This is an optimization exercise on Yosys and OpenROAD, whose aim is small area and a short achievable clock period, not a production implementation. The RTL was checked by simulation tests, not by an equivalence proof against the original design. The series may have gaps, and a smaller design here may also do less where the tests do not look.

$ cat design.v
`timescale 1ns / 1ps
module final_log(clk, reset, base, in_data, out_data );
    input clk, reset;
    input [1:0] base;
    input [31:0] in_data;
    output reg [31:0] out_data;
    reg [23:0] temp_x, temp_y, err;
    reg [7:0] exp;
    reg [7:0] temp_exp;
    reg [4:0] count;
    reg flag;
    reg [31:0] next_data;
    integer i;
    always@(*)
    begin
         exp = in_data[30:23] - 8'd127;
         temp_x = {1'b1,in_data[22:0]};
         temp_y = 24'd0;
         err = 24'd0;
         temp_exp = 8'd0;
         count = 5'd0;
         flag = 1'b0;
         next_data = 32'hffffffff;
                if(in_data[31]==1'b1)
                    next_data = 32'hffffffff;   
                    else if(exp > 8'd9)
                    next_data = 32'hffffffff;   
                    else
                       begin 
                       if(base ==2'b00)
				        begin  
                            case (exp)
                                8'd0 :begin
                                        temp_x = temp_x >> 1 ;                           
                                        temp_y = 24'b000001001101000100000101 ;         
                                      end
                                8'd1 :begin
                                        temp_x = temp_x >> 1 ;                           
                                        temp_y = 24'b000010011010001000001010 ;         
                                      end
                                8'd2 :begin
                                        temp_x = temp_x >> 1 ;                           
                                        temp_y = 24'b000011100111001100001110 ;         
                                      end
                                8'd3 :begin
                                        temp_x = temp_x >> 1 ;                           
                                        temp_y = 24'b000100110100010000010011 ;         
                                      end
                                8'd4 :begin
                                        temp_x = temp_x >> 1 ;                           
                                        temp_y = 24'b000110000001010100011000 ;         
                                      end
                                8'd5 :begin
                                        temp_x = temp_x >> 1 ;                           
                                        temp_y = 24'b000111001110011000011101 ;         
                                      end
                                8'd6 :begin
                                        temp_x = temp_x >> 1 ;                           
                                        temp_y = 24'b001000011011011100100010 ;         
                                      end
                                8'd7 :begin
                                        temp_x = temp_x >> 1 ;                           
                                        temp_y = 24'b001001101000100000100111 ;         
                                      end
                                8'd8 :begin
                                        temp_x = temp_x >> 1 ;                           
                                        temp_y = 24'b001010110101100100101011 ;         
                                      end
                                8'd9 :begin
                                        temp_x = temp_x >> 1 ;                           
                                        temp_y = 24'b001100000010101000110000 ;         
                                      end       
                            endcase
                            if( ((temp_x + (temp_x>>1)) & 24'h800000)==24'd0)
                                begin
                                temp_x = temp_x + (temp_x>>1) ;                          
                                temp_y = temp_y - 24'b000000101101000101000101 ;         
                                end
                            if( ((temp_x + (temp_x>>2)) & 24'h800000)==24'd0) 
                                begin
                                temp_x = temp_x + (temp_x>>2) ;                           
                                temp_y = temp_y - 24'b000000011000110011110010 ;         
                                end
                            if( ((temp_x + (temp_x>>3)) & 24'h800000)==24'd0) 
                                begin
                                temp_x = temp_x + (temp_x>>3) ;                           
                                temp_y = temp_y - 24'b000000001101000110000101 ;         
                                end
                            if( ((temp_x + (temp_x>>4)) & 24'h800000)==24'd0) 
                                begin
                                temp_x = temp_x + (temp_x>>4) ;                           
                                temp_y = temp_y - 24'b000000000110101111011000 ;         
                                end
                            if( ((temp_x + (temp_x>>5)) & 24'h800000)==24'd0) 
                                begin
                                temp_x = temp_x + (temp_x>>5) ;                           
                                temp_y = temp_y - 24'b000000000011011010111101 ;         
                                end
                            if( ((temp_x + (temp_x>>6)) & 24'h800000)==24'd0) 
                                begin
                                temp_x = temp_x + (temp_x>>6) ;                           
                                temp_y = temp_y - 24'b000000000001101110010100 ;         
                                end
                             if( ((temp_x + (temp_x>>7)) & 24'h800000)==24'd0) 
                                begin
                                temp_x = temp_x + (temp_x>>7) ;                           
                                temp_y = temp_y - 24'b000000000000110111011000 ;         
                                end   
                             err = 24'h800000 - temp_x;
                             err = err >> 3 ;
                             temp_y = temp_y - err;
                             flag=0;
                             count=0;
                             for( i=0; i<24; i=i+1)
                                if(temp_y[23-i]==0 && flag == 0)
                                 count=count+1;
                                 else flag=1;
                             if (count <= 32'd3)
                                begin
                                temp_y = temp_y >> (3 - count);
                                temp_exp = 3-count +8'd127;
                                end
                               else
                                begin
                                temp_y = temp_y << (count - 3);
                                temp_exp = 8'd127 - (count - 3);
                                end
                              next_data = {1'd0,temp_exp[7:0],temp_y[19:0],3'b0}; 
                         end 
                       else if(base == 2'b01)
                        begin
                            case (exp)
                                8'd0 :begin
                                        temp_x = temp_x >> 1 ;                           
                                        temp_y = 24'b000010110001011100100001 ;         
                                      end
                                8'd1 :begin
                                        temp_x = temp_x >> 1 ;                           
                                        temp_y = 24'b000101100010111001000011 ;         
                                      end
                                8'd2 :begin
                                        temp_x = temp_x >> 1 ;                           
                                        temp_y = 24'b001000010100010101100100 ;         
                                      end
                                8'd3 :begin
                                        temp_x = temp_x >> 1 ;                           
                                        temp_y = 24'b001011000101110010000110 ;         
                                      end
                                8'd4 :begin
                                        temp_x = temp_x >> 1 ;                           
                                        temp_y = 24'b001101110111001110100111 ;         
                                      end
                                8'd5 :begin
                                        temp_x = temp_x >> 1 ;                           
                                        temp_y = 24'b010000101000101011001001 ;         
                                      end
                                8'd6 :begin
                                        temp_x = temp_x >> 1 ;                           
                                        temp_y = 24'b010011011010000111101010 ;         
                                      end
                                8'd7 :begin
                                        temp_x = temp_x >> 1 ;                           
                                        temp_y = 24'b010110001011100100001100 ;         
                                      end
                                8'd8 :begin
                                        temp_x = temp_x >> 1 ;                           
                                        temp_y = 24'b011000111101000000101101 ;         
                                      end
                                8'd9 :begin
                                        temp_x = temp_x >> 1 ;                           
                                        temp_y = 24'b011011101110011101001111 ;         
                                      end       
                            endcase
                            if( ((temp_x + (temp_x>>1)) & 24'h800000)==24'd0)
                                begin
                                temp_x = temp_x + (temp_x>>1) ;                          
                                temp_y = temp_y - 24'b000001100111110011001001 ;         
                                end
                            if( ((temp_x + (temp_x>>2)) & 24'h800000)==24'd0) 
                                begin
                                temp_x = temp_x + (temp_x>>2) ;                           
                                temp_y = temp_y - 24'b000000111001000111111111 ;         
                                end
                            if( ((temp_x + (temp_x>>3)) & 24'h800000)==24'd0) 
                                begin
                                temp_x = temp_x + (temp_x>>3) ;                           
                                temp_y = temp_y - 24'b000000011110001001110000 ;         
                                end
                            if( ((temp_x + (temp_x>>4)) & 24'h800000)==24'd0) 
                                begin
                                temp_x = temp_x + (temp_x>>4) ;                           
                                temp_y = temp_y - 24'b000000001111100001010010 ;         
                                end
                            if( ((temp_x + (temp_x>>5)) & 24'h800000)==24'd0) 
                                begin
                                temp_x = temp_x + (temp_x>>5) ;                           
                                temp_y = temp_y - 24'b000000000111111000001010 ;         
                                end
                            if( ((temp_x + (temp_x>>6)) & 24'h800000)==24'd0) 
                                begin
                                temp_x = temp_x + (temp_x>>6) ;                           
                                temp_y = temp_y - 24'b000000000011111110000001 ;         
                                end
                             if( ((temp_x + (temp_x>>7)) & 24'h800000)==24'd0) 
                                begin
                                temp_x = temp_x + (temp_x>>7) ;                           
                                temp_y = temp_y - 24'b000000000001111111100000 ;         
                                end   
                             err = 24'h800000 - temp_x;
                             err = err >> 3 ;
                             temp_y = temp_y - err;
                             flag=0;
                             count=0;
                             for( i=0; i<24; i=i+1)
                                if(temp_y[23-i]==0 && flag == 0)
                                 count=count+1;
                                 else flag=1;
                             if (count <= 32'd3)
                                begin
                                temp_y = temp_y >> (3 - count);
                                temp_exp = 3-count +8'd127;
                                end
                               else
                                begin
                                temp_y = temp_y << (count - 3);
                                temp_exp = 8'd127 - (count - 3);
                                end
                              next_data = {1'd0,temp_exp[7:0],temp_y[19:0],3'b0}; 
                          end   
                     else 
                        begin
                            case (exp)
                                8'd0 :begin
                                        temp_x = temp_x >> 1 ;                           
                                        temp_y = 24'b000100000000000000000000 ;         
                                      end
                                8'd1 :begin
                                        temp_x = temp_x >> 1 ;                           
                                        temp_y = 24'b001000000000000000000000 ;         
                                      end
                                8'd2 :begin
                                        temp_x = temp_x >> 1 ;                           
                                        temp_y = 24'b001100000000000000000000 ;         
                                      end
                                8'd3 :begin
                                        temp_x = temp_x >> 1 ;                           
                                        temp_y = 24'b010000000000000000000000 ;         
                                      end
                                8'd4 :begin
                                        temp_x = temp_x >> 1 ;                           
                                        temp_y = 24'b010100000000000000000000 ;         
                                      end
                                8'd5 :begin
                                        temp_x = temp_x >> 1 ;                           
                                        temp_y = 24'b011000000000000000000000 ;         
                                      end
                                8'd6 :begin
                                        temp_x = temp_x >> 1 ;                           
                                        temp_y = 24'b011100000000000000000000 ;         
                                      end
                                8'd7 :begin
                                        temp_x = temp_x >> 1 ;                           
                                        temp_y = 24'b100000000000000000000000 ;         
                                      end
                                8'd8 :begin
                                        temp_x = temp_x >> 1 ;                           
                                        temp_y = 24'b100100000000000000000000 ;         
                                      end
                                8'd9 :begin
                                        temp_x = temp_x >> 1 ;                           
                                        temp_y = 24'b101000000000000000000000 ;         
                                      end       
                            endcase
                            if( ((temp_x + (temp_x>>1)) & 24'h800000)==24'd0)
                                begin
                                temp_x = temp_x + (temp_x>>1) ;                          
                                temp_y = temp_y - 24'b000010010101110000000010 ;         
                                end
                            if( ((temp_x + (temp_x>>2)) & 24'h800000)==24'd0) 
                                begin
                                temp_x = temp_x + (temp_x>>2) ;                           
                                temp_y = temp_y - 24'b000001010010011010011110 ;         
                                end
                            if( ((temp_x + (temp_x>>3)) & 24'h800000)==24'd0) 
                                begin
                                temp_x = temp_x + (temp_x>>3) ;                           
                                temp_y = temp_y - 24'b000000101011100000000011 ;         
                                end
                            if( ((temp_x + (temp_x>>4)) & 24'h800000)==24'd0) 
                                begin
                                temp_x = temp_x + (temp_x>>4) ;                           
                                temp_y = temp_y - 24'b000000010110011000111111 ;         
                                end
                            if( ((temp_x + (temp_x>>5)) & 24'h800000)==24'd0) 
                                begin
                                temp_x = temp_x + (temp_x>>5) ;                           
                                temp_y = temp_y - 24'b000000001011010111010111 ;         
                                end
                            if( ((temp_x + (temp_x>>6)) & 24'h800000)==24'd0) 
                                begin
                                temp_x = temp_x + (temp_x>>6) ;                           
                                temp_y = temp_y - 24'b000000000101101110011110 ;         
                                end
                             if( ((temp_x + (temp_x>>7)) & 24'h800000)==24'd0) 
                                begin
                                temp_x = temp_x + (temp_x>>7) ;                           
                                temp_y = temp_y - 24'b000000000010110111111101 ;         
                                end   
                             err = 24'h800000 - temp_x;
                             err = err >> 3 ;
                             temp_y = temp_y - err;
                             flag=0;
                             count=0;
                             for( i=0; i<24; i=i+1)
                                if(temp_y[23-i]==0 && flag == 0)
                                 count=count+1;
                                 else flag=1;
                             if (count <= 32'd3)
                                begin
                                temp_y = temp_y >> (3 - count);
                                temp_exp = 3-count +8'd127;
                                end
                               else
                                begin
                                temp_y = temp_y << (count - 3);
                                temp_exp = 8'd127 - (count - 3);
                                end
                              next_data = {1'd0,temp_exp[7:0],temp_y[19:0],3'b0}; 
                          end     
                       end
    end
    always@(posedge clk or posedge reset)
    begin
        if(reset)
        out_data <= 0;
        else
        out_data <= next_data;
    end
endmodule
$ cat run.sh
#!/bin/bash
# synth_recipe.tcl (not shown) runs the flow's synth.tcl, then flattens the netlist and writes it again
# the make line also repeats each setting of config.mk as NAME=value (left out here)
make -C /OpenROAD-flow-scripts/flow DESIGN_CONFIG=/design/flow/config.mk WORK_HOME=/design/flow/orfs CLKGATE_MAP_FILE= SYNTH_SCRIPT=/design/flow/synth_recipe.tcl finish
$ cat config.mk
export PLATFORM = sky130hd
export DESIGN_NAME = final_log
export DESIGN_NICKNAME = final_log
export VERILOG_FILES = /design/flow/design.v
export SDC_FILE = /design/flow/constraint.sdc
export NUM_CORES = 4
export LEC_CHECK = 0
export CAP_MARGIN = 20
export CORE_MARGIN = 2
export CORE_UTILIZATION = 40
export SLEW_MARGIN = 20
$ cat constraint.sdc
create_clock -name core_clock -period 60.0 [get_ports {clk}]
set_input_delay 12.0000 -clock core_clock [delete_from_list [all_inputs] [get_ports {clk}]]
set_output_delay 12.0000 -clock core_clock [all_outputs]
set_load 0.01 [all_outputs]
==> results.json, run 1 <==
{
  "status": "complete, no violations",
  "n_all_inverters": 280,
  "largestRegisters": "out_data (29)",
  "syn_avg_cell_area_um2": 6.62,
  "slew_violations": 0,
  "num_rows": 114,
  "hold_slack_ps": 12110,
  "syn_to_final_growth_pct": 10.4,
  "crit_arrival_ps": 57280,
  "routedWlPerCell_um": 20.2,
  "wl_met2_mm": 68.6,
  "grt_max_degree": 58,
  "synth_top_area_share_pct": 9.80,
  "met3_wirelength_mm": 6.33,
  "hpwlAfterDp_mm": 117,
  "synth-edff-count": 0,
  "grt_overflow": 0,
  "cpPeakStageDelay_ps": 610,
  "drtPass1Iterations": 8,
  "wl_met1_mm": 63.1,
  "max_freq_mhz": 17.5,
  "yosysMostFrequentCell": "nand2_1",
  "root_buffer": "clkbuf_16",
  "hold_violations": 0,
  "end_kind": "flip-flop",
  "synth_flop_cell": "dfrtp_1",
  "start_util_pct": 40.2,
  "relSlewSlack_pct": 26.9,
  "nets": 6202,
  "cp.required_ps": 60110,
  "area_dominant_class": "multi-input combinational cells",
  "synth.area.top_cells": "ha_1 9.8%, xnor2_1 9.0%, nand2_1 7.0%",
  "ys_warn_count": 1,
  "n_tap_cell": 1276,
  "design.seq.count": 29,
  "numCtsBuffers": 5,
  "place_congestion": 1.00,
  "hold_class": "in2async",
  "diodes": 0,
  "post-place-cells": 7061,
  "synth_area_um2": 38700,
  "grt_pass1_wl_mm": 225,
  "seqCellArea_um2": 726,
  "via_count": 43700,
  "maxCapViolations": 0,
  "n_all_buffers": 269,
  "seq_share_pct": 1.70,
  "grt_pass1_vias": 40400,
  "worst-path-buf-inv": 25,
  "cts_tree": "yes",
  "worst_path_max_delay_cell": "or4b_4",
  "syn-num-nets": 6200,
  "via_per_inst": 6.14,
  "met2_usage_pct": 48.0,
  "clk_share_pct": 0.445,
  "async_flop_share_pct": 100,
  "track_usage_pct": 27.4,
  "path_class": "in2reg",
  "met3_usage_pct": 1.24,
  "htree_levels": 2,
  "top_usage_layer": "met2",
  "yosysSeqAreaShare_pct": 1.88,
  "path_clk_slew_ps": 50,
  "ys_ff_latch": 29,
  "met1_usage_pct": 35.8,
  "crit_top_cell": "ha_1",
  "setup_viol": 0,
  "yosys-top-cells-count": "721 x nand2_1, 534 x nor2_1, 500 x a21oi_1",
  "core_area_um2": 96300,
  "multi_input_area_um2": 36900,
  "yosysUniqueCellTypes": 140,
  "buffer_area_share_pct": 5.34,
  "critPathTopFamily": "compound AO/OA/AOI/OAI gates",
  "worstSetupStartpointType": "primary input",
  "synthCells": 5849,
  "ant_nets": 0,
  "pre_cts_ws_ps": -2380,
  "clock_path_buffers": 2,
  "die_x_um": 315,
  "cts.sink_count": 29,
  "fin_crit_sh_pct": 95.3,
  "placement.cell_area_um2": 40900,
  "antenna_found_initial": 0,
  "worstPathMaxFanout": 34,
  "layout_common_cells": "716 x nand2_1, 522 x nor2_1, 475 x a21oi_1",
  "fillers": 10300,
  "design.die.area_um2": 99300,
  "port_buffers": 67,
  "clock_buffers": 5,
  "regMostFlops": "out_data",
  "drc": 0,
  "largest_reg_flops": 29,
  "final_area_um2": 42700,
  "drt_iter0_drc": 3891,
  "highest_layer": "met4",
  "comb.multi_input.count": 5266,
  "synth_largest_area_cell": "ha_1",
  "worstMarginPinSlew_ps": 1090,
  "grt_setup_unrepaired": "yes",
  "drive_above_1_share_pct": 10.4
}
## run 1: worst max-delay path by stage
stage	from	to	slack, ps	cells after the start
6_report	in_data[28]	out_data[14]$_DFF_PP0_	2830	230
3_5_place_dp	in_data[29]	out_data[21]$_DFF_PP0_	-2380	233
4_1_cts	in_data[28]	out_data[18]$_DFF_PP0_	30	235
2_1_floorplan	in_data[28]	out_data[18]$_DFF_PP0_	3	267
3_3_place_gp	in_data[29]	out_data[21]$_DFF_PP0_	-1770	233
5_1_grt	in_data[28]	out_data[21]$_DFF_PP0_	-410	237
## run 1: logic make-up after synthesis
| kind of cell | after synthesis | synth area share (%) |
|---|---|---|
| AO/OA/AOI/OAI | 1820 | 31.1 |
| XOR/XNOR | 638 | 15.6 |
| adder cells (fa/ha/maj) | 336 | 11.0 |
| buffers and inverters | 556 | 6.02 |
| flip-flops | 29 | 1.88 |
| multiplexers | 230 | 6.24 |
| AND/OR/NAND/NOR | 2240 | 28.2 |
## run 1: repair_timing
item | in CTS | in global routing
gates cloned | 0 | 3
setup buffers | 5 | 51
gates resized for setup | 37 | 207
pin swaps | 2 | 38
endpoints found under the setup margin | 27 | 27
hold buffers | 0 | 0
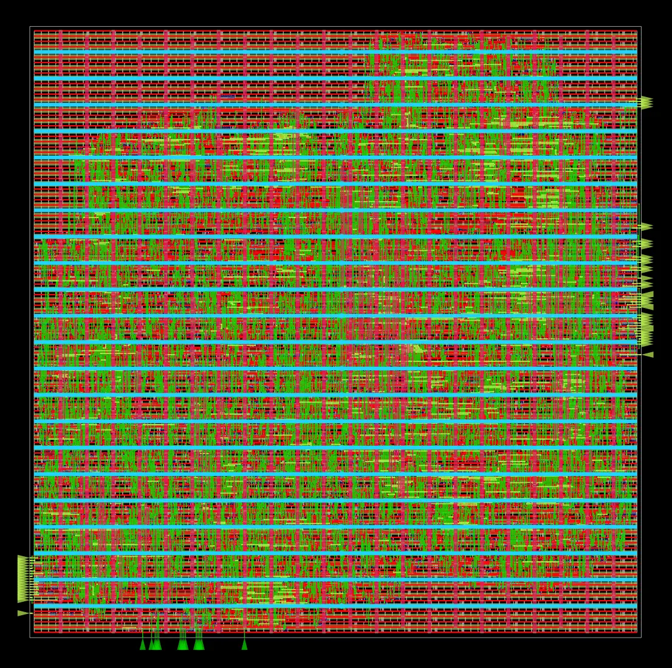
Run 1: full-chip view from the flow's report step
final core utilization: 44.4%
I/O pin count: 68
Vert. Die Dim: 315 um
WL final: 144 mm

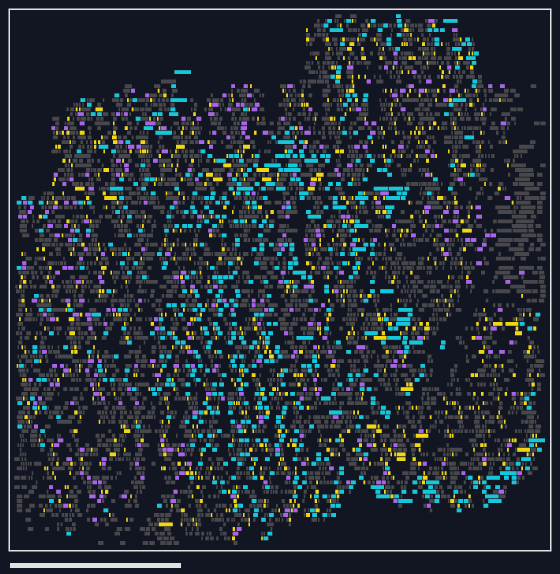
Run 1: logic cells by family
Bar = 100 um.
Key: AND-OR and OR-AND gates = purple [cells 336, where spread over the die]; NOR gates = yellow [cells 844, where spread over the die]; XOR/XNOR gates = cyan [cells 639]
Post-Layout Cell Count: 7128
multi-input gate share of total cell area: 86.3%
commonest non-fill, non-tap cell in the layout: nand2_1

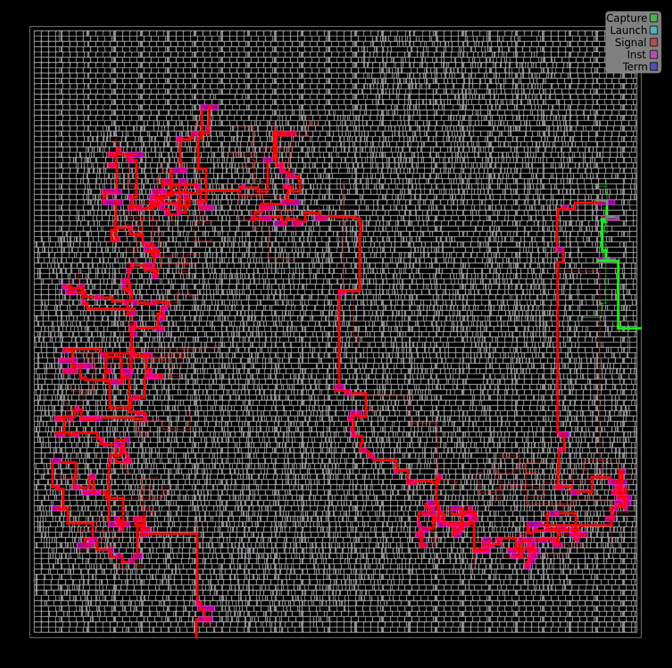
Run 1: worst path highlighted
Tmin final: 57170 ps
TNS Setup: 0 ps
post-route worst setup slack: 2830 ps

## Run 2: large edit since run 1, in outline
design.v: 339 -> 1554 lines; modules unchanged: 0
  final_log: edited, 338 -> 1553 lines
--- a/config.mk
+++ b/config.mk
@@ -6,4 +6,5 @@
 export NUM_CORES = 4
 export LEC_CHECK = 0
+export ABC_AREA = 1
 export CAP_MARGIN = 20
 export CORE_MARGIN = 2
==> results.json, run 2 <==
{
  "status": "complete, no violations",
  "grt_setup_unrepaired": "no",
  "design.seq.count": 31,
  "multi_input_area_share_pct": 74.8,
  "area_dominant_class": "multi-input combinational cells",
  "grt_pass1_vias": 11600,
  "nets": 2243,
  "clock_buffers": 5,
  "placement.cell_area_um2": 13700,
  "met2_usage_pct": 34.5,
  "cpPeakStageDelay_ps": 720,
  "io_pins": 68,
  "synth_flop_cell": "dfrtp_1",
  "synth-edff-count": 0,
  "hold_class": "in2async",
  "worstSetupStartpointType": "flip-flop",
  "htree_levels": 2,
  "met3_wirelength_mm": 1.21,
  "ctsHoldBuffers": 0,
  "synthAdderAreaFrac_pct": 34.7,
  "crit_start": "wq[5]$_DFF_PP0_",
  "layout_common_cells": "436 x nand2_1, 350 x inv_1, 181 x ha_1",
  "ant_nets": 0,
  "diodes": 0,
  "drt_iter0_drc": 712,
  "path_clk_slew_ps": 70,
  "yosys-top-cells-count": "436 x nand2_1, 350 x inv_1, 181 x ha_1",
  "regMostFlops": "wq",
  "grt_overflow": 0,
  "fillers": 3350,
  "layout_commonest_cell": "nand2_1",
  "largestRegisters": "wq (19), dq (4), eq (4)",
  "n_all_inverters": 359,
  "path_class": "reg2out",
  "clk_share_pct": 1.22,
  "grt_max_degree": 42,
  "synth.area.top_cells": "ha_1 18%, fa_1 17%, nand2_1 13%",
  "relSlewSlack_pct": 34.5,
  "async_flop_share_pct": 100,
  "design.die.area_um2": 33500,
  "cts_resized": 0,
  "postCtsSetupRepairBufs": 0,
  "ys_warn_count": 1,
  "syn_to_final_growth_pct": 8.32,
  "crit_arrival_ps": 15420,
  "setup_viol": 0,
  "yosysUniqueCellTypes": 61,
  "buffer_area_share_pct": 4.98,
  "comb.multi_input.count": 1450,
  "worstMarginPinSlew_ps": 980,
  "multi_input_area_um2": 10400,
  "grt_pass1_wl_mm": 54.3,
  "drc": 0,
  "synth_mux_area_share_pct": 0.244,
  "die_x_um": 183,
  "synth_top_area_share_pct": 17.7,
  "cp.required_ps": 48000,
  "antenna_found_initial": 0,
  "met1_usage_pct": 25.2,
  "drtPass1Iterations": 5,
  "synthSimpleGateAreaFrac_pct": 24.4,
  "worst_path_max_delay_cell": "nand2_1",
  "synth_largest_area_cell": "ha_1",
  "syn_avg_cell_area_um2": 6.74,
  "syn-num-nets": 2227,
  "n_tap_cell": 402,
  "pre_cts_ws_ps": 32880,
  "max_freq_mhz": 36.5,
  "yosysMostFrequentCell": "nand2_1",
  "cts_tree": "yes",
  "via_per_inst": 5.05,
  "wl_met2_mm": 14.7,
  "largest_reg_flops": 19,
  "end_kind": "primary output",
  "synth_compound_area_share_pct": 16.8,
  "core_area_um2": 31600,
  "maxCapViolations": 0,
  "wl_met1_mm": 14.8,
  "place_congestion": 0.924,
  "top_usage_layer": "met2",
  "hpwlAfterDp_mm": 26.9,
  "port_buffers": 66,
  "num_rows": 65,
  "routedWlPerCell_um": 13.5,
  "synthCells": 1901,
  "worstPathMaxFanout": 39,
  "final_area_um2": 13900,
  "wl_mm": 31.3,
  "fin_crit_sh_pct": 45.7,
  "root_buffer": "clkbuf_16",
  "post-place-cells": 2312,
  "ys_ff_latch": 31,
  "crit_top_cell": "nand2_1",
  "numCtsBuffers": 5,
  "cts.sink_count": 31,
  "synth_xor_area_share_pct": 4.85,
  "drive_above_1_share_pct": 4.69,
  "hold_violations": 0,
  "slew_violations": 0,
  "critPathCapture": "out_data[14]",
  "highest_layer": "met4",
  "n_all_buffers": 70,
  "yosysSeqAreaShare_pct": 6.07,
  "synth_top_family_by_area": "adder cells",
  "clock_path_buffers": 2
}
## run 2: cell types whose count changed after synthesis, moves of 161 or more
cell and change:
a21oi_1 -435, mux2i_1 -161, nand2_1 -285, nor2_1 -425, o21ai_0 -212, xnor2_1 -373, xor2_1 -165
## run 2: critical path: cells and delay by family, from the launching register on
| kind | cells | cell delay (ps) |
|---|---|---|
| simple gates | 36 | 4570 |
| fa+ha+maj | 12 | 4310 |
| compound gates | 16 | 3660 |
| buf+inv | 12 | 1950 |
| flops | 1 | 390 |
| xor+xnor | 2 | 240 |
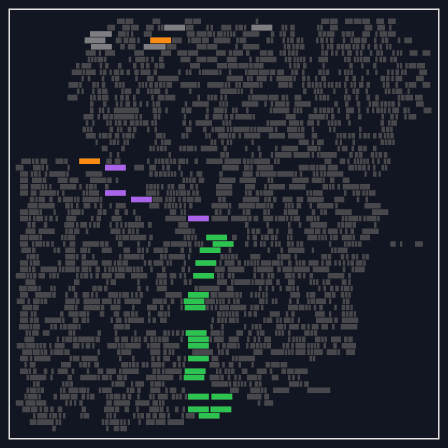
Run 2: sequential cells coloured by netlist name
Other sequential cells in the stronger grey, the rest of the logic in the fainter grey.
Key: dq = purple [placed flops 4, where west]; wq = green [placed flops 19]; bq = orange [placed flops 2]
Another 6 sequential cells are not coloured.
sequential cell area share: 5.61%
Reg area: 778 um2
final core utilization: 44.0%

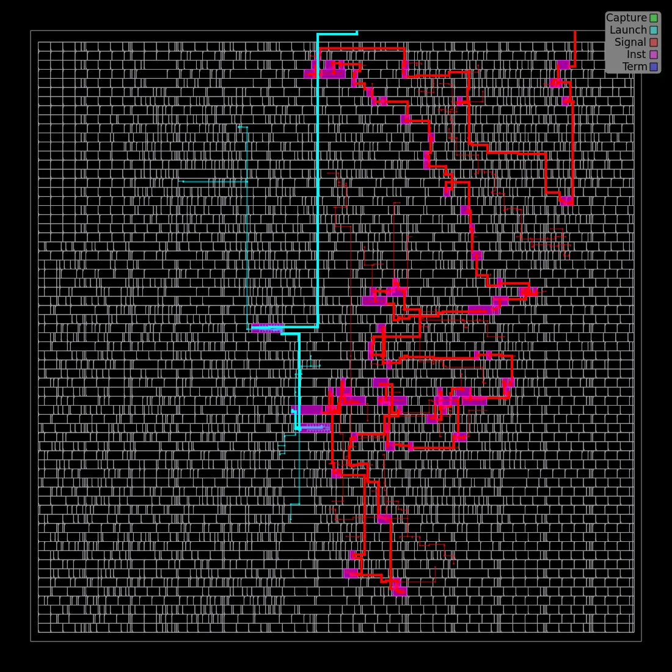
Run 2: worst path highlighted
Post-Layout Cell Count: 2320
Tmin final: 27420 ps
post-route worst setup slack: 32580 ps

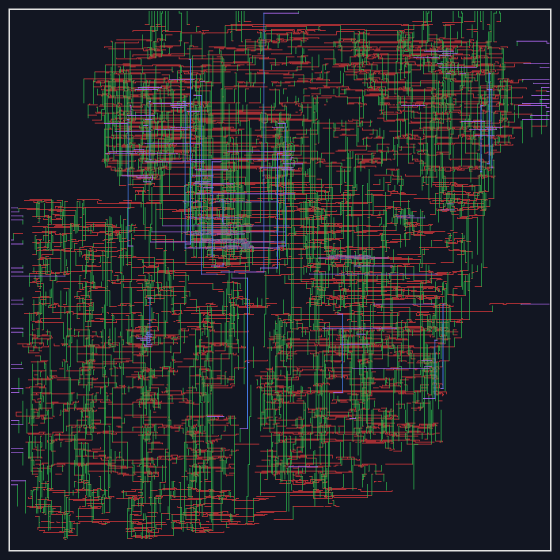
Run 2: signal wires by layer
Key: metal 2 = green [wire length 14700 um]; metal 4 = blue [wire length 668 um]; metal 1 = red [wire length 14800 um]; metal 3 = purple [wire length 1210 um]
via count: 11700
GR Util All Layers: 19.3%

==> run 3, diff against run 2 <==
--- a/design.v
+++ b/design.v
@@ -806,15 +806,14 @@
     reg [1:0] bq;
     reg [3:0] eq;          
     reg invq;              
-    reg nzq;               
     always @(posedge clk or posedge reset)
         if (reset) begin
             wq <= 19'd0; dq <= 4'd0;
-            bq <= 2'd0; eq <= 4'd9; invq <= 1'b0; nzq <= 1'b0;
+            bq <= 2'd0; eq <= 4'd9; invq <= 1'b0;
         end else begin
             wq <= {w4_18, w4_17, w4_16, w4_15, w4_14, w4_13, w4_12, w4_11, w4_10, w4_9, w4_8, w4_7, w4_6, w4_5, w4_4, w4_3, w4_2, w4_1, w4_0};
             dq <= {d4, d3, d2, d1};
-            bq <= base; eq <= e8[3:0]; invq <= ~valid; nzq <= 1'b1;
+            bq <= base; eq <= e8[3:0]; invq <= ~valid;
         end
     wire x5_0 = wq[0] ^ wq[5];
     wire x5_1 = wq[1] ^ wq[6];
@@ -1549,6 +1548,6 @@
             if (y[i]) cnt = 5'd23 - i;
     end
     wire [23:0] ys = y << cnt;
-    wire [7:0] expo = (8'd130 - {3'd0, cnt}) & {8{nzq}};
+    wire [7:0] expo = (8'd130 - {3'd0, cnt}) & {8{eq != 4'd9}};    
     always @(*) out_data = invq ? 32'hffffffff : {1'b0, expo, ys[22:3], 3'b0};
 endmodule
--- a/config.mk
+++ b/config.mk
@@ -6,7 +6,7 @@
 export NUM_CORES = 4
 export LEC_CHECK = 0
 export ABC_AREA = 1
-export CAP_MARGIN = 20
+export CAP_MARGIN = 70
 export CORE_MARGIN = 2
 export CORE_UTILIZATION = 40
-export SLEW_MARGIN = 20
+export SLEW_MARGIN = 70
==> results.json, run 3 <==
{
  "ys_warn_count": 1,
  "critPathCapture": "out_data[22]",
  "worstSetupStartpointType": "flip-flop",
  "clock_path_buffers": 2,
  "highest_layer": "met4",
  "end_kind": "primary output",
  "grt_setup_unrepaired": "no",
  "numCtsBuffers": 5,
  "worst-path-buf-inv": 14,
  "crit_top_cell": "nand2_1",
  "largestRegisters": "wq (19), dq (4), eq (4)",
  "ys_ff_latch": 30,
  "place_congestion": 0.935,
  "drtPass1Iterations": 5,
  "syn_to_final_growth_pct": 9.78,
  "setup-tns-final_ps": 0,
  "die_x_um": 184,
  "htree_levels": 2,
  "met2_usage_pct": 33.7,
  "async_flop_share_pct": 100,
  "worst_path_max_delay_cell": "fa_1",
  "hpwlAfterDp_mm": 27.0,
  "via_count": 11700,
  "drt_iter0_drc": 592,
  "regMostFlops": "wq",
  "wl_met2_mm": 14.7,
  "io_pins": 68,
  "hold_violations": 0,
  "diodes": 0,
  "max_freq_mhz": 38.2,
  "crit_arrival_ps": 14160,
  "routedWlPerCell_um": 13.4,
  "critPathTopFamily": "adder cells",
  "cpPeakStageDelay_ps": 530,
  "drc": 0,
  "path_clk_slew_ps": 50,
  "hold_class": "in2async",
  "hold_slack_ps": 12050,
  "grt_max_degree": 42,
  "nets": 2262,
  "path_class": "reg2out",
  "largest_reg_flops": 19,
  "slew_violations": 0,
  "setup_viol": 0,
  "synth_flop_cell": "dfrtp_1",
  "track_usage_pct": 19.2,
  "core_area_um2": 31700,
  "met3_usage_pct": 0.812,
  "cp_num_cells": 81,
  "antenna_found_initial": 0,
  "yosysUniqueCellTypes": 64,
  "start_util_pct": 40.8,
  "worstPathMaxFanout": 34,
  "top_usage_layer": "met2",
  "num_rows": 65,
  "drive_above_1_share_pct": 7.12,
  "ant_nets": 0,
  "die_h_um": 184,
  "status": "complete, no violations",
  "grt_pass1_vias": 11500,
  "maxCapViolations": 0,
  "wl_mm": 31.3,
  "synthCells": 1911,
  "met3_wirelength_mm": 1.19,
  "final_area_um2": 14200,
  "syn-num-nets": 2237,
  "synth_top_area_share_pct": 17.5,
  "synth_largest_area_cell": "ha_1",
  "placement.cell_area_um2": 14000,
  "fin_crit_sh_pct": 43.6,
  "postCtsSetupRepairBufs": 0,
  "cp.required_ps": 48000,
  "layout_common_cells": "428 x nand2_1, 356 x inv_1, 181 x ha_1",
  "grt_overflow": 0,
  "synth.area.top_cells": "ha_1 18%, fa_1 17%, nand2_1 12%",
  "cts.sink_count": 30,
  "yosysMostFrequentCell": "nand2_1",
  "port_buffers": 66,
  "relSlewSlack_pct": 68.4,
  "root_buffer": "clkbuf_16",
  "via_per_inst": 5.01,
  "synth-edff-count": 0,
  "worstMarginPinSlew_ps": 470,
  "synth_area_um2": 12900,
  "grt_pass1_wl_mm": 54.1,
  "wl_met1_mm": 15.0,
  "layout_commonest_cell": "nand2_1",
  "yosysSeqAreaShare_pct": 5.82,
  "ctsHoldBuffers": 0,
  "cts_resized": 0,
  "design.die.area_um2": 33800,
  "crit_start": "wq[5]$_DFF_PP0_",
  "yosys-top-cells-count": "430 x nand2_1, 360 x inv_1, 181 x ha_1",
  "met1_usage_pct": 26.2,
  "syn_avg_cell_area_um2": 6.77,
  "cts_tree": "yes"
}
run 3: cell types whose count changed in the layout (fill, tap and decap cells not counted), sizes merged, moves of 3 or more:
| cell | delta |
|---|---|
| inv | +8 |
| nand3 | +6 |
| xor2 | +3 |
| mux2i | +3 |
| a21oi | -3 |
| o211ai | +5 |
| nand2 | -3 |
| buf | +5 |
run 3: area by class of cell:
class | count | area [um2]
clock buffer | 6 | 139
clock inverter | 2 | 60.1
fill | 3253 | 17500
inverter | 371 | 1390
multi-input combinational | 1452 | 10600
sequential | 30 | 757
tap | 402 | 503
timing repair buffer | 76 | 737
run 3: worst min-delay path, delay by kind of cell:
family | cells | cell delay [ps]
buffers and inverters | 3 | 720
run 3: through the flow:
step / worst slack, ps / std cells
finish: 33840 / 2339
global route: 32380 / 2339
CTS: 33410 / 2339
detailed placement: 33760 / 2331
global placement: 33530 / 2328
floorplan: 36000 / 1911
run 3: cell families after synthesis:
group	Yosys count	synth area share [%]
mux	7	0.561
flops	30	5.82
fa+ha+maj	290	34.4
simple gates	720	24.3
xor+xnor	69	4.99
buf+inv	429	13.2
compound gates	366	16.7
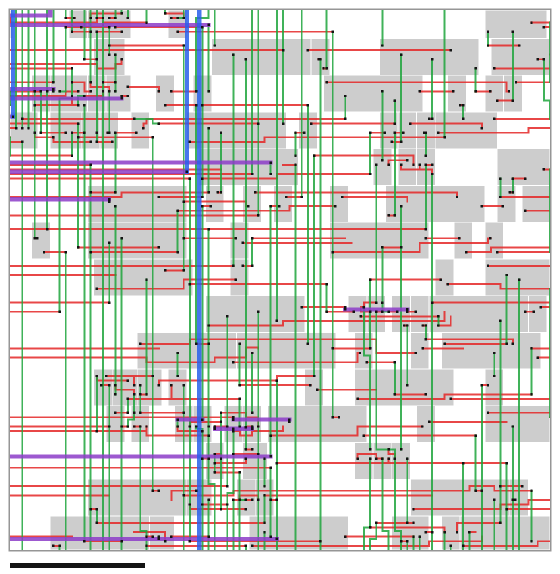
Run 3: zoomed window
Bar = 10 um. Window x 72 to 112, y 109 to 149 um. Cells in grey, sequential cells in the stronger grey; small squares are vias.
Key: metal 1 = red; metal 3 = purple; metal 2 = green; metal 4 = blue
97 logic cells have their middle in the window. Sequential cells in the window: 0. Most frequent: inv_1 (32), fa_1 (24), nand2_1 (22).

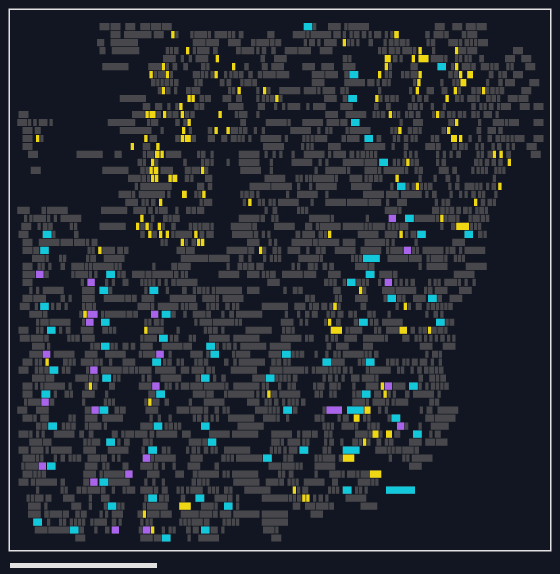
Run 3: logic cells by family
Bar = 50 um.
Key: NOR gates = yellow [cells 124]; AND-OR and OR-AND gates = purple [cells 23]; XOR/XNOR gates = cyan [cells 69]
multi-input gate share of total cell area: 74.7%
Post-Layout Cell Count: 2339

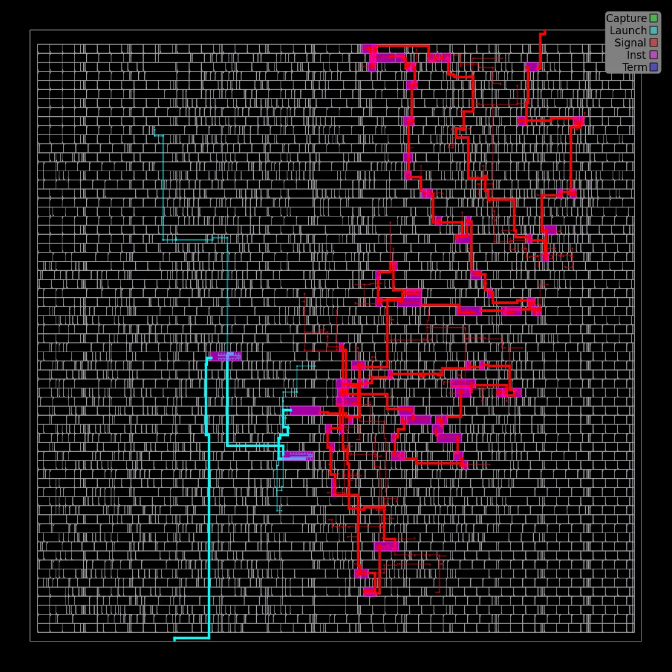
Run 3: worst path highlighted
final core utilization: 44.8%
post-route worst setup slack: 33840 ps
Tmin final: 26160 ps

==> run 4, diff against run 3 <==
==> flow/run.sh (new file) <==
#!/bin/bash
# The standard layout, with ORFS's timing repair asked to leave 38 ns of setup
# slack (a 22 ns period) instead of none, so that it sizes and buffers the
# critical paths; every tool's output is kept in the ORFS logs and in run.log.
set -euo pipefail
bash standard.sh SETUP_SLACK_MARGIN=38 finish > run.log 2>&1
==> standard.sh (new file) <==
#!/bin/bash
# synth_recipe.tcl (not shown) runs the flow's synth.tcl, then flattens the netlist and writes it again
# the make line also repeats each setting of config.mk as NAME=value (left out here)
make -C /OpenROAD-flow-scripts/flow DESIGN_CONFIG=/design/flow/config.mk WORK_HOME=/design/flow/orfs CLKGATE_MAP_FILE= SYNTH_SCRIPT=/design/flow/synth_recipe.tcl "${@:-finish}"
--- a/config.mk
+++ b/config.mk
@@ -6,7 +6,7 @@
 export NUM_CORES = 4
 export LEC_CHECK = 0
 export ABC_AREA = 1
-export CAP_MARGIN = 70
+export CAP_MARGIN = 20
 export CORE_MARGIN = 2
 export CORE_UTILIZATION = 40
-export SLEW_MARGIN = 70
+export SLEW_MARGIN = 20
removed: run.sh
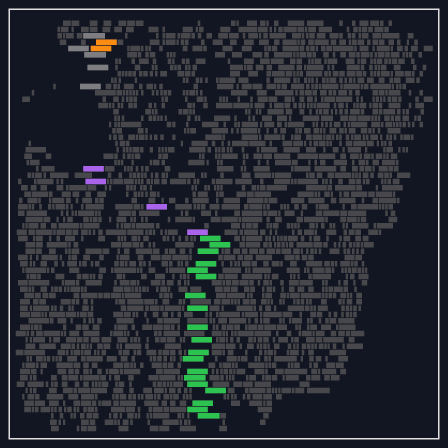
Run 4: sequential cells coloured by netlist name
Other sequential cells in the stronger grey, the rest of the logic in the fainter grey.
final core utilization: 54.5%
Reg area: 756 um2
sequential cell area share: 4.37%

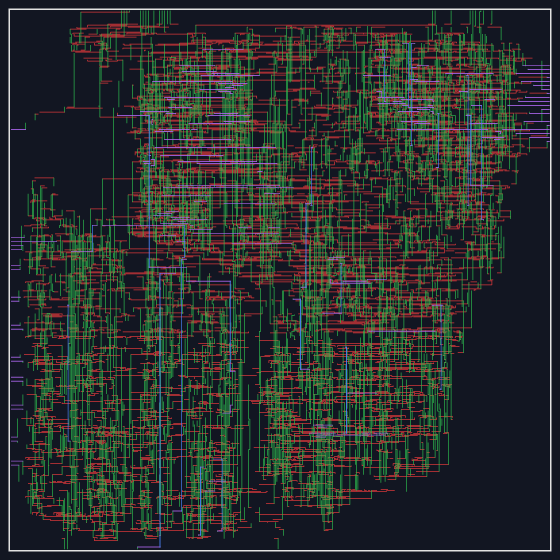
Run 4: signal wires by layer
Key: metal 3 = purple [wire length 1300 um]; metal 1 = red [wire length 16700 um]; metal 2 = green [wire length 19000 um]; metal 4 = blue [wire length 721 um]
WL final: 37.7 mm
via count: 13000
DR WL/cell: 15.0 um
GR Util All Layers: 22.0%

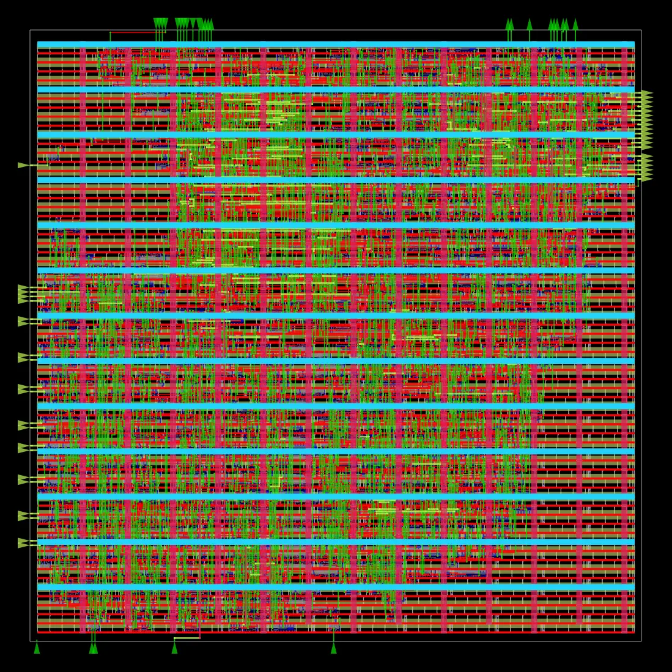
Run 4: full-chip view from the flow's report step
post-route cell area: 17300 um2
die area: 33800 um2
Die X: 184 um
FP Rows: 65

==> results.json, run 4 <==
{
  "async_flop_share_pct": 100,
  "synth_area_um2": 12900,
  "ys_ff_latch": 30,
  "relSlewSlack_pct": 37.2,
  "met2_usage_pct": 39.3,
  "setup-tns-final_ps": 0,
  "synth_largest_area_cell": "ha_1",
  "yosysSeqAreaShare_pct": 5.82,
  "drc": 0,
  "io_pins": 68,
  "placement.cell_area_um2": 14200,
  "synth_compound_area_share_pct": 16.7,
  "maxCapViolations": 0,
  "layout_common_cells": "376 x nand2_1, 320 x inv_1, 154 x buf_4",
  "hold_class": "in2async",
  "diodes": 0,
  "synth_flop_cell": "dfrtp_1",
  "path_clk_slew_ps": 60,
  "largestRegisters": "wq (19), dq (4), eq (4)",
  "drive_above_1_share_pct": 28.7,
  "grt_pass1_wl_mm": 61.6,
  "end_kind": "primary output",
  "min_period_ps": 23220,
  "post-place-cells": 2327,
  "layout_commonest_cell": "nand2_1",
  "drt_iter0_drc": 695,
  "hpwlAfterDp_mm": 27.1,
  "synth_top_family_by_area": "adder cells",
  "synth.area.top_cells": "ha_1 18%, fa_1 17%, nand2_1 12%",
  "clock_path_buffers": 2,
  "cpPeakStageDelay_ps": 540,
  "pre_cts_ws_ps": 34390,
  "highest_layer": "met4",
  "cp.required_ps": 48000,
  "worstSetupStartpointType": "flip-flop",
  "regMostFlops": "wq",
  "worst_slack_ps": 36780,
  "largest_reg_flops": 19,
  "path_class": "reg2out",
  "grt_pass1_vias": 12700,
  "wl_met1_mm": 16.7,
  "grt_max_degree": 31,
  "met3_wirelength_mm": 1.30,
  "htree_levels": 2,
  "synth_mux_area_share_pct": 0.561,
  "nets": 2443,
  "syn-num-nets": 2237,
  "synth-edff-count": 0,
  "crit_top_cell": "nand2_2",
  "max_freq_mhz": 43.1,
  "synth_top_area_share_pct": 17.5,
  "synthCells": 1911,
  "worst_path_max_delay_cell": "fa_1",
  "worstMarginPinSlew_ps": 941,
  "cts.sink_count": 30,
  "postCtsSetupRepairBufs": 115,
  "syn_avg_cell_area_um2": 6.77,
  "ctsHoldBuffers": 0,
  "fin_crit_sh_pct": 38.7,
  "synthAdderAreaFrac_pct": 34.4,
  "port_buffers": 66,
  "ant_nets": 0,
  "drtPass1Iterations": 5,
  "hold_slack_ps": 12090,
  "crit_arrival_ps": 11220,
  "grt_overflow": 0,
  "worstPathMaxFanout": 28,
  "root_buffer": "clkbuf_16",
  "top_usage_layer": "met2",
  "cts_resized": 330,
  "met3_usage_pct": 0.990,
  "yosys-top-cells-count": "430 x nand2_1, 360 x inv_1, 181 x ha_1",
  "wl_met2_mm": 19.0,
  "setup_viol": 0,
  "instances_no_fill": 2520,
  "core_area_um2": 31700,
  "via_per_inst": 5.15,
  "met1_usage_pct": 29.0,
  "synth_xor_area_share_pct": 4.99,
  "numCtsBuffers": 5,
  "cts_tree": "yes",
  "synthSimpleGateAreaFrac_pct": 24.3,
  "hold_violations": 0,
  "status": "complete, no violations",
  "start_util_pct": 40.8,
  "ys_warn_count": 1,
  "grt_setup_unrepaired": "yes",
  "yosysUniqueCellTypes": 64,
  "yosysMostFrequentCell": "nand2_1",
  "antenna_found_initial": 0,
  "place_congestion": 0.946,
  "crit_start": "wq[5]$_DFF_PP0_",
  "syn_to_final_growth_pct": 33.6,
  "slew_violations": 0
}
[run 4: cell counts after synthesis]
Identical to the previous run, type by type.
[run 4: critical path, delay by kind of cell (launching register included)]
kind	cells	cell delay, ps
adder cells (fa/ha/maj)	10	3430
AO/OA/AOI/OAI	16	2260
flip-flops	1	380
buffers and inverters	13	1360
AND/OR/NAND/NOR	30	3050
XOR/XNOR	2	430
[run 4: cell type report]
type / count / area [um2]
Fill cell: 2952 / 14400
Multi-Input combinational cell: 1469 / 12400
Timing Repair Buffer: 239 / 2030
Inverter: 371 / 1430
Sequential cell: 30 / 756
Tap cell: 402 / 503
Clock buffer: 6 / 139
Clock inverter: 2 / 12.5
Timing Repair inverter: 1 / 8.76
[run 4: worst max path at each step]
stage / endpoint / slack [ps] / depth (start not counted)
5_1_grt: out_data[22] / 36110 / 74
3_5_place_dp: out_data[22] / 34390 / 82
4_1_cts: out_data[22] / 36760 / 74
6_report: out_data[22] / 36780 / 71
2_1_floorplan: out_data[21] / 37110 / 88
3_3_place_gp: out_data[22] / 34580 / 77
==> run 5, diff against run 4 <==
==> flow/run.sh (replaced) <==
#!/bin/bash
# The standard layout, with ORFS's timing repair asked to leave 41 ns of setup
# slack (a 19 ns period) instead of none, so that it sizes and buffers the
# critical paths; every tool's output is kept in the ORFS logs and in run.log.
set -euo pipefail
bash standard.sh SETUP_SLACK_MARGIN=41 finish > run.log 2>&1
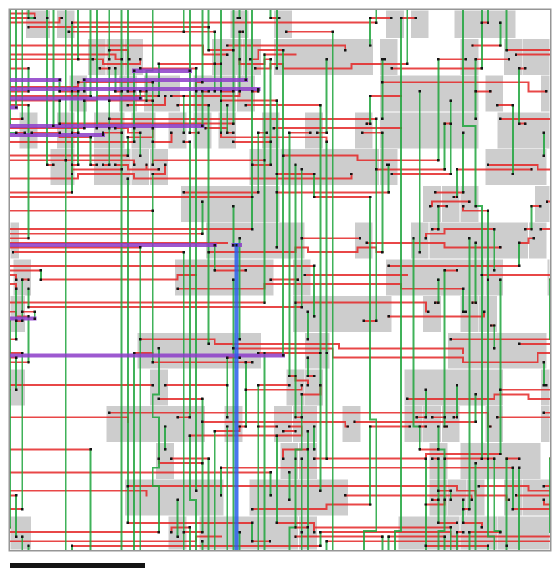
Run 5: zoomed window
Bar = 10 um. Window x 72 to 112, y 109 to 149 um. Cells in grey, sequential cells in the stronger grey; small squares are vias.
Key: metal 3 = purple; metal 2 = green; metal 4 = blue; metal 1 = red
Most frequent: inv_1 (32), nand2_1 (25), fa_1 (17). Sequential cells in the window: 0. 99 logic cells have their middle in the window.

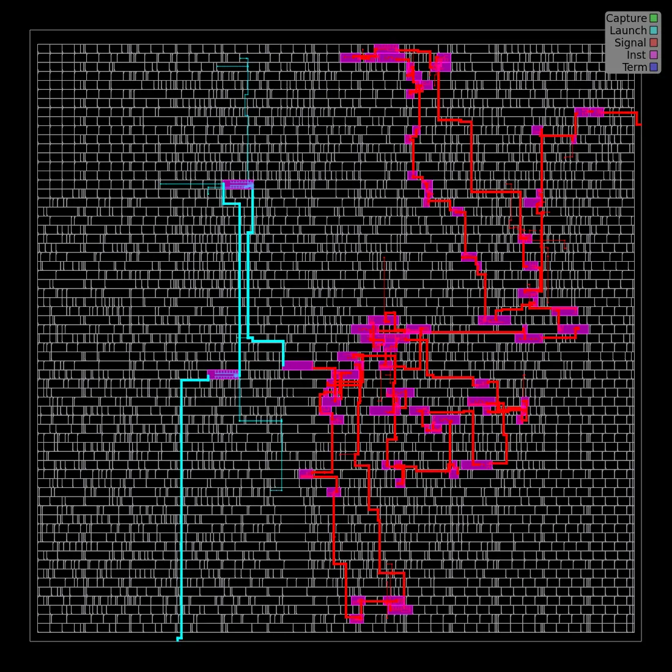
Run 5: worst path highlighted
final core utilization: 58.1%
Post-Layout Cell Count: 2568

==> results.json, run 5 <==
{
  "nets": 2491,
  "synth_top_area_share_pct": 17.5,
  "synthAdderAreaFrac_pct": 34.4,
  "die_h_um": 184,
  "relSlewSlack_pct": 31.5,
  "yosysSeqAreaShare_pct": 5.82,
  "ys_ff_latch": 30,
  "drive_above_1_share_pct": 34.5,
  "antenna_found_initial": 0,
  "largest_reg_flops": 19,
  "synth_mux_area_share_pct": 0.561,
  "worst_slack_ps": 36870,
  "num_rows": 65,
  "postCtsSetupRepairBufs": 168,
  "synthSimpleGateAreaFrac_pct": 24.3,
  "syn_to_final_growth_pct": 42.4,
  "grt_overflow": 0,
  "synth_compound_area_share_pct": 16.7,
  "yosysMostFrequentCell": "nand2_1",
  "start_util_pct": 40.8,
  "min_period_ps": 23130,
  "async_flop_share_pct": 100,
  "place_congestion": 0.930,
  "hold_class": "in2async",
  "core_area_um2": 31700,
  "synthCells": 1911,
  "worst_path_max_delay_cell": "fa_2",
  "wl_met1_mm": 16.8,
  "port_buffers": 66,
  "synth_area_um2": 12900,
  "clock_path_buffers": 2,
  "yosysUniqueCellTypes": 64,
  "cts_resized": 445,
  "worst-path-buf-inv": 13,
  "hpwlAfterDp_mm": 27.4,
  "regMostFlops": "wq",
  "top_usage_layer": "met2",
  "worstSetupStartpointType": "flip-flop",
  "fin_crit_sh_pct": 38.5,
  "crit_top_cell": "nand2_4",
  "layout_commonest_cell": "nand2_1",
  "met3_wirelength_mm": 1.65,
  "ant_nets": 0,
  "grt_max_degree": 31,
  "critPathTopFamily": "adder cells",
  "max_freq_mhz": 43.2,
  "ctsHoldBuffers": 0,
  "via_per_inst": 5.24,
  "met2_usage_pct": 42.5,
  "placement.cell_area_um2": 14400,
  "post-place-cells": 2326,
  "wl_met2_mm": 20.5,
  "status": "complete, no violations",
  "synth_flop_cell": "dfrtp_1",
  "largestRegisters": "wq (19), dq (4), eq (4)",
  "syn_avg_cell_area_um2": 6.77,
  "grt_setup_unrepaired": "yes",
  "die_x_um": 184,
  "layout_common_cells": "360 x nand2_1, 310 x inv_1, 187 x buf_4",
  "synth_top_family_by_area": "adder cells",
  "hold_slack_ps": 12100,
  "drtPass1Iterations": 7,
  "root_buffer": "clkbuf_16",
  "final_area_um2": 18400,
  "htree_levels": 2,
  "via_count": 13500,
  "numCtsBuffers": 5,
  "synth_largest_area_cell": "ha_1",
  "diodes": 0,
  "path_clk_slew_ps": 60,
  "synth-edff-count": 0,
  "crit_arrival_ps": 11130,
  "worstMarginPinSlew_ps": 1020,
  "hold_violations": 0,
  "met3_usage_pct": 1.53,
  "drt_iter0_drc": 688,
  "drc": 0,
  "highest_layer": "met4",
  "slew_violations": 0,
  "yosys-top-cells-count": "430 x nand2_1, 360 x inv_1, 181 x ha_1",
  "synth.area.top_cells": "ha_1 18%, fa_1 17%, nand2_1 12%",
  "synth_xor_area_share_pct": 4.99,
  "grt_pass1_vias": 13200,
  "pre_cts_ws_ps": 34410,
  "setup_viol": 0,
  "design.die.area_um2": 33800,
  "cp.required_ps": 48000,
  "setup-tns-final_ps": 0,
  "ys_warn_count": 1,
  "end_kind": "primary output",
  "path_class": "reg2out",
  "io_pins": 68,
  "worstPathMaxFanout": 6,
  "cpPeakStageDelay_ps": 590,
  "syn-num-nets": 2237,
  "cts.sink_count": 30,
  "met1_usage_pct": 27.8,
  "grt_pass1_wl_mm": 63.1,
  "maxCapViolations": 0,
  "cts_tree": "yes"
}
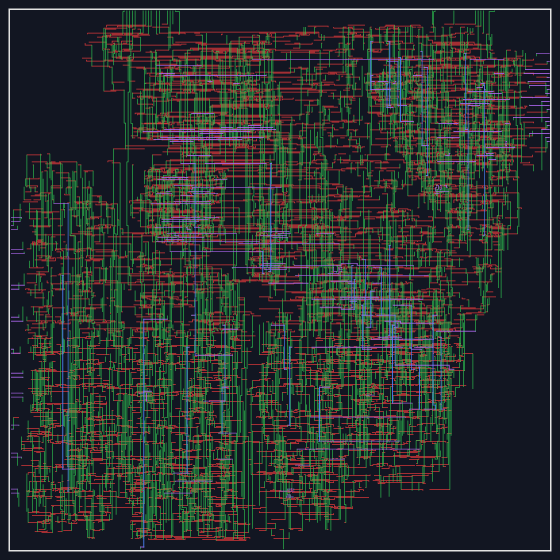
Run 5: signal wires by layer
DR WL/cell: 15.6 um
GR Util All Layers: 22.7%
WL final: 39.9 mm

[run 5: cell counts after synthesis]
Identical to the previous run, type by type.
[run 5: layout make-up]
type / instances / area (um2)
Timing Repair Buffer: 285 / 2450
Tap cell: 402 / 503
Clock buffer: 6 / 139
Clock inverter: 2 / 12.5
Fill cell: 2805 / 13300
Sequential cell: 30 / 756
Timing Repair inverter: 2 / 15.0
Multi-Input combinational cell: 1470 / 13100
Inverter: 371 / 1450
[run 5: worst max path at each step]
| stage | startpoint | endpoint | slack (ps) | cells past startpoint |
|---|---|---|---|---|
| 2_1_floorplan | wq[5]$_DFF_PP0_ | out_data[21] | 37110 | 88 |
| 3_3_place_gp | wq[5]$_DFF_PP0_ | out_data[22] | 34600 | 82 |
| 3_5_place_dp | wq[5]$_DFF_PP0_ | out_data[22] | 34410 | 82 |
| 4_1_cts | wq[0]$_DFF_PP0_ | out_data[22] | 36870 | 78 |
| 5_1_grt | wq[9]$_DFF_PP0_ | out_data[18] | 36230 | 76 |
| 6_report | wq[0]$_DFF_PP0_ | out_data[22] | 36870 | 77 |
Run 5, logic cells by family:
Bar = 50 um.
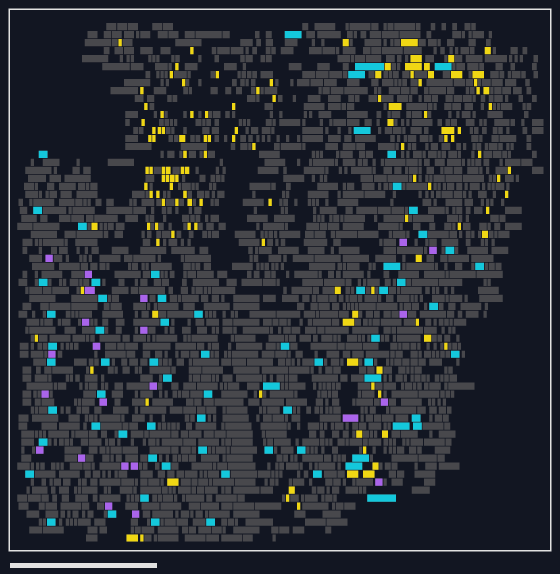

==> run 6, diff against run 5 <==
==> flow/run.sh (replaced) <==
#!/bin/bash
# The standard layout (standard.sh: ORFS from synthesis to the final
# layout, unchanged), with ORFS's timing repair asked to leave 33 ns of setup
# slack instead of none, so that it sizes and buffers the critical paths.
# The ORFS logs keep each tool's output; run.log keeps make's.
set -euo pipefail
bash standard.sh SETUP_SLACK_MARGIN=33 finish > run.log 2>&1
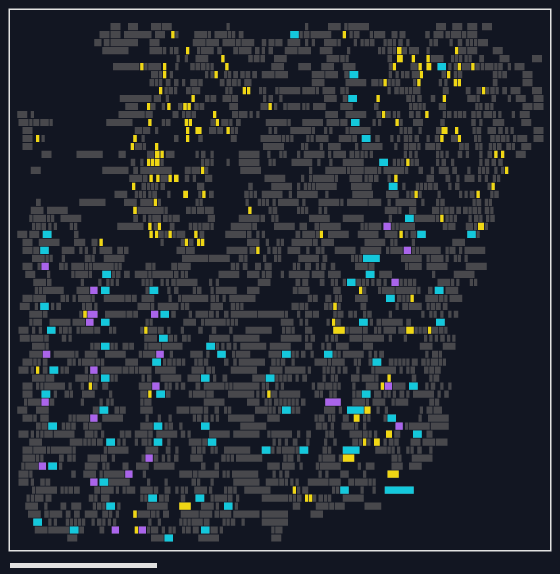
Run 6: logic cells by family
Bar = 50 um.
multi-input gate share of total cell area: 74.4%
Post-Layout Cell Count: 2343

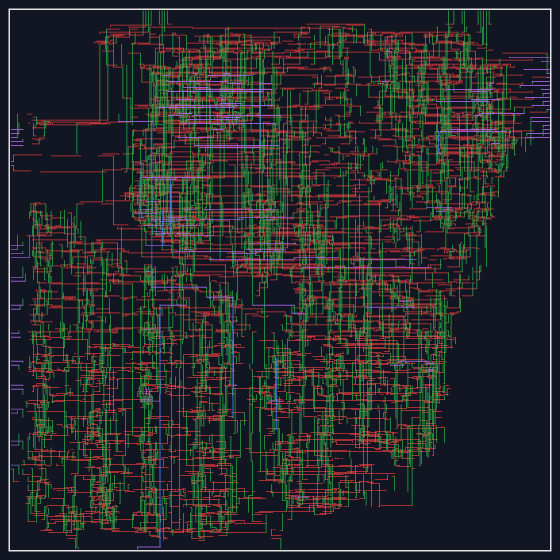
Run 6: signal wires by layer
Key: metal 2 = green [wire length 14900 um]; metal 3 = purple [wire length 1160 um]; metal 1 = red [wire length 15200 um]; metal 4 = blue [wire length 281 um]
GR Util All Layers: 19.0%
WL final: 31.6 mm

==> results.json, run 6 <==
{
  "final_area_um2": 14100,
  "worst_slack_ps": 34270,
  "maxCapViolations": 0,
  "root_buffer": "clkbuf_16",
  "design.die.area_um2": 33800,
  "clock_path_buffers": 2,
  "hold_violations": 0,
  "crit_arrival_ps": 13730,
  "yosys-top-cells-count": "430 x nand2_1, 360 x inv_1, 181 x ha_1",
  "cp.required_ps": 48000,
  "via_per_inst": 5.04,
  "ys_warn_count": 1,
  "syn_avg_cell_area_um2": 6.77,
  "hold_slack_ps": 12090,
  "setup_viol": 0,
  "synth_flop_cell": "dfrtp_1",
  "post-place-cells": 2328,
  "yosysSeqAreaShare_pct": 5.82,
  "yosysMostFrequentCell": "nand2_1",
  "regMostFlops": "wq",
  "relSlewSlack_pct": 37.7,
  "pre_cts_ws_ps": 33370,
  "port_buffers": 66,
  "layout_commonest_cell": "nand2_1",
  "worstPathMaxFanout": 35,
  "crit_start": "wq[5]$_DFF_PP0_",
  "nets": 2266,
  "status": "complete, no violations",
  "ys_ff_latch": 30,
  "start_util_pct": 40.8,
  "drive_above_1_share_pct": 6.23,
  "path_class": "reg2out",
  "path_clk_slew_ps": 50,
  "antenna_found_initial": 0,
  "async_flop_share_pct": 100,
  "die_h_um": 184,
  "synth.area.top_cells": "ha_1 18%, fa_1 17%, nand2_1 12%",
  "core_area_um2": 31700,
  "yosysUniqueCellTypes": 64,
  "die_x_um": 184,
  "grt_pass1_wl_mm": 53.8,
  "syn_to_final_growth_pct": 9.38,
  "worst-path-buf-inv": 12,
  "worstSetupStartpointType": "flip-flop",
  "layout_common_cells": "428 x nand2_1, 357 x inv_1, 181 x ha_1",
  "syn-num-nets": 2237,
  "end_kind": "primary output",
  "fin_util_pct": 44.6,
  "io_pins": 68,
  "largest_reg_flops": 19,
  "routedWlPerCell_um": 13.5,
  "largestRegisters": "wq (19), dq (4), eq (4)",
  "hpwlAfterDp_mm": 26.9,
  "drt_iter0_drc": 768,
  "worst_path_max_delay_cell": "o21ai_0",
  "worstMarginPinSlew_ps": 925,
  "crit_top_cell": "nand2_1",
  "synth_area_um2": 12900,
  "cts_tree": "yes",
  "setup-tns-final_ps": 0,
  "grt_pass1_vias": 11500,
  "cpPeakStageDelay_ps": 670,
  "grt_overflow": 0,
  "fin_crit_sh_pct": 42.9,
  "slew_violations": 0,
  "via_count": 11800,
  "placement.cell_area_um2": 13800,
  "numCtsBuffers": 5,
  "critPathCapture": "out_data[22]",
  "synth_top_area_share_pct": 17.5,
  "min_period_ps": 25730,
  "cts.sink_count": 30,
  "max_freq_mhz": 38.9,
  "htree_levels": 2,
  "grt_max_degree": 42,
  "cp_num_cells": 77,
  "hold_class": "in2async",
  "num_rows": 65,
  "synthCells": 1911
}
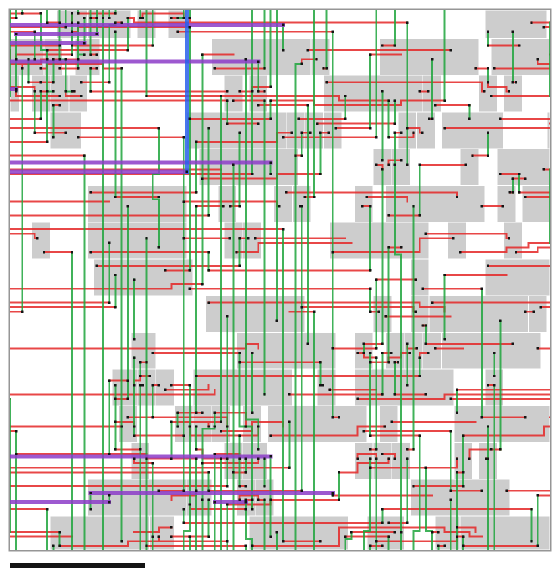
Run 6: zoomed window
Bar = 10 um. Window x 72 to 112, y 109 to 149 um. Cells in grey, sequential cells in the stronger grey; small squares are vias.

-- run 6: cell counts after synthesis --
Identical to the previous run, type by type.
-- run 6: kinds of logic (layout without fill, tap and decap cells) --
logic type,count (synthesis),after routing,share of synthesized area [%]
buf+inv,429,458,13.2
flops,30,30,5.82
xor+xnor,69,69,4.99
fa+ha+maj,290,290,34.4
simple gates,720,721,24.3
mux,7,7,0.561
compound gates,366,366,16.7
-- run 6: layer usage --
layer	GRT usage, %	part of all wire (%)	vias up	routed length (um)
met3	1.03	3.7	21	1160
li1	-	-	6185	-
met1	25.9	48	5359	15200
met4	3.46	0.89	0	280
met5	0	0	-	0
met2	33.6	47	241	14900
-- run 6: layout make-up --
type	count	area, um2
Tap cell	402	503
Timing Repair inverter	2	12.5
Clock buffer	6	139
Timing Repair Buffer	77	747
Fill cell	3315	17600
Sequential cell	30	753
Inverter	371	1400
Clock inverter	2	60.1
Multi-Input combinational cell	1453	10500
-- run 6: timing repair --
| item | CTS | global route |
|---|---|---|
| hold buffers | 0 | 0 |
| gates resized for setup | 0 | 18 |
| setup buffers | 0 | 4 |
| endpoints found under the setup margin | 0 | 27 |
==> run 7, diff against run 6 <==
==> flow/run.sh (replaced) <==
#!/bin/bash
# The standard layout (standard.sh: ORFS from synthesis to the final
# layout, unchanged), with ORFS's timing repair asked to leave 35 ns of setup
# slack instead of none, so that it sizes and buffers the critical paths.
# The ORFS logs keep each tool's output; run.log keeps make's.
set -euo pipefail
bash standard.sh SETUP_SLACK_MARGIN=35 finish > run.log 2>&1
--- a/config.mk
+++ b/config.mk
@@ -8,5 +8,5 @@
 export ABC_AREA = 1
 export CAP_MARGIN = 20
 export CORE_MARGIN = 2
-export CORE_UTILIZATION = 40
+export CORE_UTILIZATION = 60
 export SLEW_MARGIN = 20
==> results.json, run 7 <==
{
  "n_all_inverters": 373,
  "relSlewSlack_pct": 42.2,
  "hold_class": "in2async",
  "drtPass1Iterations": 5,
  "post-place-cells": 2197,
  "synth_flop_cell": "dfrtp_1",
  "multi_input_area_um2": 10900,
  "yosys-top-cells-count": "430 x nand2_1, 360 x inv_1, 181 x ha_1",
  "pre_cts_ws_ps": 32880,
  "async_flop_share_pct": 100,
  "grt_setup_unrepaired": "no",
  "final_area_um2": 14500,
  "met1_usage_pct": 36.8,
  "multi_input_area_share_pct": 74.9,
  "path_class": "reg2out",
  "drt_iter0_drc": 698,
  "n_all_buffers": 99,
  "slew_violations": 0,
  "cts_resized": 48,
  "max_freq_mhz": 40.9,
  "cp_num_cells": 83,
  "wl_met2_mm": 16.0,
  "clock_path_buffers": 2,
  "worstMarginPinSlew_ps": 858,
  "area_dominant_class": "multi-input combinational cells",
  "layout_common_cells": "419 x nand2_1, 351 x inv_1, 178 x ha_1",
  "via_count": 12300,
  "crit_arrival_ps": 12420,
  "grt_max_degree": 42,
  "hpwlAfterDp_mm": 26.8,
  "syn-num-nets": 2237,
  "grt_overflow": 0,
  "wl_mm": 32.7,
  "antenna_found_initial": 0,
  "design.die.area_um2": 22700,
  "clock_buffers": 6,
  "synth_top_area_share_pct": 17.5,
  "yosysMostFrequentCell": "nand2_1",
  "buffer_area_share_pct": 6.71,
  "synth_area_um2": 12900,
  "die_h_um": 151,
  "top_usage_layer": "met2",
  "syn_avg_cell_area_um2": 6.77,
  "fillers": 1879,
  "place_congestion": 0.975,
  "crit_top_cell": "nand2_1",
  "drive_above_1_share_pct": 10.2,
  "core_area_um2": 21100,
  "wl_met1_mm": 14.1,
  "syn_to_final_growth_pct": 12.3,
  "end_kind": "primary output",
  "critPathTopFamily": "adder cells",
  "min_period_ps": 24420,
  "synth.area.top_cells": "ha_1 18%, fa_1 17%, nand2_1 12%",
  "crit_start": "wq[5]$_DFF_PP0_",
  "yosysUniqueCellTypes": 64,
  "path_clk_slew_ps": 50,
  "htree_levels": 2,
  "grt_pass1_wl_mm": 53.5,
  "setup_viol": 0,
  "clk_share_pct": 1.04,
  "synth_largest_area_cell": "ha_1",
  "worstPathMaxFanout": 11,
  "placement.cell_area_um2": 13700,
  "largest_reg_flops": 19,
  "ant_nets": 0,
  "routedWlPerCell_um": 14.6,
  "synthCells": 1911,
  "yosysSeqAreaShare_pct": 5.82,
  "worstSetupStartpointType": "flip-flop",
  "postCtsSetupRepairBufs": 9,
  "drc": 0,
  "regMostFlops": "wq",
  "synth-edff-count": 0,
  "ys_warn_count": 1,
  "cts.sink_count": 30,
  "cpPeakStageDelay_ps": 540,
  "critPathCapture": "out_data[22]",
  "status": "complete, no violations",
  "via_per_inst": 5.49,
  "largestRegisters": "wq (19), dq (4), eq (4)",
  "highest_layer": "met4",
  "die_x_um": 151,
  "design.seq.count": 30,
  "setup-tns-final_ps": 0,
  "diodes": 0,
  "port_buffers": 66,
  "fin_crit_sh_pct": 40.7,
  "ctsHoldBuffers": 0,
  "hold_violations": 0,
  "grt_pass1_vias": 11600,
  "worst-path-buf-inv": 15,
  "met3_wirelength_mm": 1.62,
  "layout_commonest_cell": "nand2_1",
  "met2_usage_pct": 51.6,
  "met3_usage_pct": 2.38,
  "worst_path_max_delay_cell": "fa_1",
  "start_util_pct": 61.3,
  "num_rows": 53,
  "nets": 2292,
  "comb.multi_input.count": 1457,
  "hold_slack_ps": 12150,
  "cts_tree": "yes",
  "io_pins": 68,
  "track_usage_pct": 28.8,
  "maxCapViolations": 0,
  "n_tap_cell": 275,
  "cp.required_ps": 48000,
  "ys_ff_latch": 30,
  "root_buffer": "clkbuf_16",
  "numCtsBuffers": 5
}
==> run 7: cell counts after synthesis <==
Identical to the previous run, type by type.
==> run 7: worst min-delay path by stage <==
| stage | from | to | slack, ps | cells after the start |
|---|---|---|---|---|
| after floorplan | in_data[23] | eq[0]$_DFF_PP1_ | 12000 | 0 |
| after global placement | base[0] | bq[0]$_DFF_PP0_ | 12450 | 1 |
| after detailed placement | base[0] | bq[0]$_DFF_PP0_ | 12450 | 1 |
| after CTS | base[0] | bq[0]$_DFF_PP0_ | 12150 | 1 |
| after global routing | base[0] | bq[0]$_DFF_PP0_ | 12160 | 1 |
| final | reset | bq[1]$_DFF_PP0_ | 12150 | 2 |
==> run 7: logic make-up (layout without fill, tap and decap cells) <==
kind of cell | Yosys count | in the layout | share of synthesized area, %
AND/OR/NAND/NOR | 720 | 725 | 24.3
multiplexers | 7 | 7 | 0.561
XOR/XNOR | 69 | 69 | 4.99
buffers and inverters | 429 | 480 | 13.2
adder cells (fa/ha/maj) | 290 | 290 | 34.4
flip-flops | 30 | 30 | 5.82
AO/OA/AOI/OAI | 366 | 366 | 16.7
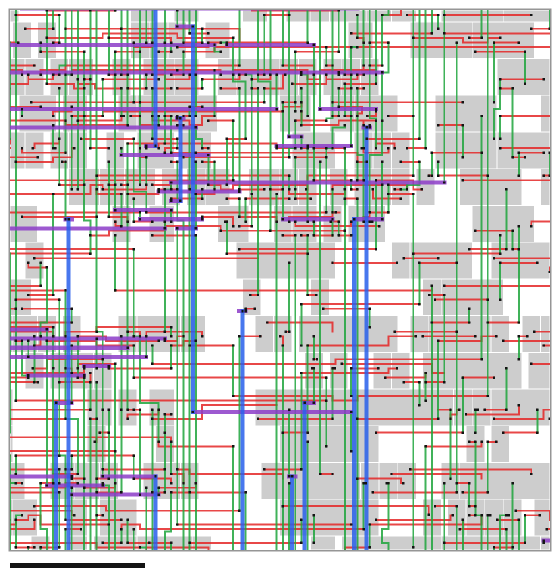
Run 7: zoomed window
Bar = 10 um. Window x 55 to 95, y 86 to 126 um. Cells in grey, sequential cells in the stronger grey; small squares are vias.
Key: metal 4 = blue; metal 3 = purple; metal 1 = red; metal 2 = green
Most frequent: inv_1 (38), nor2_1 (20), nand2_1 (19). Sequential cells in the window: 0. 137 logic cells have their middle in the window.

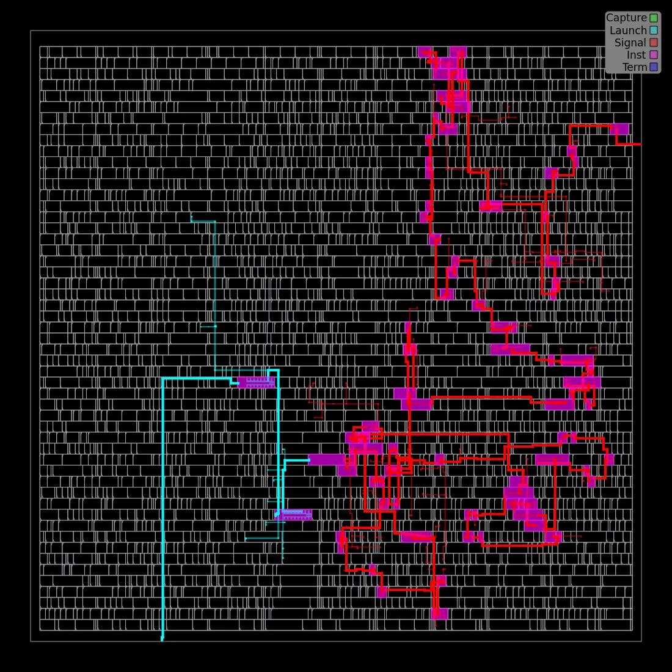
Run 7: worst path highlighted
post-route worst setup slack: 35580 ps
Post-Layout Cell Count: 2242

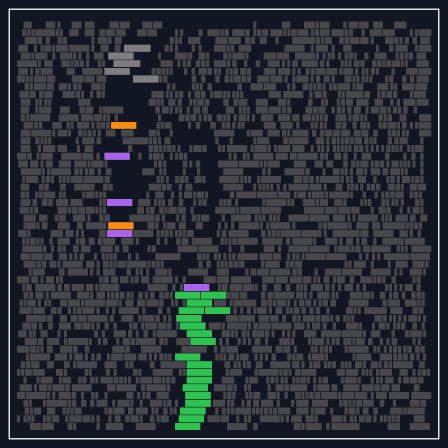
Run 7: sequential cells coloured by netlist name
Other sequential cells in the stronger grey, the rest of the logic in the fainter grey.
Key: bq = orange [placed flops 2]; wq = green [placed flops 19, where south]; dq = purple [placed flops 4, where west]
Another 5 sequential cells are not coloured.
final core utilization: 68.9%
Reg area: 753 um2
sequential cell area share: 5.19%

==> run 8, diff against run 7 <==
--- a/config.mk
+++ b/config.mk
@@ -5,8 +5,7 @@
 export SDC_FILE = /design/flow/constraint.sdc
 export NUM_CORES = 4
 export LEC_CHECK = 0
-export ABC_AREA = 1
 export CAP_MARGIN = 20
 export CORE_MARGIN = 2
-export CORE_UTILIZATION = 60
+export CORE_UTILIZATION = 40
 export SLEW_MARGIN = 20
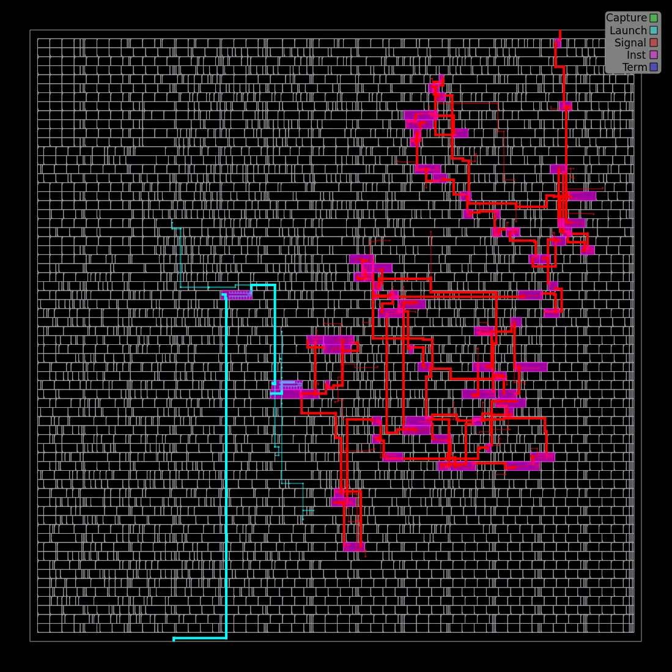
Run 8: worst path highlighted
final core utilization: 51.7%
post-route worst setup slack: 34690 ps
Post-Layout Cell Count: 2290
Tmin final: 25310 ps

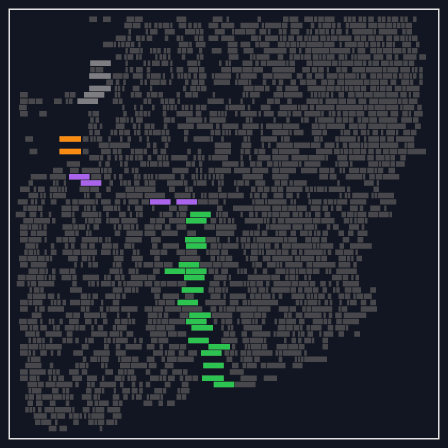
Run 8: sequential cells coloured by netlist name
Other sequential cells in the stronger grey, the rest of the logic in the fainter grey.
sequential cell area share: 4.55%
Reg area: 762 um2

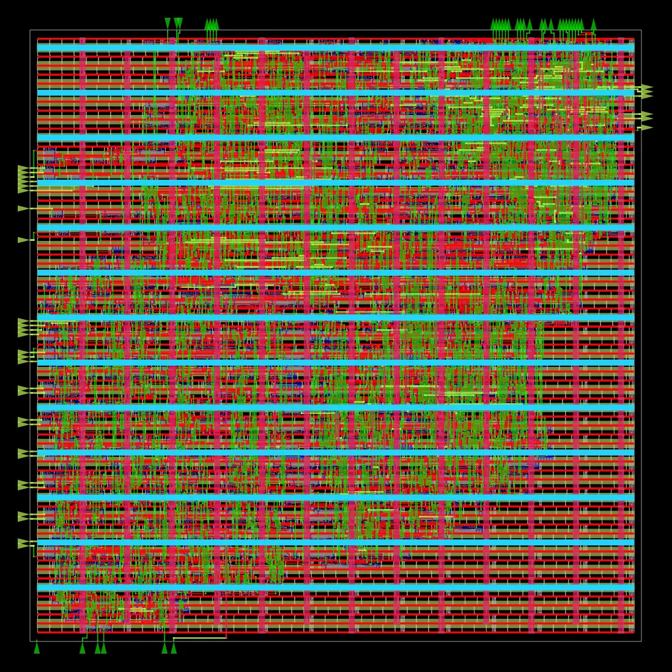
Run 8: full-chip view from the flow's report step
Die X: 185 um
Vert. Die Dim: 185 um
die area: 34200 um2
FP Rows: 66
post-route cell area: 16700 um2

==> results.json, run 8 <==
{
  "layout_commonest_cell": "inv_1",
  "ys_ff_latch": 30,
  "yosys-top-cells-count": "194 x inv_1, 181 x ha_1, 177 x nand2_1",
  "regMostFlops": "wq",
  "path_class": "reg2out",
  "synth_largest_area_cell": "ha_1",
  "htree_levels": 2,
  "synth.area.top_cells": "ha_1 17%, fa_1 17%, inv_1 5.6%",
  "path_clk_slew_ps": 50,
  "clock_buffers": 6,
  "buffer_area_share_pct": 11.9,
  "clock_path_buffers": 2,
  "place_congestion": 0.880,
  "n_tap_cell": 442,
  "met2_usage_pct": 35.9,
  "relSlewSlack_pct": 43.1,
  "critPathCapture": "out_data[10]",
  "grt_max_degree": 68,
  "grt_pass1_wl_mm": 59.2,
  "placement.cell_area_um2": 14200,
  "synth_area_um2": 13100,
  "hold_violations": 0,
  "crit_start": "wq[5]$_DFF_PP0_",
  "grt_setup_unrepaired": "yes",
  "hold_class": "in2async",
  "worstMarginPinSlew_ps": 854,
  "largest_reg_flops": 19,
  "end_kind": "primary output",
  "synth_mux_area_share_pct": 8.19,
  "hold_slack_ps": 12110,
  "fillers": 3042,
  "design.seq.count": 30,
  "drc": 0,
  "syn_avg_cell_area_um2": 7.76,
  "ctsHoldBuffers": 0,
  "area_dominant_class": "multi-input combinational cells",
  "status": "complete, no violations",
  "grt_overflow": 0,
  "slew_violations": 0,
  "setup_viol": 0,
  "pre_cts_ws_ps": 31890,
  "syn_to_final_growth_pct": 27.9,
  "multi_input_area_share_pct": 74.7,
  "multi_input_area_um2": 12500,
  "worst_path_max_delay_cell": "fa_1",
  "max_freq_mhz": 39.5,
  "antenna_found_initial": 0,
  "syn-num-nets": 2013,
  "ant_nets": 0,
  "n_all_buffers": 225,
  "yosysMostFrequentCell": "inv_1",
  "met1_usage_pct": 28.9,
  "routedWlPerCell_um": 16.4,
  "maxCapViolations": 0,
  "synthCells": 1687,
  "wl_mm": 37.5,
  "synthSimpleGateAreaFrac_pct": 15.4,
  "synth-edff-count": 0,
  "n_all_inverters": 200,
  "yosysSeqAreaShare_pct": 5.76,
  "synth_top_area_share_pct": 17.3,
  "core_area_um2": 32400,
  "drt_iter0_drc": 833,
  "async_flop_share_pct": 100,
  "grt_pass1_vias": 11900,
  "cp.required_ps": 48000,
  "drtPass1Iterations": 5,
  "ys_warn_count": 1,
  "crit_arrival_ps": 13310,
  "drive_above_1_share_pct": 23.9
}
## run 8: cell count changes after synthesis, moves of 36 or more
| cell | before | now |
|---|---|---|
| inv_1 | 360 | 194 |
| o21ai_0 | 165 | 129 |
| a21oi_1 | 62 | 133 |
| nand2_1 | 430 | 177 |
| nand3_1 | 98 | 42 |
| mux2i_1 | 5 | 70 |
## run 8: what timing repair did
item                                    CTS  global route
endpoints found under the setup margin   48            48
cloned                                   11             2
buffers inserted                         75            68
pin swaps                                72            90
resized for setup                       226           165
## run 8: layer usage
metal  wire length (um)  vias to the layer above
li1                   -                     6155
met1              17100                     5946
met2              18200                      327
met3               1430                       61
met4                727                        0
met5                  0                        -
## run 8: critical path: cells and delay by family (launching register included)
family / cells / cell delay [ps]
AO/OA/AOI/OAI: 29 / 5140
adder cells (fa/ha/maj): 10 / 3180
buffers and inverters: 14 / 1520
AND/OR/NAND/NOR: 8 / 1160
multiplexers: 5 / 890
XOR/XNOR: 3 / 720
flip-flops: 1 / 370
Run 8, signal wires by layer:
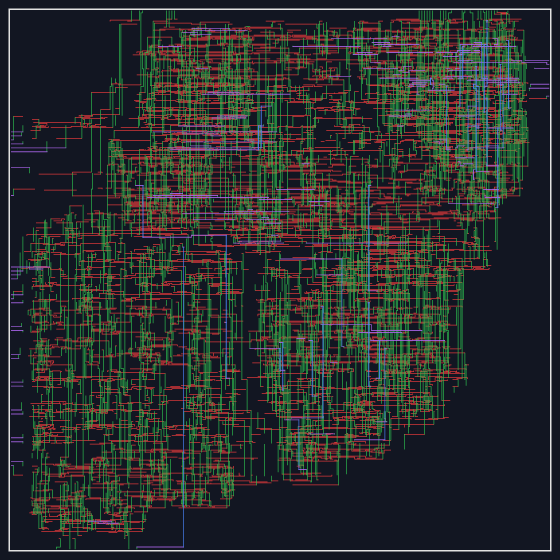

==> run 9, diff against run 8 <==
--- a/config.mk
+++ b/config.mk
@@ -5,7 +5,9 @@
 export SDC_FILE = /design/flow/constraint.sdc
 export NUM_CORES = 4
 export LEC_CHECK = 0
+export ABC_AREA = 1
 export CAP_MARGIN = 20
 export CORE_MARGIN = 2
 export CORE_UTILIZATION = 40
 export SLEW_MARGIN = 20
+export TNS_END_PERCENT = 10
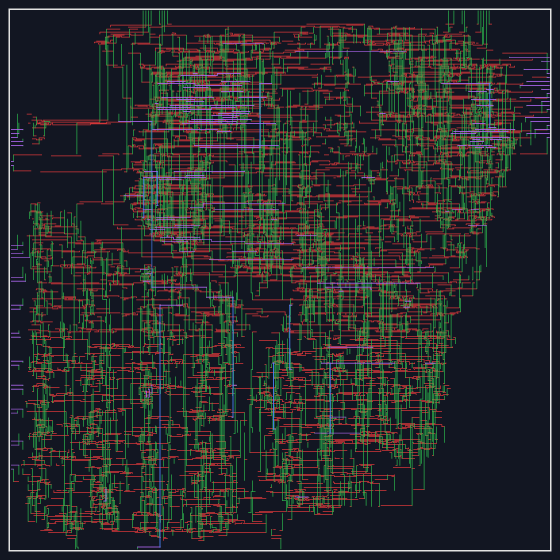
Run 9: signal wires by layer
Key: metal 2 = green [wire length 15500 um]; metal 4 = blue [wire length 309 um]; metal 1 = red [wire length 15300 um]; metal 3 = purple [wire length 1280 um]
via count: 12000
GR Util All Layers: 19.3%
DR WL/cell: 13.6 um
WL final: 32.3 mm

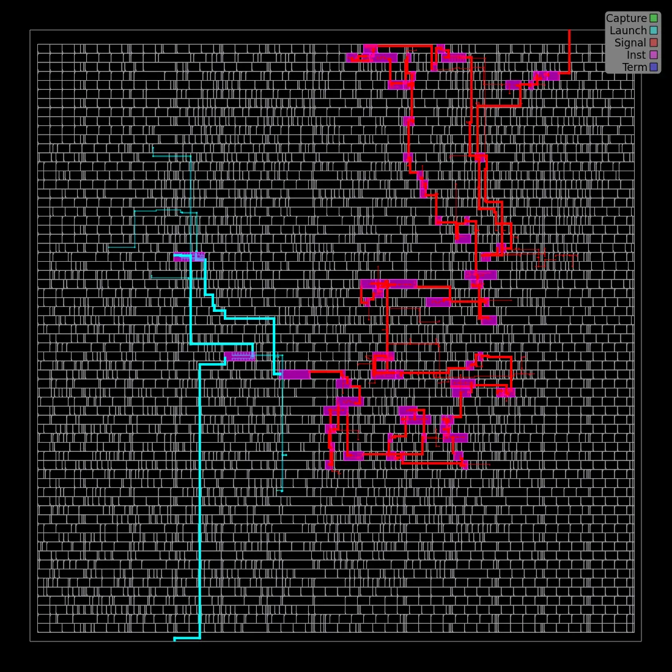
Run 9: worst path highlighted
post-route worst setup slack: 35640 ps
Post-Layout Cell Count: 2372
final core utilization: 46.3%
Tmin final: 24360 ps

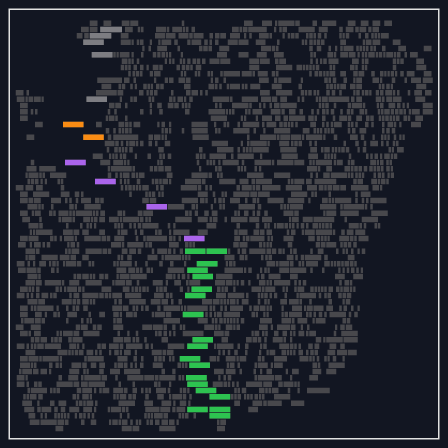
Run 9: sequential cells coloured by netlist name
Other sequential cells in the stronger grey, the rest of the logic in the fainter grey.
Key: dq = purple [placed flops 4, where west]; bq = orange [placed flops 2]; wq = green [placed flops 19, where south]
Another 5 sequential cells are not coloured.
Reg area: 753 um2
sequential cell area share: 5.13%

==> results.json, run 9 <==
{
  "regMostFlops": "wq",
  "ant_nets": 0,
  "grt_max_degree": 42,
  "synth.area.top_cells": "ha_1 18%, fa_1 17%, nand2_1 12%",
  "drc": 0,
  "largestRegisters": "wq (19), dq (4), eq (4)",
  "met2_usage_pct": 34.1,
  "cp.required_ps": 48000,
  "synth_flop_cell": "dfrtp_1",
  "fin_crit_sh_pct": 40.6,
  "port_buffers": 66,
  "layout_common_cells": "420 x nand2_1, 355 x inv_1, 176 x ha_1",
  "ys_warn_count": 1,
  "yosys-top-cells-count": "430 x nand2_1, 360 x inv_1, 181 x ha_1",
  "drt_iter0_drc": 696,
  "htree_levels": 2,
  "io_pins": 68,
  "worstSetupStartpointType": "flip-flop",
  "fillers": 3259,
  "syn_to_final_growth_pct": 13.4,
  "via_per_inst": 5.05,
  "worst-path-buf-inv": 16,
  "synth_area_um2": 12900,
  "syn_avg_cell_area_um2": 6.77,
  "hold_violations": 0,
  "clock_path_buffers": 2,
  "pre_cts_ws_ps": 33370,
  "grt_pass1_wl_mm": 54.5,
  "met3_wirelength_mm": 1.28,
  "die_h_um": 184,
  "placement.cell_area_um2": 13800,
  "wl_met1_mm": 15.3,
  "path_clk_slew_ps": 60,
  "top_usage_layer": "met2",
  "setup_viol": 0,
  "setup-tns-final_ps": 0,
  "worst_path_max_delay_cell": "clkdlybuf4s50_1",
  "ctsHoldBuffers": 0,
  "yosysMostFrequentCell": "nand2_1",
  "ys_ff_latch": 30,
  "path_class": "reg2out",
  "hold_class": "in2async",
  "crit_top_cell": "inv_1",
  "antenna_found_initial": 0,
  "num_rows": 65,
  "critPathTopFamily": "adder cells",
  "numCtsBuffers": 5,
  "cpPeakStageDelay_ps": 570,
  "yosysUniqueCellTypes": 64,
  "synth-edff-count": 0,
  "met1_usage_pct": 26.1,
  "crit_arrival_ps": 12360,
  "start_util_pct": 40.8,
  "core_area_um2": 31700,
  "async_flop_share_pct": 100,
  "grt_overflow": 0,
  "relSlewSlack_pct": 37.8,
  "hpwlAfterDp_mm": 26.9,
  "postCtsSetupRepairBufs": 10,
  "slew_violations": 0,
  "maxCapViolations": 0,
  "met3_usage_pct": 1.05,
  "root_buffer": "clkbuf_16",
  "grt_setup_unrepaired": "yes",
  "drtPass1Iterations": 5,
  "cp_num_cells": 73,
  "end_kind": "primary output",
  "nets": 2295,
  "hold_slack_ps": 12090,
  "synth_top_area_share_pct": 17.5,
  "synthCells": 1911,
  "synth_largest_area_cell": "ha_1",
  "worstPathMaxFanout": 17,
  "wl_met2_mm": 15.5,
  "grt_pass1_vias": 11600,
  "post-place-cells": 2328,
  "final_area_um2": 14700,
  "highest_layer": "met4",
  "cts.sink_count": 30,
  "die_x_um": 184,
  "cts_tree": "yes",
  "worstMarginPinSlew_ps": 923,
  "layout_commonest_cell": "nand2_1",
  "design.die.area_um2": 33800,
  "place_congestion": 0.935,
  "status": "complete, no violations",
  "drive_above_1_share_pct": 9.49,
  "largest_reg_flops": 19,
  "max_freq_mhz": 41.1,
  "cts_resized": 35,
  "diodes": 0,
  "syn-num-nets": 2237,
  "yosysSeqAreaShare_pct": 5.82
}
run 9: cell type report:
class / instances / area [um2] / share of cell area [%]
timing repair inverter: 1 / 7.51 / 0.0512
tap: 402 / 503 / 3.43
sequential: 30 / 753 / 5.13
clock inverter: 2 / 60.1 / 0.409
timing repair buffer: 106 / 1010 / 6.87
inverter: 371 / 1410 / 9.63
clock buffer: 6 / 139 / 0.947
multi-input combinational: 1454 / 10800 / 73.5
run 9: worst max path at each step:
stage / start / endpoint / slack (ps)
after global placement: wq[5]$_DFF_PP0_ / out_data[22] / 33530
after detailed placement: wq[5]$_DFF_PP0_ / out_data[22] / 33370
final: wq[0]$_DFF_PP0_ / out_data[25] / 35640
after global routing: wq[5]$_DFF_PP0_ / out_data[22] / 34840
after floorplan: wq[5]$_DFF_PP0_ / out_data[21] / 36000
after CTS: wq[5]$_DFF_PP0_ / out_data[12] / 34880
run 9: cell families (layout without fill, tap and decap cells):
logic type	count (synthesis)	in the layout	synth area share, %
AOI/OAI and AO/OA	366	366	16.7
xor gates and xnor gates	69	69	4.99
adders and majority gates	290	290	34.4
buffers and inverters	429	486	13.2
DFF	30	30	5.82
muxes	7	7	0.561
and+or+nand+nor	720	722	24.3
==> run 10, diff against run 9 <==
==> flow/run.sh (replaced) <==
#!/bin/bash
# The standard layout (standard.sh: ORFS from synthesis to the final
# layout, unchanged), with ORFS's timing repair asked to leave 35 ns of setup
# slack instead of none, so that it sizes and buffers the critical paths, then lets it downsize the gates off them (RECOVER_POWER).
# The ORFS logs keep each tool's output; run.log keeps make's.
set -euo pipefail
bash standard.sh SETUP_SLACK_MARGIN=35 RECOVER_POWER=100 finish > run.log 2>&1
--- a/config.mk
+++ b/config.mk
@@ -10,4 +10,3 @@
 export CORE_MARGIN = 2
 export CORE_UTILIZATION = 40
 export SLEW_MARGIN = 20
-export TNS_END_PERCENT = 10
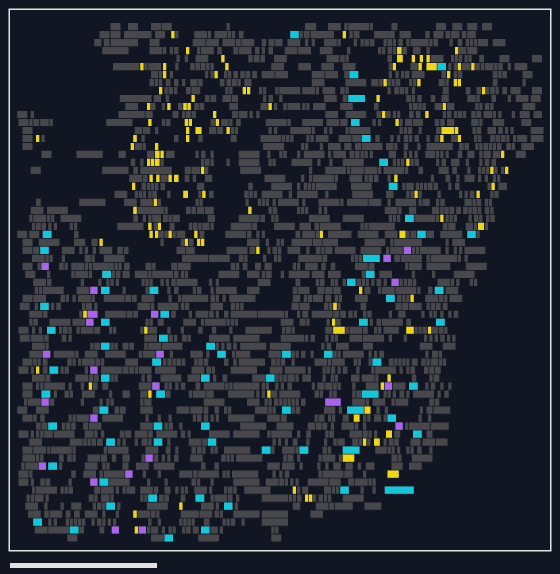
Run 10: logic cells by family
Bar = 50 um.
Key: NOR gates = yellow [cells 124]; AND-OR and OR-AND gates = purple [cells 23]; XOR/XNOR gates = cyan [cells 69]
multi-input gate share of total cell area: 73.5%
Post-Layout Cell Count: 2370

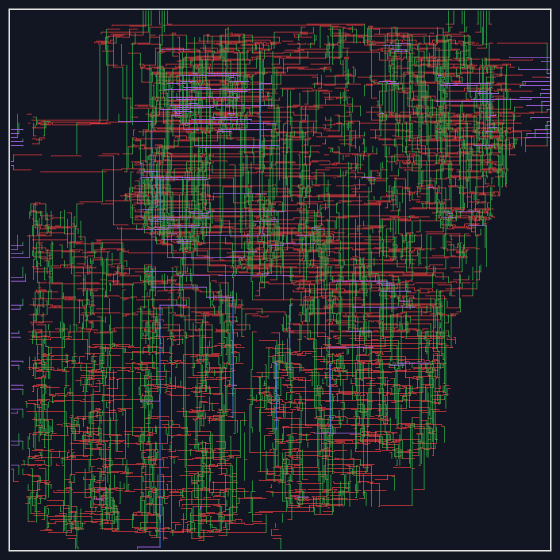
Run 10: signal wires by layer
Key: metal 2 = green [wire length 15400 um]; metal 3 = purple [wire length 1220 um]; metal 4 = blue [wire length 327 um]; metal 1 = red [wire length 15300 um]
via count: 12000
DR WL/cell: 13.6 um
GR Util All Layers: 19.3%
WL final: 32.3 mm

==> results.json, run 10 <==
{
  "end_kind": "flip-flop",
  "die_h_um": 184,
  "synth_mux_area_share_pct": 0.561,
  "ant_nets": 0,
  "crit_start": "in_data[1]",
  "antenna_found_initial": 0,
  "crit_top_cell": "nand2_1",
  "num_rows": 65,
  "critPathTopFamily": "simple AND/OR/NAND/NOR gates",
  "worst_path_max_delay_cell": "nand2_1",
  "synth_largest_area_cell": "ha_1",
  "slew_violations": 31,
  "cp.required_ps": 60170,
  "holdPathStages": 3,
  "worstSetupStartpointType": "primary input",
  "wl_met2_mm": 15.4,
  "hold_violations": 0,
  "cpPeakStageDelay_ps": 780,
  "largestRegisters": "wq (19), dq (4), eq (4)",
  "drt_iter0_drc": 764,
  "synthCells": 1911,
  "via_per_inst": 5.04,
  "layout_common_cells": "428 x nand2_1, 355 x inv_1, 177 x ha_1",
  "synthSimpleGateAreaFrac_pct": 24.3,
  "hp-start": "in_data[31]",
  "critPathCapture": "wq[9]$_DFF_PP0_",
  "worst_slack_ps": 32770,
  "highest_layer": "met4",
  "holdPathEnd": "invq$_DFF_PP0_",
  "path_clk_slew_ps": 50,
  "synth_area_um2": 12900,
  "synth_compound_area_share_pct": 16.7,
  "top_usage_layer": "met2",
  "setup_viol": 0,
  "drive_above_1_share_pct": 8.43,
  "clock_path_buffers": 2,
  "yosys-top-cells-count": "430 x nand2_1, 360 x inv_1, 181 x ha_1",
  "postCtsSetupRepairBufs": 14,
  "layout_commonest_cell": "nand2_1",
  "synth_top_area_share_pct": 17.5,
  "grt_setup_unrepaired": "yes",
  "die_x_um": 184,
  "worstMarginPinSlew_ps": 1620,
  "yosysMostFrequentCell": "nand2_1",
  "synthAdderAreaFrac_pct": 34.4,
  "placement.cell_area_um2": 13800,
  "worstPathMaxFanout": 41,
  "core_area_um2": 31700,
  "syn-num-nets": 2237,
  "wl_met1_mm": 15.3,
  "synth_flop_cell": "dfrtp_1",
  "grt_overflow": 0,
  "htree_levels": 2,
  "ys_ff_latch": 30,
  "io_pins": 68,
  "grt_pass1_wl_mm": 54.6,
  "synth_top_family_by_area": "adder cells",
  "min_period_ps": 27240,
  "cts_tree": "yes",
  "design.die.area_um2": 33800,
  "synth.area.top_cells": "ha_1 18%, fa_1 17%, nand2_1 12%",
  "met1_usage_pct": 26.2,
  "nets": 2293,
  "syn_avg_cell_area_um2": 6.77,
  "status": "complete, but fails checks",
  "ys_warn_count": 1,
  "fillers": 3272,
  "relSlewSlack_pct": -8.15,
  "ctsHoldBuffers": 0,
  "grt_max_degree": 42,
  "regMostFlops": "wq",
  "post-place-cells": 2328,
  "diodes": 0,
  "cts_resized": 42,
  "final_area_um2": 14500,
  "met2_usage_pct": 34.2,
  "cp_num_cells": 72,
  "synth_xor_area_share_pct": 4.99,
  "pre_cts_ws_ps": 33370,
  "yosysUniqueCellTypes": 64,
  "worst-path-buf-inv": 14,
  "port_buffers": 66,
  "synth-edff-count": 0,
  "cts.sink_count": 30,
  "root_buffer": "clkbuf_16",
  "met3_wirelength_mm": 1.22,
  "hpwlAfterDp_mm": 26.9,
  "hold_slack_ps": 12270,
  "start_util_pct": 40.8,
  "drc": 0,
  "failed_checks": "capacitance limit, slew limit",
  "place_congestion": 0.935,
  "grt_pass1_vias": 11700,
  "setup-tns-final_ps": 0,
  "fin_crit_sh_pct": 45.4,
  "drtPass1Iterations": 6,
  "largest_reg_flops": 19,
  "async_flop_share_pct": 100,
  "crit_arrival_ps": 27400,
  "path_class": "in2reg",
  "hold_class": "in2reg",
  "maxCapViolations": 1,
  "met3_usage_pct": 1.05,
  "syn_to_final_growth_pct": 12.3,
  "max_freq_mhz": 36.7,
  "yosysSeqAreaShare_pct": 5.82,
  "numCtsBuffers": 5
}
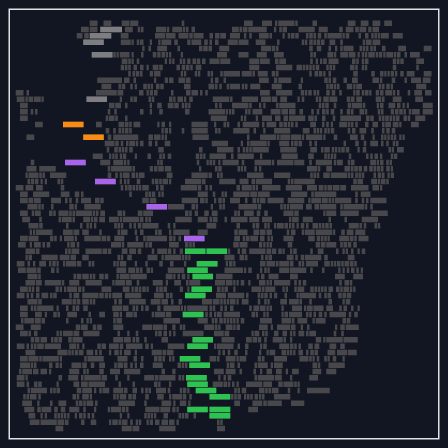
Run 10: sequential cells coloured by netlist name
Other sequential cells in the stronger grey, the rest of the logic in the fainter grey.
Key: wq = green [placed flops 19, where south]; bq = orange [placed flops 2]; dq = purple [placed flops 4, where west]
sequential cell area share: 5.18%
final core utilization: 45.8%

## run 10: cell counts after synthesis
No cell type changed its count.
## run 10: tightest hold or removal path, delay by kind of cell
family | cells | cell delay [ps]
buffers and inverters | 2 | 440
and+or+nand+nor | 1 | 60
## run 10: layout make-up
| cell class | instances | area (um2) | area share (%) |
|---|---|---|---|
| Multi-Input combinational cell | 1454 | 10700 | 73.5 |
| Clock inverter | 2 | 60.1 | 0.413 |
| Tap cell | 402 | 503 | 3.46 |
| Inverter | 371 | 1410 | 9.71 |
| Sequential cell | 30 | 753 | 5.18 |
| Timing Repair Buffer | 104 | 972 | 6.69 |
| Timing Repair inverter | 1 | 7.51 | 0.0517 |
| Clock buffer | 6 | 139 | 0.956 |
==> run 11, diff against run 10 <==
==> flow/run.sh (replaced) <==
#!/bin/bash
# The standard layout (standard.sh: ORFS from synthesis to the final
# layout, unchanged), with ORFS's timing repair asked to leave 35 ns of setup
# slack instead of none, so that it sizes and buffers the critical paths.
# Ports get buf_1 buffers rather than the delay cells buffer_ports picks on
# its own; the timing repair resizes them where that matters.
# The ORFS logs keep each tool's output; run.log keeps make's.
set -euo pipefail
bash standard.sh SETUP_SLACK_MARGIN=35 "BUFFER_PORTS_ARGS=-buffer_cell sky130_fd_sc_hd__buf_1" finish > run.log 2>&1
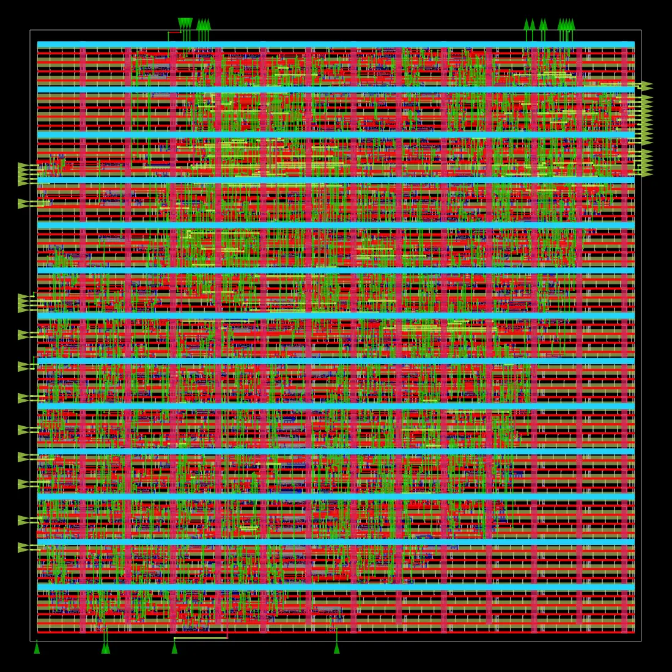
Run 11: full-chip view from the flow's report step
WL final: 32.3 mm
Post-Layout Cell Count: 2358
Die X: 184 um
Vert. Die Dim: 184 um
die area: 33800 um2

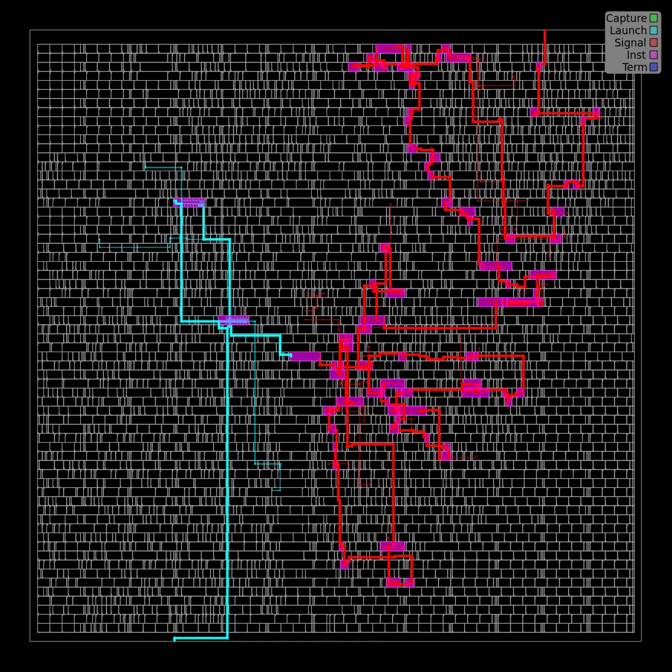
Run 11: worst path highlighted
final core utilization: 44.4%
post-route worst setup slack: 35880 ps
Tmin final: 24120 ps

==> results.json, run 11 <==
{
  "status": "complete, no violations",
  "wl_met1_mm": 15.4,
  "syn_to_final_growth_pct": 8.80,
  "worst_path_max_delay_cell": "fa_1",
  "synth_xor_area_share_pct": 4.99,
  "highest_layer": "met4",
  "layout_common_cells": "422 x nand2_1, 356 x inv_1, 177 x ha_1",
  "via_per_inst": 5.07,
  "root_buffer": "clkbuf_16",
  "synth_top_area_share_pct": 17.5,
  "synthSimpleGateAreaFrac_pct": 24.3,
  "antenna_found_initial": 0,
  "path_class": "reg2out",
  "synth-edff-count": 0,
  "cpPeakStageDelay_ps": 610,
  "start_util_pct": 40.8,
  "fillers": 3347,
  "final_area_um2": 14100,
  "regMostFlops": "wq",
  "crit_arrival_ps": 12120,
  "synth_top_family_by_area": "adder cells",
  "numCtsBuffers": 5,
  "nets": 2281,
  "worstSetupStartpointType": "flip-flop",
  "drtPass1Iterations": 5,
  "ys_ff_latch": 30,
  "wl_met2_mm": 15.2,
  "synth_mux_area_share_pct": 0.561,
  "clock_path_buffers": 2,
  "synth.area.top_cells": "ha_1 18%, fa_1 17%, nand2_1 12%",
  "path_clk_slew_ps": 60,
  "syn_avg_cell_area_um2": 6.77,
  "setup-tns-final_ps": 0,
  "cp.required_ps": 48000,
  "end_kind": "primary output",
  "cts.sink_count": 30,
  "hpwlAfterDp_mm": 27.1,
  "maxCapViolations": 0,
  "ctsHoldBuffers": 0,
  "synth_compound_area_share_pct": 16.7,
  "diodes": 0,
  "cts_resized": 29,
  "synth_largest_area_cell": "ha_1",
  "placement.cell_area_um2": 13400,
  "synth_flop_cell": "dfrtp_1",
  "core_area_um2": 31700,
  "hold_class": "in2async",
  "io_pins": 68,
  "synthAdderAreaFrac_pct": 34.4,
  "met3_wirelength_mm": 1.28,
  "place_congestion": 0.922,
  "postCtsSetupRepairBufs": 6,
  "setup_viol": 0,
  "num_rows": 65,
  "drive_above_1_share_pct": 8.79,
  "crit_top_cell": "nand2_1",
  "drc": 0,
  "drt_iter0_drc": 625,
  "hold_violations": 0,
  "async_flop_share_pct": 100,
  "grt_pass1_wl_mm": 55.2,
  "htree_levels": 2,
  "slew_violations": 0,
  "grt_overflow": 0,
  "critPathCapture": "out_data[22]",
  "crit_start": "wq[0]$_DFF_PP0_",
  "largestRegisters": "wq (19), dq (4), eq (4)",
  "yosysMostFrequentCell": "nand2_1",
  "ant_nets": 0,
  "grt_setup_unrepaired": "yes",
  "pre_cts_ws_ps": 33630,
  "yosys-top-cells-count": "430 x nand2_1, 360 x inv_1, 181 x ha_1",
  "post-place-cells": 2327,
  "grt_pass1_vias": 11600,
  "relSlewSlack_pct": 39.5,
  "layout_commonest_cell": "nand2_1",
  "port_buffers": 66,
  "synthCells": 1911,
  "cts_tree": "yes",
  "worstMarginPinSlew_ps": 897,
  "largest_reg_flops": 19,
  "syn-num-nets": 2237,
  "worstPathMaxFanout": 11,
  "synth_area_um2": 12900,
  "fin_crit_sh_pct": 40.2,
  "max_freq_mhz": 41.5,
  "yosysUniqueCellTypes": 64,
  "hold_slack_ps": 11750,
  "yosysSeqAreaShare_pct": 5.82,
  "ys_warn_count": 1,
  "grt_max_degree": 42
}
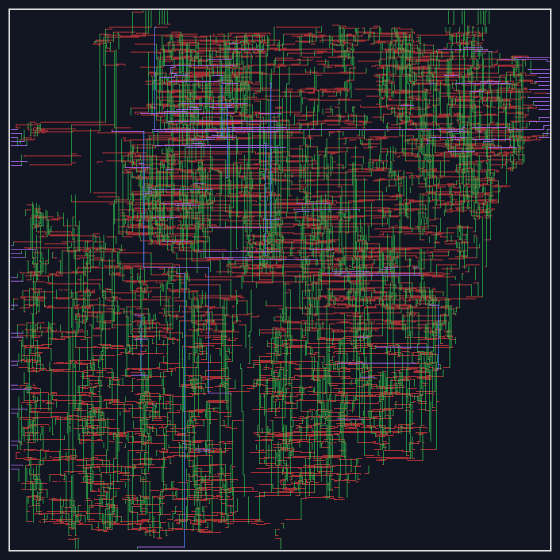
Run 11: signal wires by layer
via count: 12000
GR Util All Layers: 19.6%
DR WL/cell: 13.7 um

-- run 11: worst max-delay path: cells and delay by family (launching register included) --
kind / cells / cell delay, ps
AOI/OAI and AO/OA: 15 / 2060
and+or+nand+nor: 37 / 3810
buffers and inverters: 15 / 1410
DFF: 1 / 340
adders and majority gates: 12 / 3840
muxes: 1 / 110
xor gates and xnor gates: 2 / 230
-- run 11: final cells by class --
cell class	count	area, um2	area share, %
timing repair buffer	91	508	3.61
clock inverter	2	12.5	0.0889
timing repair inverter	2	15.0	0.107
multi-input combinational	1454	10700	76.3
sequential	30	753	5.35
tap	402	503	3.57
clock buffer	6	139	0.987
inverter	371	1410	9.99
-- run 11: metal layers --
metal  track usage [%]  vias to the layer above
met1              26.8                     5506
li1                  -                     6201
met4              3.71                        0
met3              1.31                       21
met2              34.1                      228
met5                 0                        -
Run 11, zoomed window:
Bar = 10 um. Window x 72 to 112, y 109 to 149 um. Cells in grey, sequential cells in the stronger grey; small squares are vias.
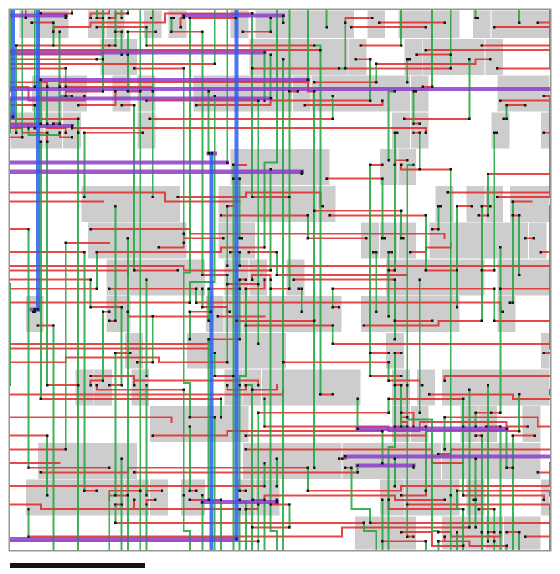

==> run 12, diff against run 11 <==
--- a/config.mk
+++ b/config.mk
@@ -9,4 +9,7 @@
 export CAP_MARGIN = 20
 export CORE_MARGIN = 2
 export CORE_UTILIZATION = 40
+export CTS_BUF_LIST = sky130_fd_sc_hd__clkbuf_8
+export CTS_CLUSTER_DIAMETER = 200
+export CTS_CLUSTER_SIZE = 30
 export SLEW_MARGIN = 20
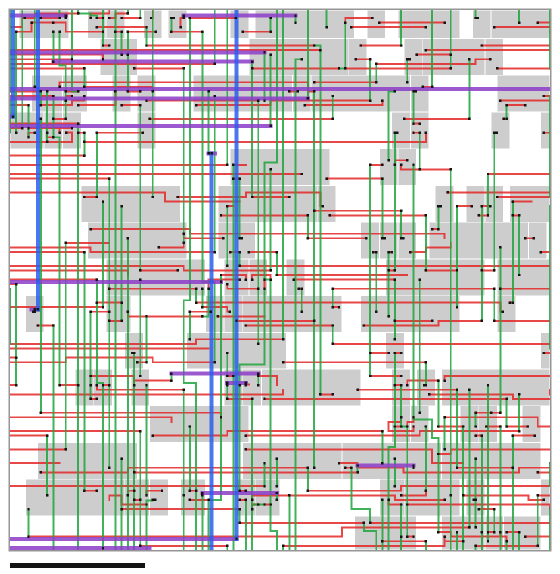
Run 12: zoomed window
Bar = 10 um. Window x 72 to 112, y 109 to 149 um. Cells in grey, sequential cells in the stronger grey; small squares are vias.
Key: metal 2 = green; metal 1 = red; metal 4 = blue; metal 3 = purple
Sequential cells in the window: 0. 99 logic cells have their middle in the window. Most frequent: inv_1 (35), fa_1 (22), nand2_1 (19).

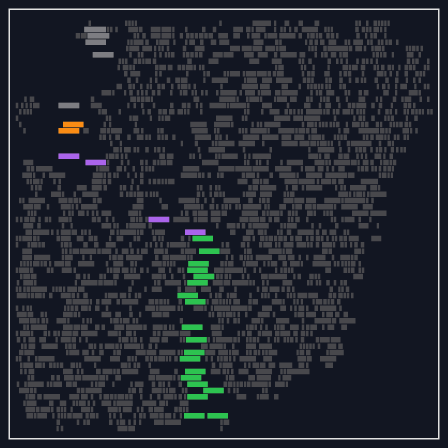
Run 12: sequential cells coloured by netlist name
Other sequential cells in the stronger grey, the rest of the logic in the fainter grey.
Key: wq = green [placed flops 19, where south]; bq = orange [placed flops 2]; dq = purple [placed flops 4, where west]
sequential cell area share: 5.37%
final core utilization: 44.2%

==> results.json, run 12 <==
{
  "regMostFlops": "wq",
  "via_per_inst": 5.08,
  "yosys-top-cells-count": "430 x nand2_1, 360 x inv_1, 181 x ha_1",
  "syn-num-nets": 2237,
  "synth_area_um2": 12900,
  "cts.sink_count": 30,
  "critPathCapture": "out_data[22]",
  "ys_warn_count": 1,
  "instances_no_fill": 2358,
  "post-place-cells": 2327,
  "synth_flop_cell": "dfrtp_1",
  "layout_common_cells": "422 x nand2_1, 356 x inv_1, 177 x ha_1",
  "port_buffers": 66,
  "drt_iter0_drc": 637,
  "yosysMostFrequentCell": "nand2_1",
  "drtPass1Iterations": 7,
  "diodes": 0,
  "nets": 2281,
  "maxCapViolations": 0,
  "crit_start": "wq[0]$_DFF_PP0_",
  "place_congestion": 0.922,
  "worst_path_max_delay_cell": "fa_1",
  "cp_num_cells": 82,
  "worstMarginPinSlew_ps": 896,
  "path_clk_slew_ps": 80,
  "grt_overflow": 0,
  "yosysUniqueCellTypes": 64,
  "synthCells": 1911,
  "core_area_um2": 31700,
  "num_rows": 65,
  "worstSetupStartpointType": "flip-flop",
  "grt_setup_unrepaired": "yes",
  "synth-edff-count": 0,
  "syn_avg_cell_area_um2": 6.77,
  "cp.required_ps": 48000,
  "ant_nets": 0,
  "relSlewSlack_pct": 39.6,
  "worstPathMaxFanout": 11,
  "path_class": "reg2out",
  "status": "complete, no violations",
  "drive_above_1_share_pct": 8.79,
  "root_buffer": "clkbuf_8",
  "drc": 0,
  "antenna_found_initial": 0,
  "yosysSeqAreaShare_pct": 5.82,
  "htree_levels": 2,
  "setup-tns-final_ps": 0,
  "placement.cell_area_um2": 13400,
  "crit_arrival_ps": 12140,
  "hold_violations": 0,
  "fin_crit_sh_pct": 40.2,
  "async_flop_share_pct": 100,
  "grt_max_degree": 42,
  "die_x_um": 184,
  "worst_slack_ps": 35860,
  "synth.area.top_cells": "ha_1 18%, fa_1 17%, nand2_1 12%",
  "cts_tree": "yes",
  "grt_pass1_vias": 11600,
  "met2_usage_pct": 34.0,
  "fillers": 3349,
  "hold_class": "in2async",
  "met3_usage_pct": 1.23
}
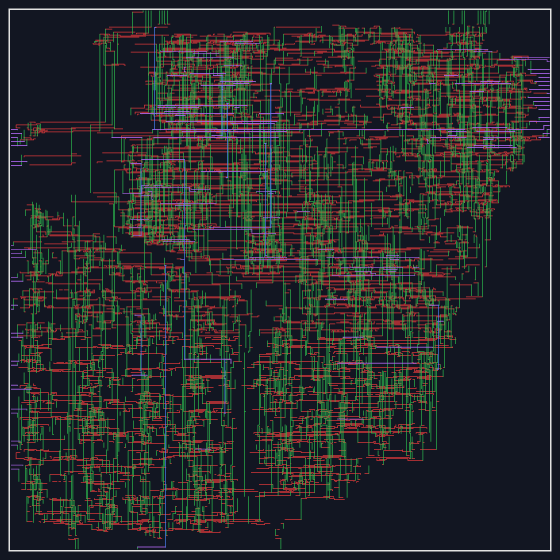
Run 12: signal wires by layer
Key: metal 1 = red [wire length 15400 um]; metal 3 = purple [wire length 1300 um]; metal 4 = blue [wire length 416 um]; metal 2 = green [wire length 15200 um]
GR Util All Layers: 19.6%
WL final: 32.4 mm
via count: 12000
DR WL/cell: 13.7 um

## run 12: routing by layer
layer | vias to the layer above | routed length [um]
met5 | - | 0
met4 | 0 | 416
met3 | 23 | 1300
met2 | 246 | 15200
met1 | 5513 | 15400
li1 | 6202 | -
## run 12: cells by family after synthesis
kind of cell,Yosys count,synth area share (%)
and+or+nand+nor,720,24.3
muxes,7,0.561
buffers and inverters,429,13.2
adders and majority gates,290,34.4
AOI/OAI and AO/OA,366,16.7
DFF,30,5.82
xor gates and xnor gates,69,4.99
## run 12: final cells by class
| cell class | count | area [um2] | share of cell area [%] |
|---|---|---|---|
| Sequential cell | 30 | 753 | 5.37 |
| Clock inverter | 2 | 12.5 | 0.0893 |
| Tap cell | 402 | 503 | 3.59 |
| Multi-Input combinational cell | 1454 | 10700 | 76.6 |
| Inverter | 371 | 1410 | 10.0 |
| Clock buffer | 6 | 82.6 | 0.589 |
| Timing Repair inverter | 2 | 15.0 | 0.107 |
| Timing Repair Buffer | 91 | 508 | 3.62 |
## run 12: timing repair
action	4_1_cts	5_1_grt
pin swaps	5	9
buffers inserted	6	10
gates cloned	4	3
endpoints found under the setup margin	28	47
resized for setup	29	59

==> notes/layouts.md <==
Pictures saved along the way, in no particular order.

Logic cells by family.
Bar = 50 um.
shot_01.png
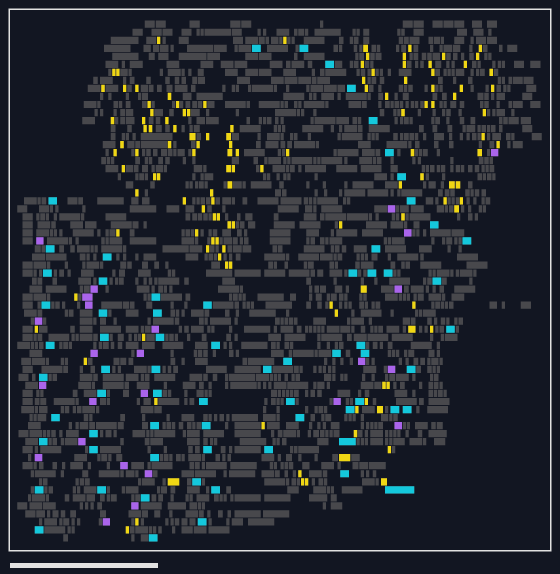
shot_02.png
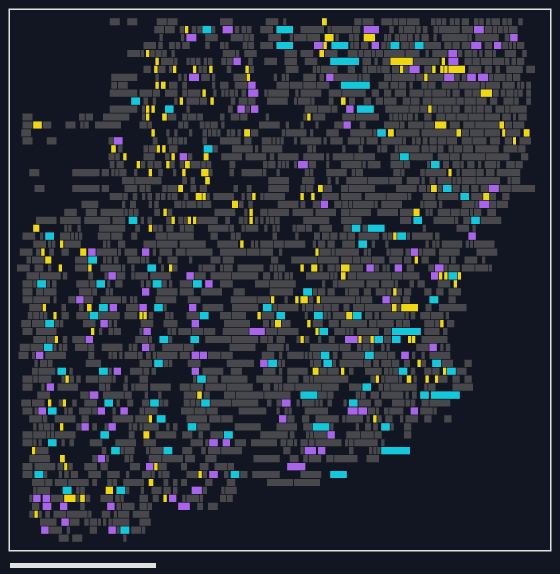
shot_03.png
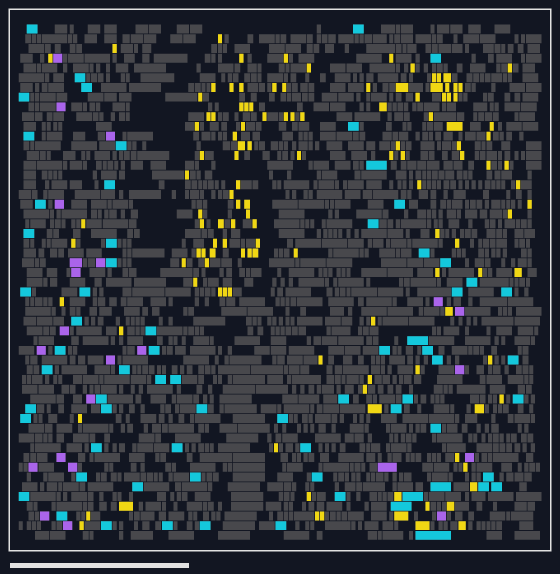
Run 8 is shot_02.png.
Run 2 is shot_01.png.
Run 7 is shot_03.png.
The one with the smallest die is shot_03.png.

Key to shot_03.png:
Key: AND-OR and OR-AND gates = purple [cells 23, where spread over the die]; XOR/XNOR gates = cyan [cells 69, where spread over the die]; NOR gates = yellow [cells 124]


## Gallery

Signal wires by layer.
image #1
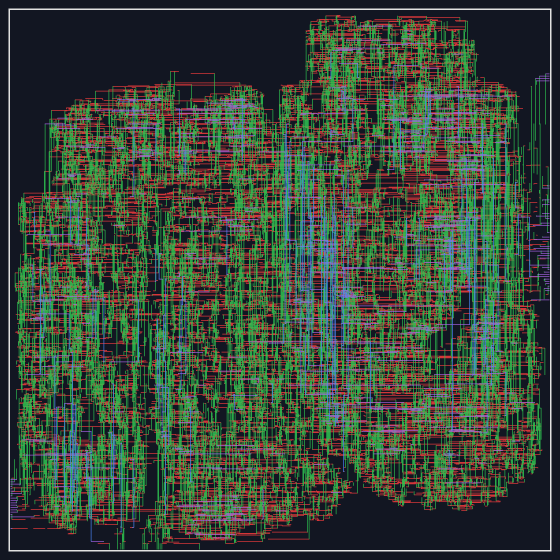
image #2
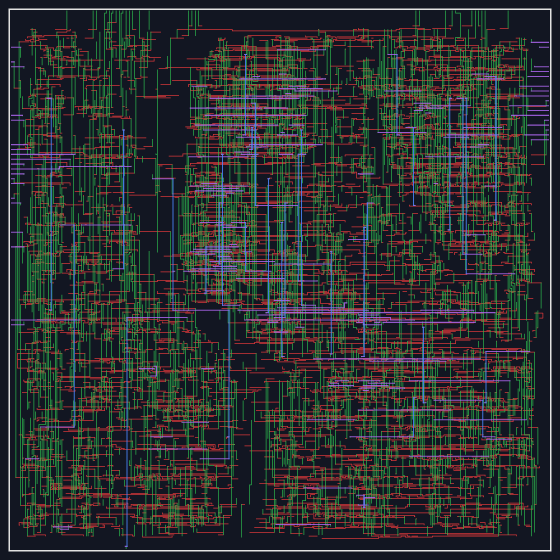
image #3
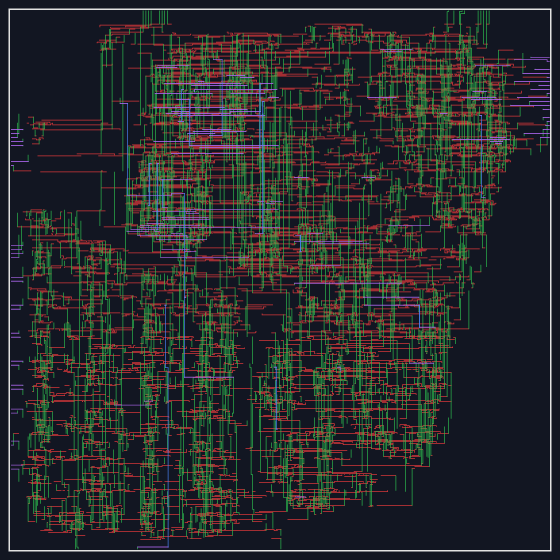
Image #2 comes from run 7.
Image #3 comes from run 3.
Image #1 comes from run 1.
Of these, most wire: image #1

Key to image #1:
Key: metal 4 = blue [wire length 5650 um]; metal 1 = red [wire length 63.1 mm]; metal 2 = green [wire length 68.6 mm]; metal 3 = purple [wire length 6330 um]

## re-timing with driven ports
The flow's constraints put no driver on any port. The routed layouts listed below were extracted and timed again, unchanged, in two steps.
Step 1: set_driving_cell puts a clkbuf_16 on clk and a buf_2 on each other input, an assumption about the parent block.
Step 2 also shifts input and output timing later by t, the mid clock arrival at the registers, as if the neighbouring blocks saw the same clock.
a / b / c = ideal ports / drivers / drivers and shift; a / b = the first two.
| run | t, ns | setup WS [ns] | hold slack, ns | worst setup path at the end | clock arrival spread, ns |
|---|---|---|---|---|---|
| run 1 | 0.300 | 2.834 / 2.841 / 2.541 | 12.105 / 12.097 / 12.397 | input to register | 0.006 / 0.006 |
| run 2 | 0.335 | 32.575 / 32.532 / 32.866 | 12.125 / 12.106 / 12.440 | register to output | 0.016 / 0.015 |
| run 3 | 0.322 | 33.836 / 33.800 / 34.122 | 12.054 / 12.039 / 12.361 | register to output | 0.006 / 0.006 |
| run 4 | 0.332 | 36.777 / 36.734 / 37.066 | 12.085 / 12.062 / 12.394 | register to output | 0.011 / 0.012 |
| run 5 | 0.327 | 36.872 / 36.831 / 37.158 | 12.102 / 12.083 / 12.410 | register to output | 0.011 / 0.010 |
| run 6 | 0.328 | 34.265 / 34.226 / 34.554 | 12.089 / 12.071 / 12.398 | register to output | 0.009 / 0.009 |
| run 7 | 0.315 | 35.580 / 35.542 / 35.857 | 12.154 / 12.138 / 12.453 | register to output | 0.003 / 0.004 |
| run 8 | 0.321 | 34.694 / 34.650 / 34.971 | 12.114 / 12.092 / 12.413 | register to output | 0.002 / 0.002 |
| run 9 | 0.327 | 35.644 / 35.605 / 35.909 | 12.088 / 12.071 / 12.398 | input to register | 0.009 / 0.009 |
| run 10 | 0.328 | 32.765 / 32.787 / 32.460 | 12.268 / 12.250 / 12.578 | input to register | 0.009 / 0.009 |
| run 11 | 0.327 | 35.880 / 35.838 / 36.165 | 11.753 / 11.731 / 12.058 | register to output | 0.008 / 0.008 |
| run 12 | 0.339 | 35.865 / 35.830 / 36.168 | 11.726 / 11.711 / 12.049 | register to output | 0.015 / 0.015 |
The setup slack of run 10, which loses most, moves by +0.022 ns with the drivers and by -0.305 ns with both steps.
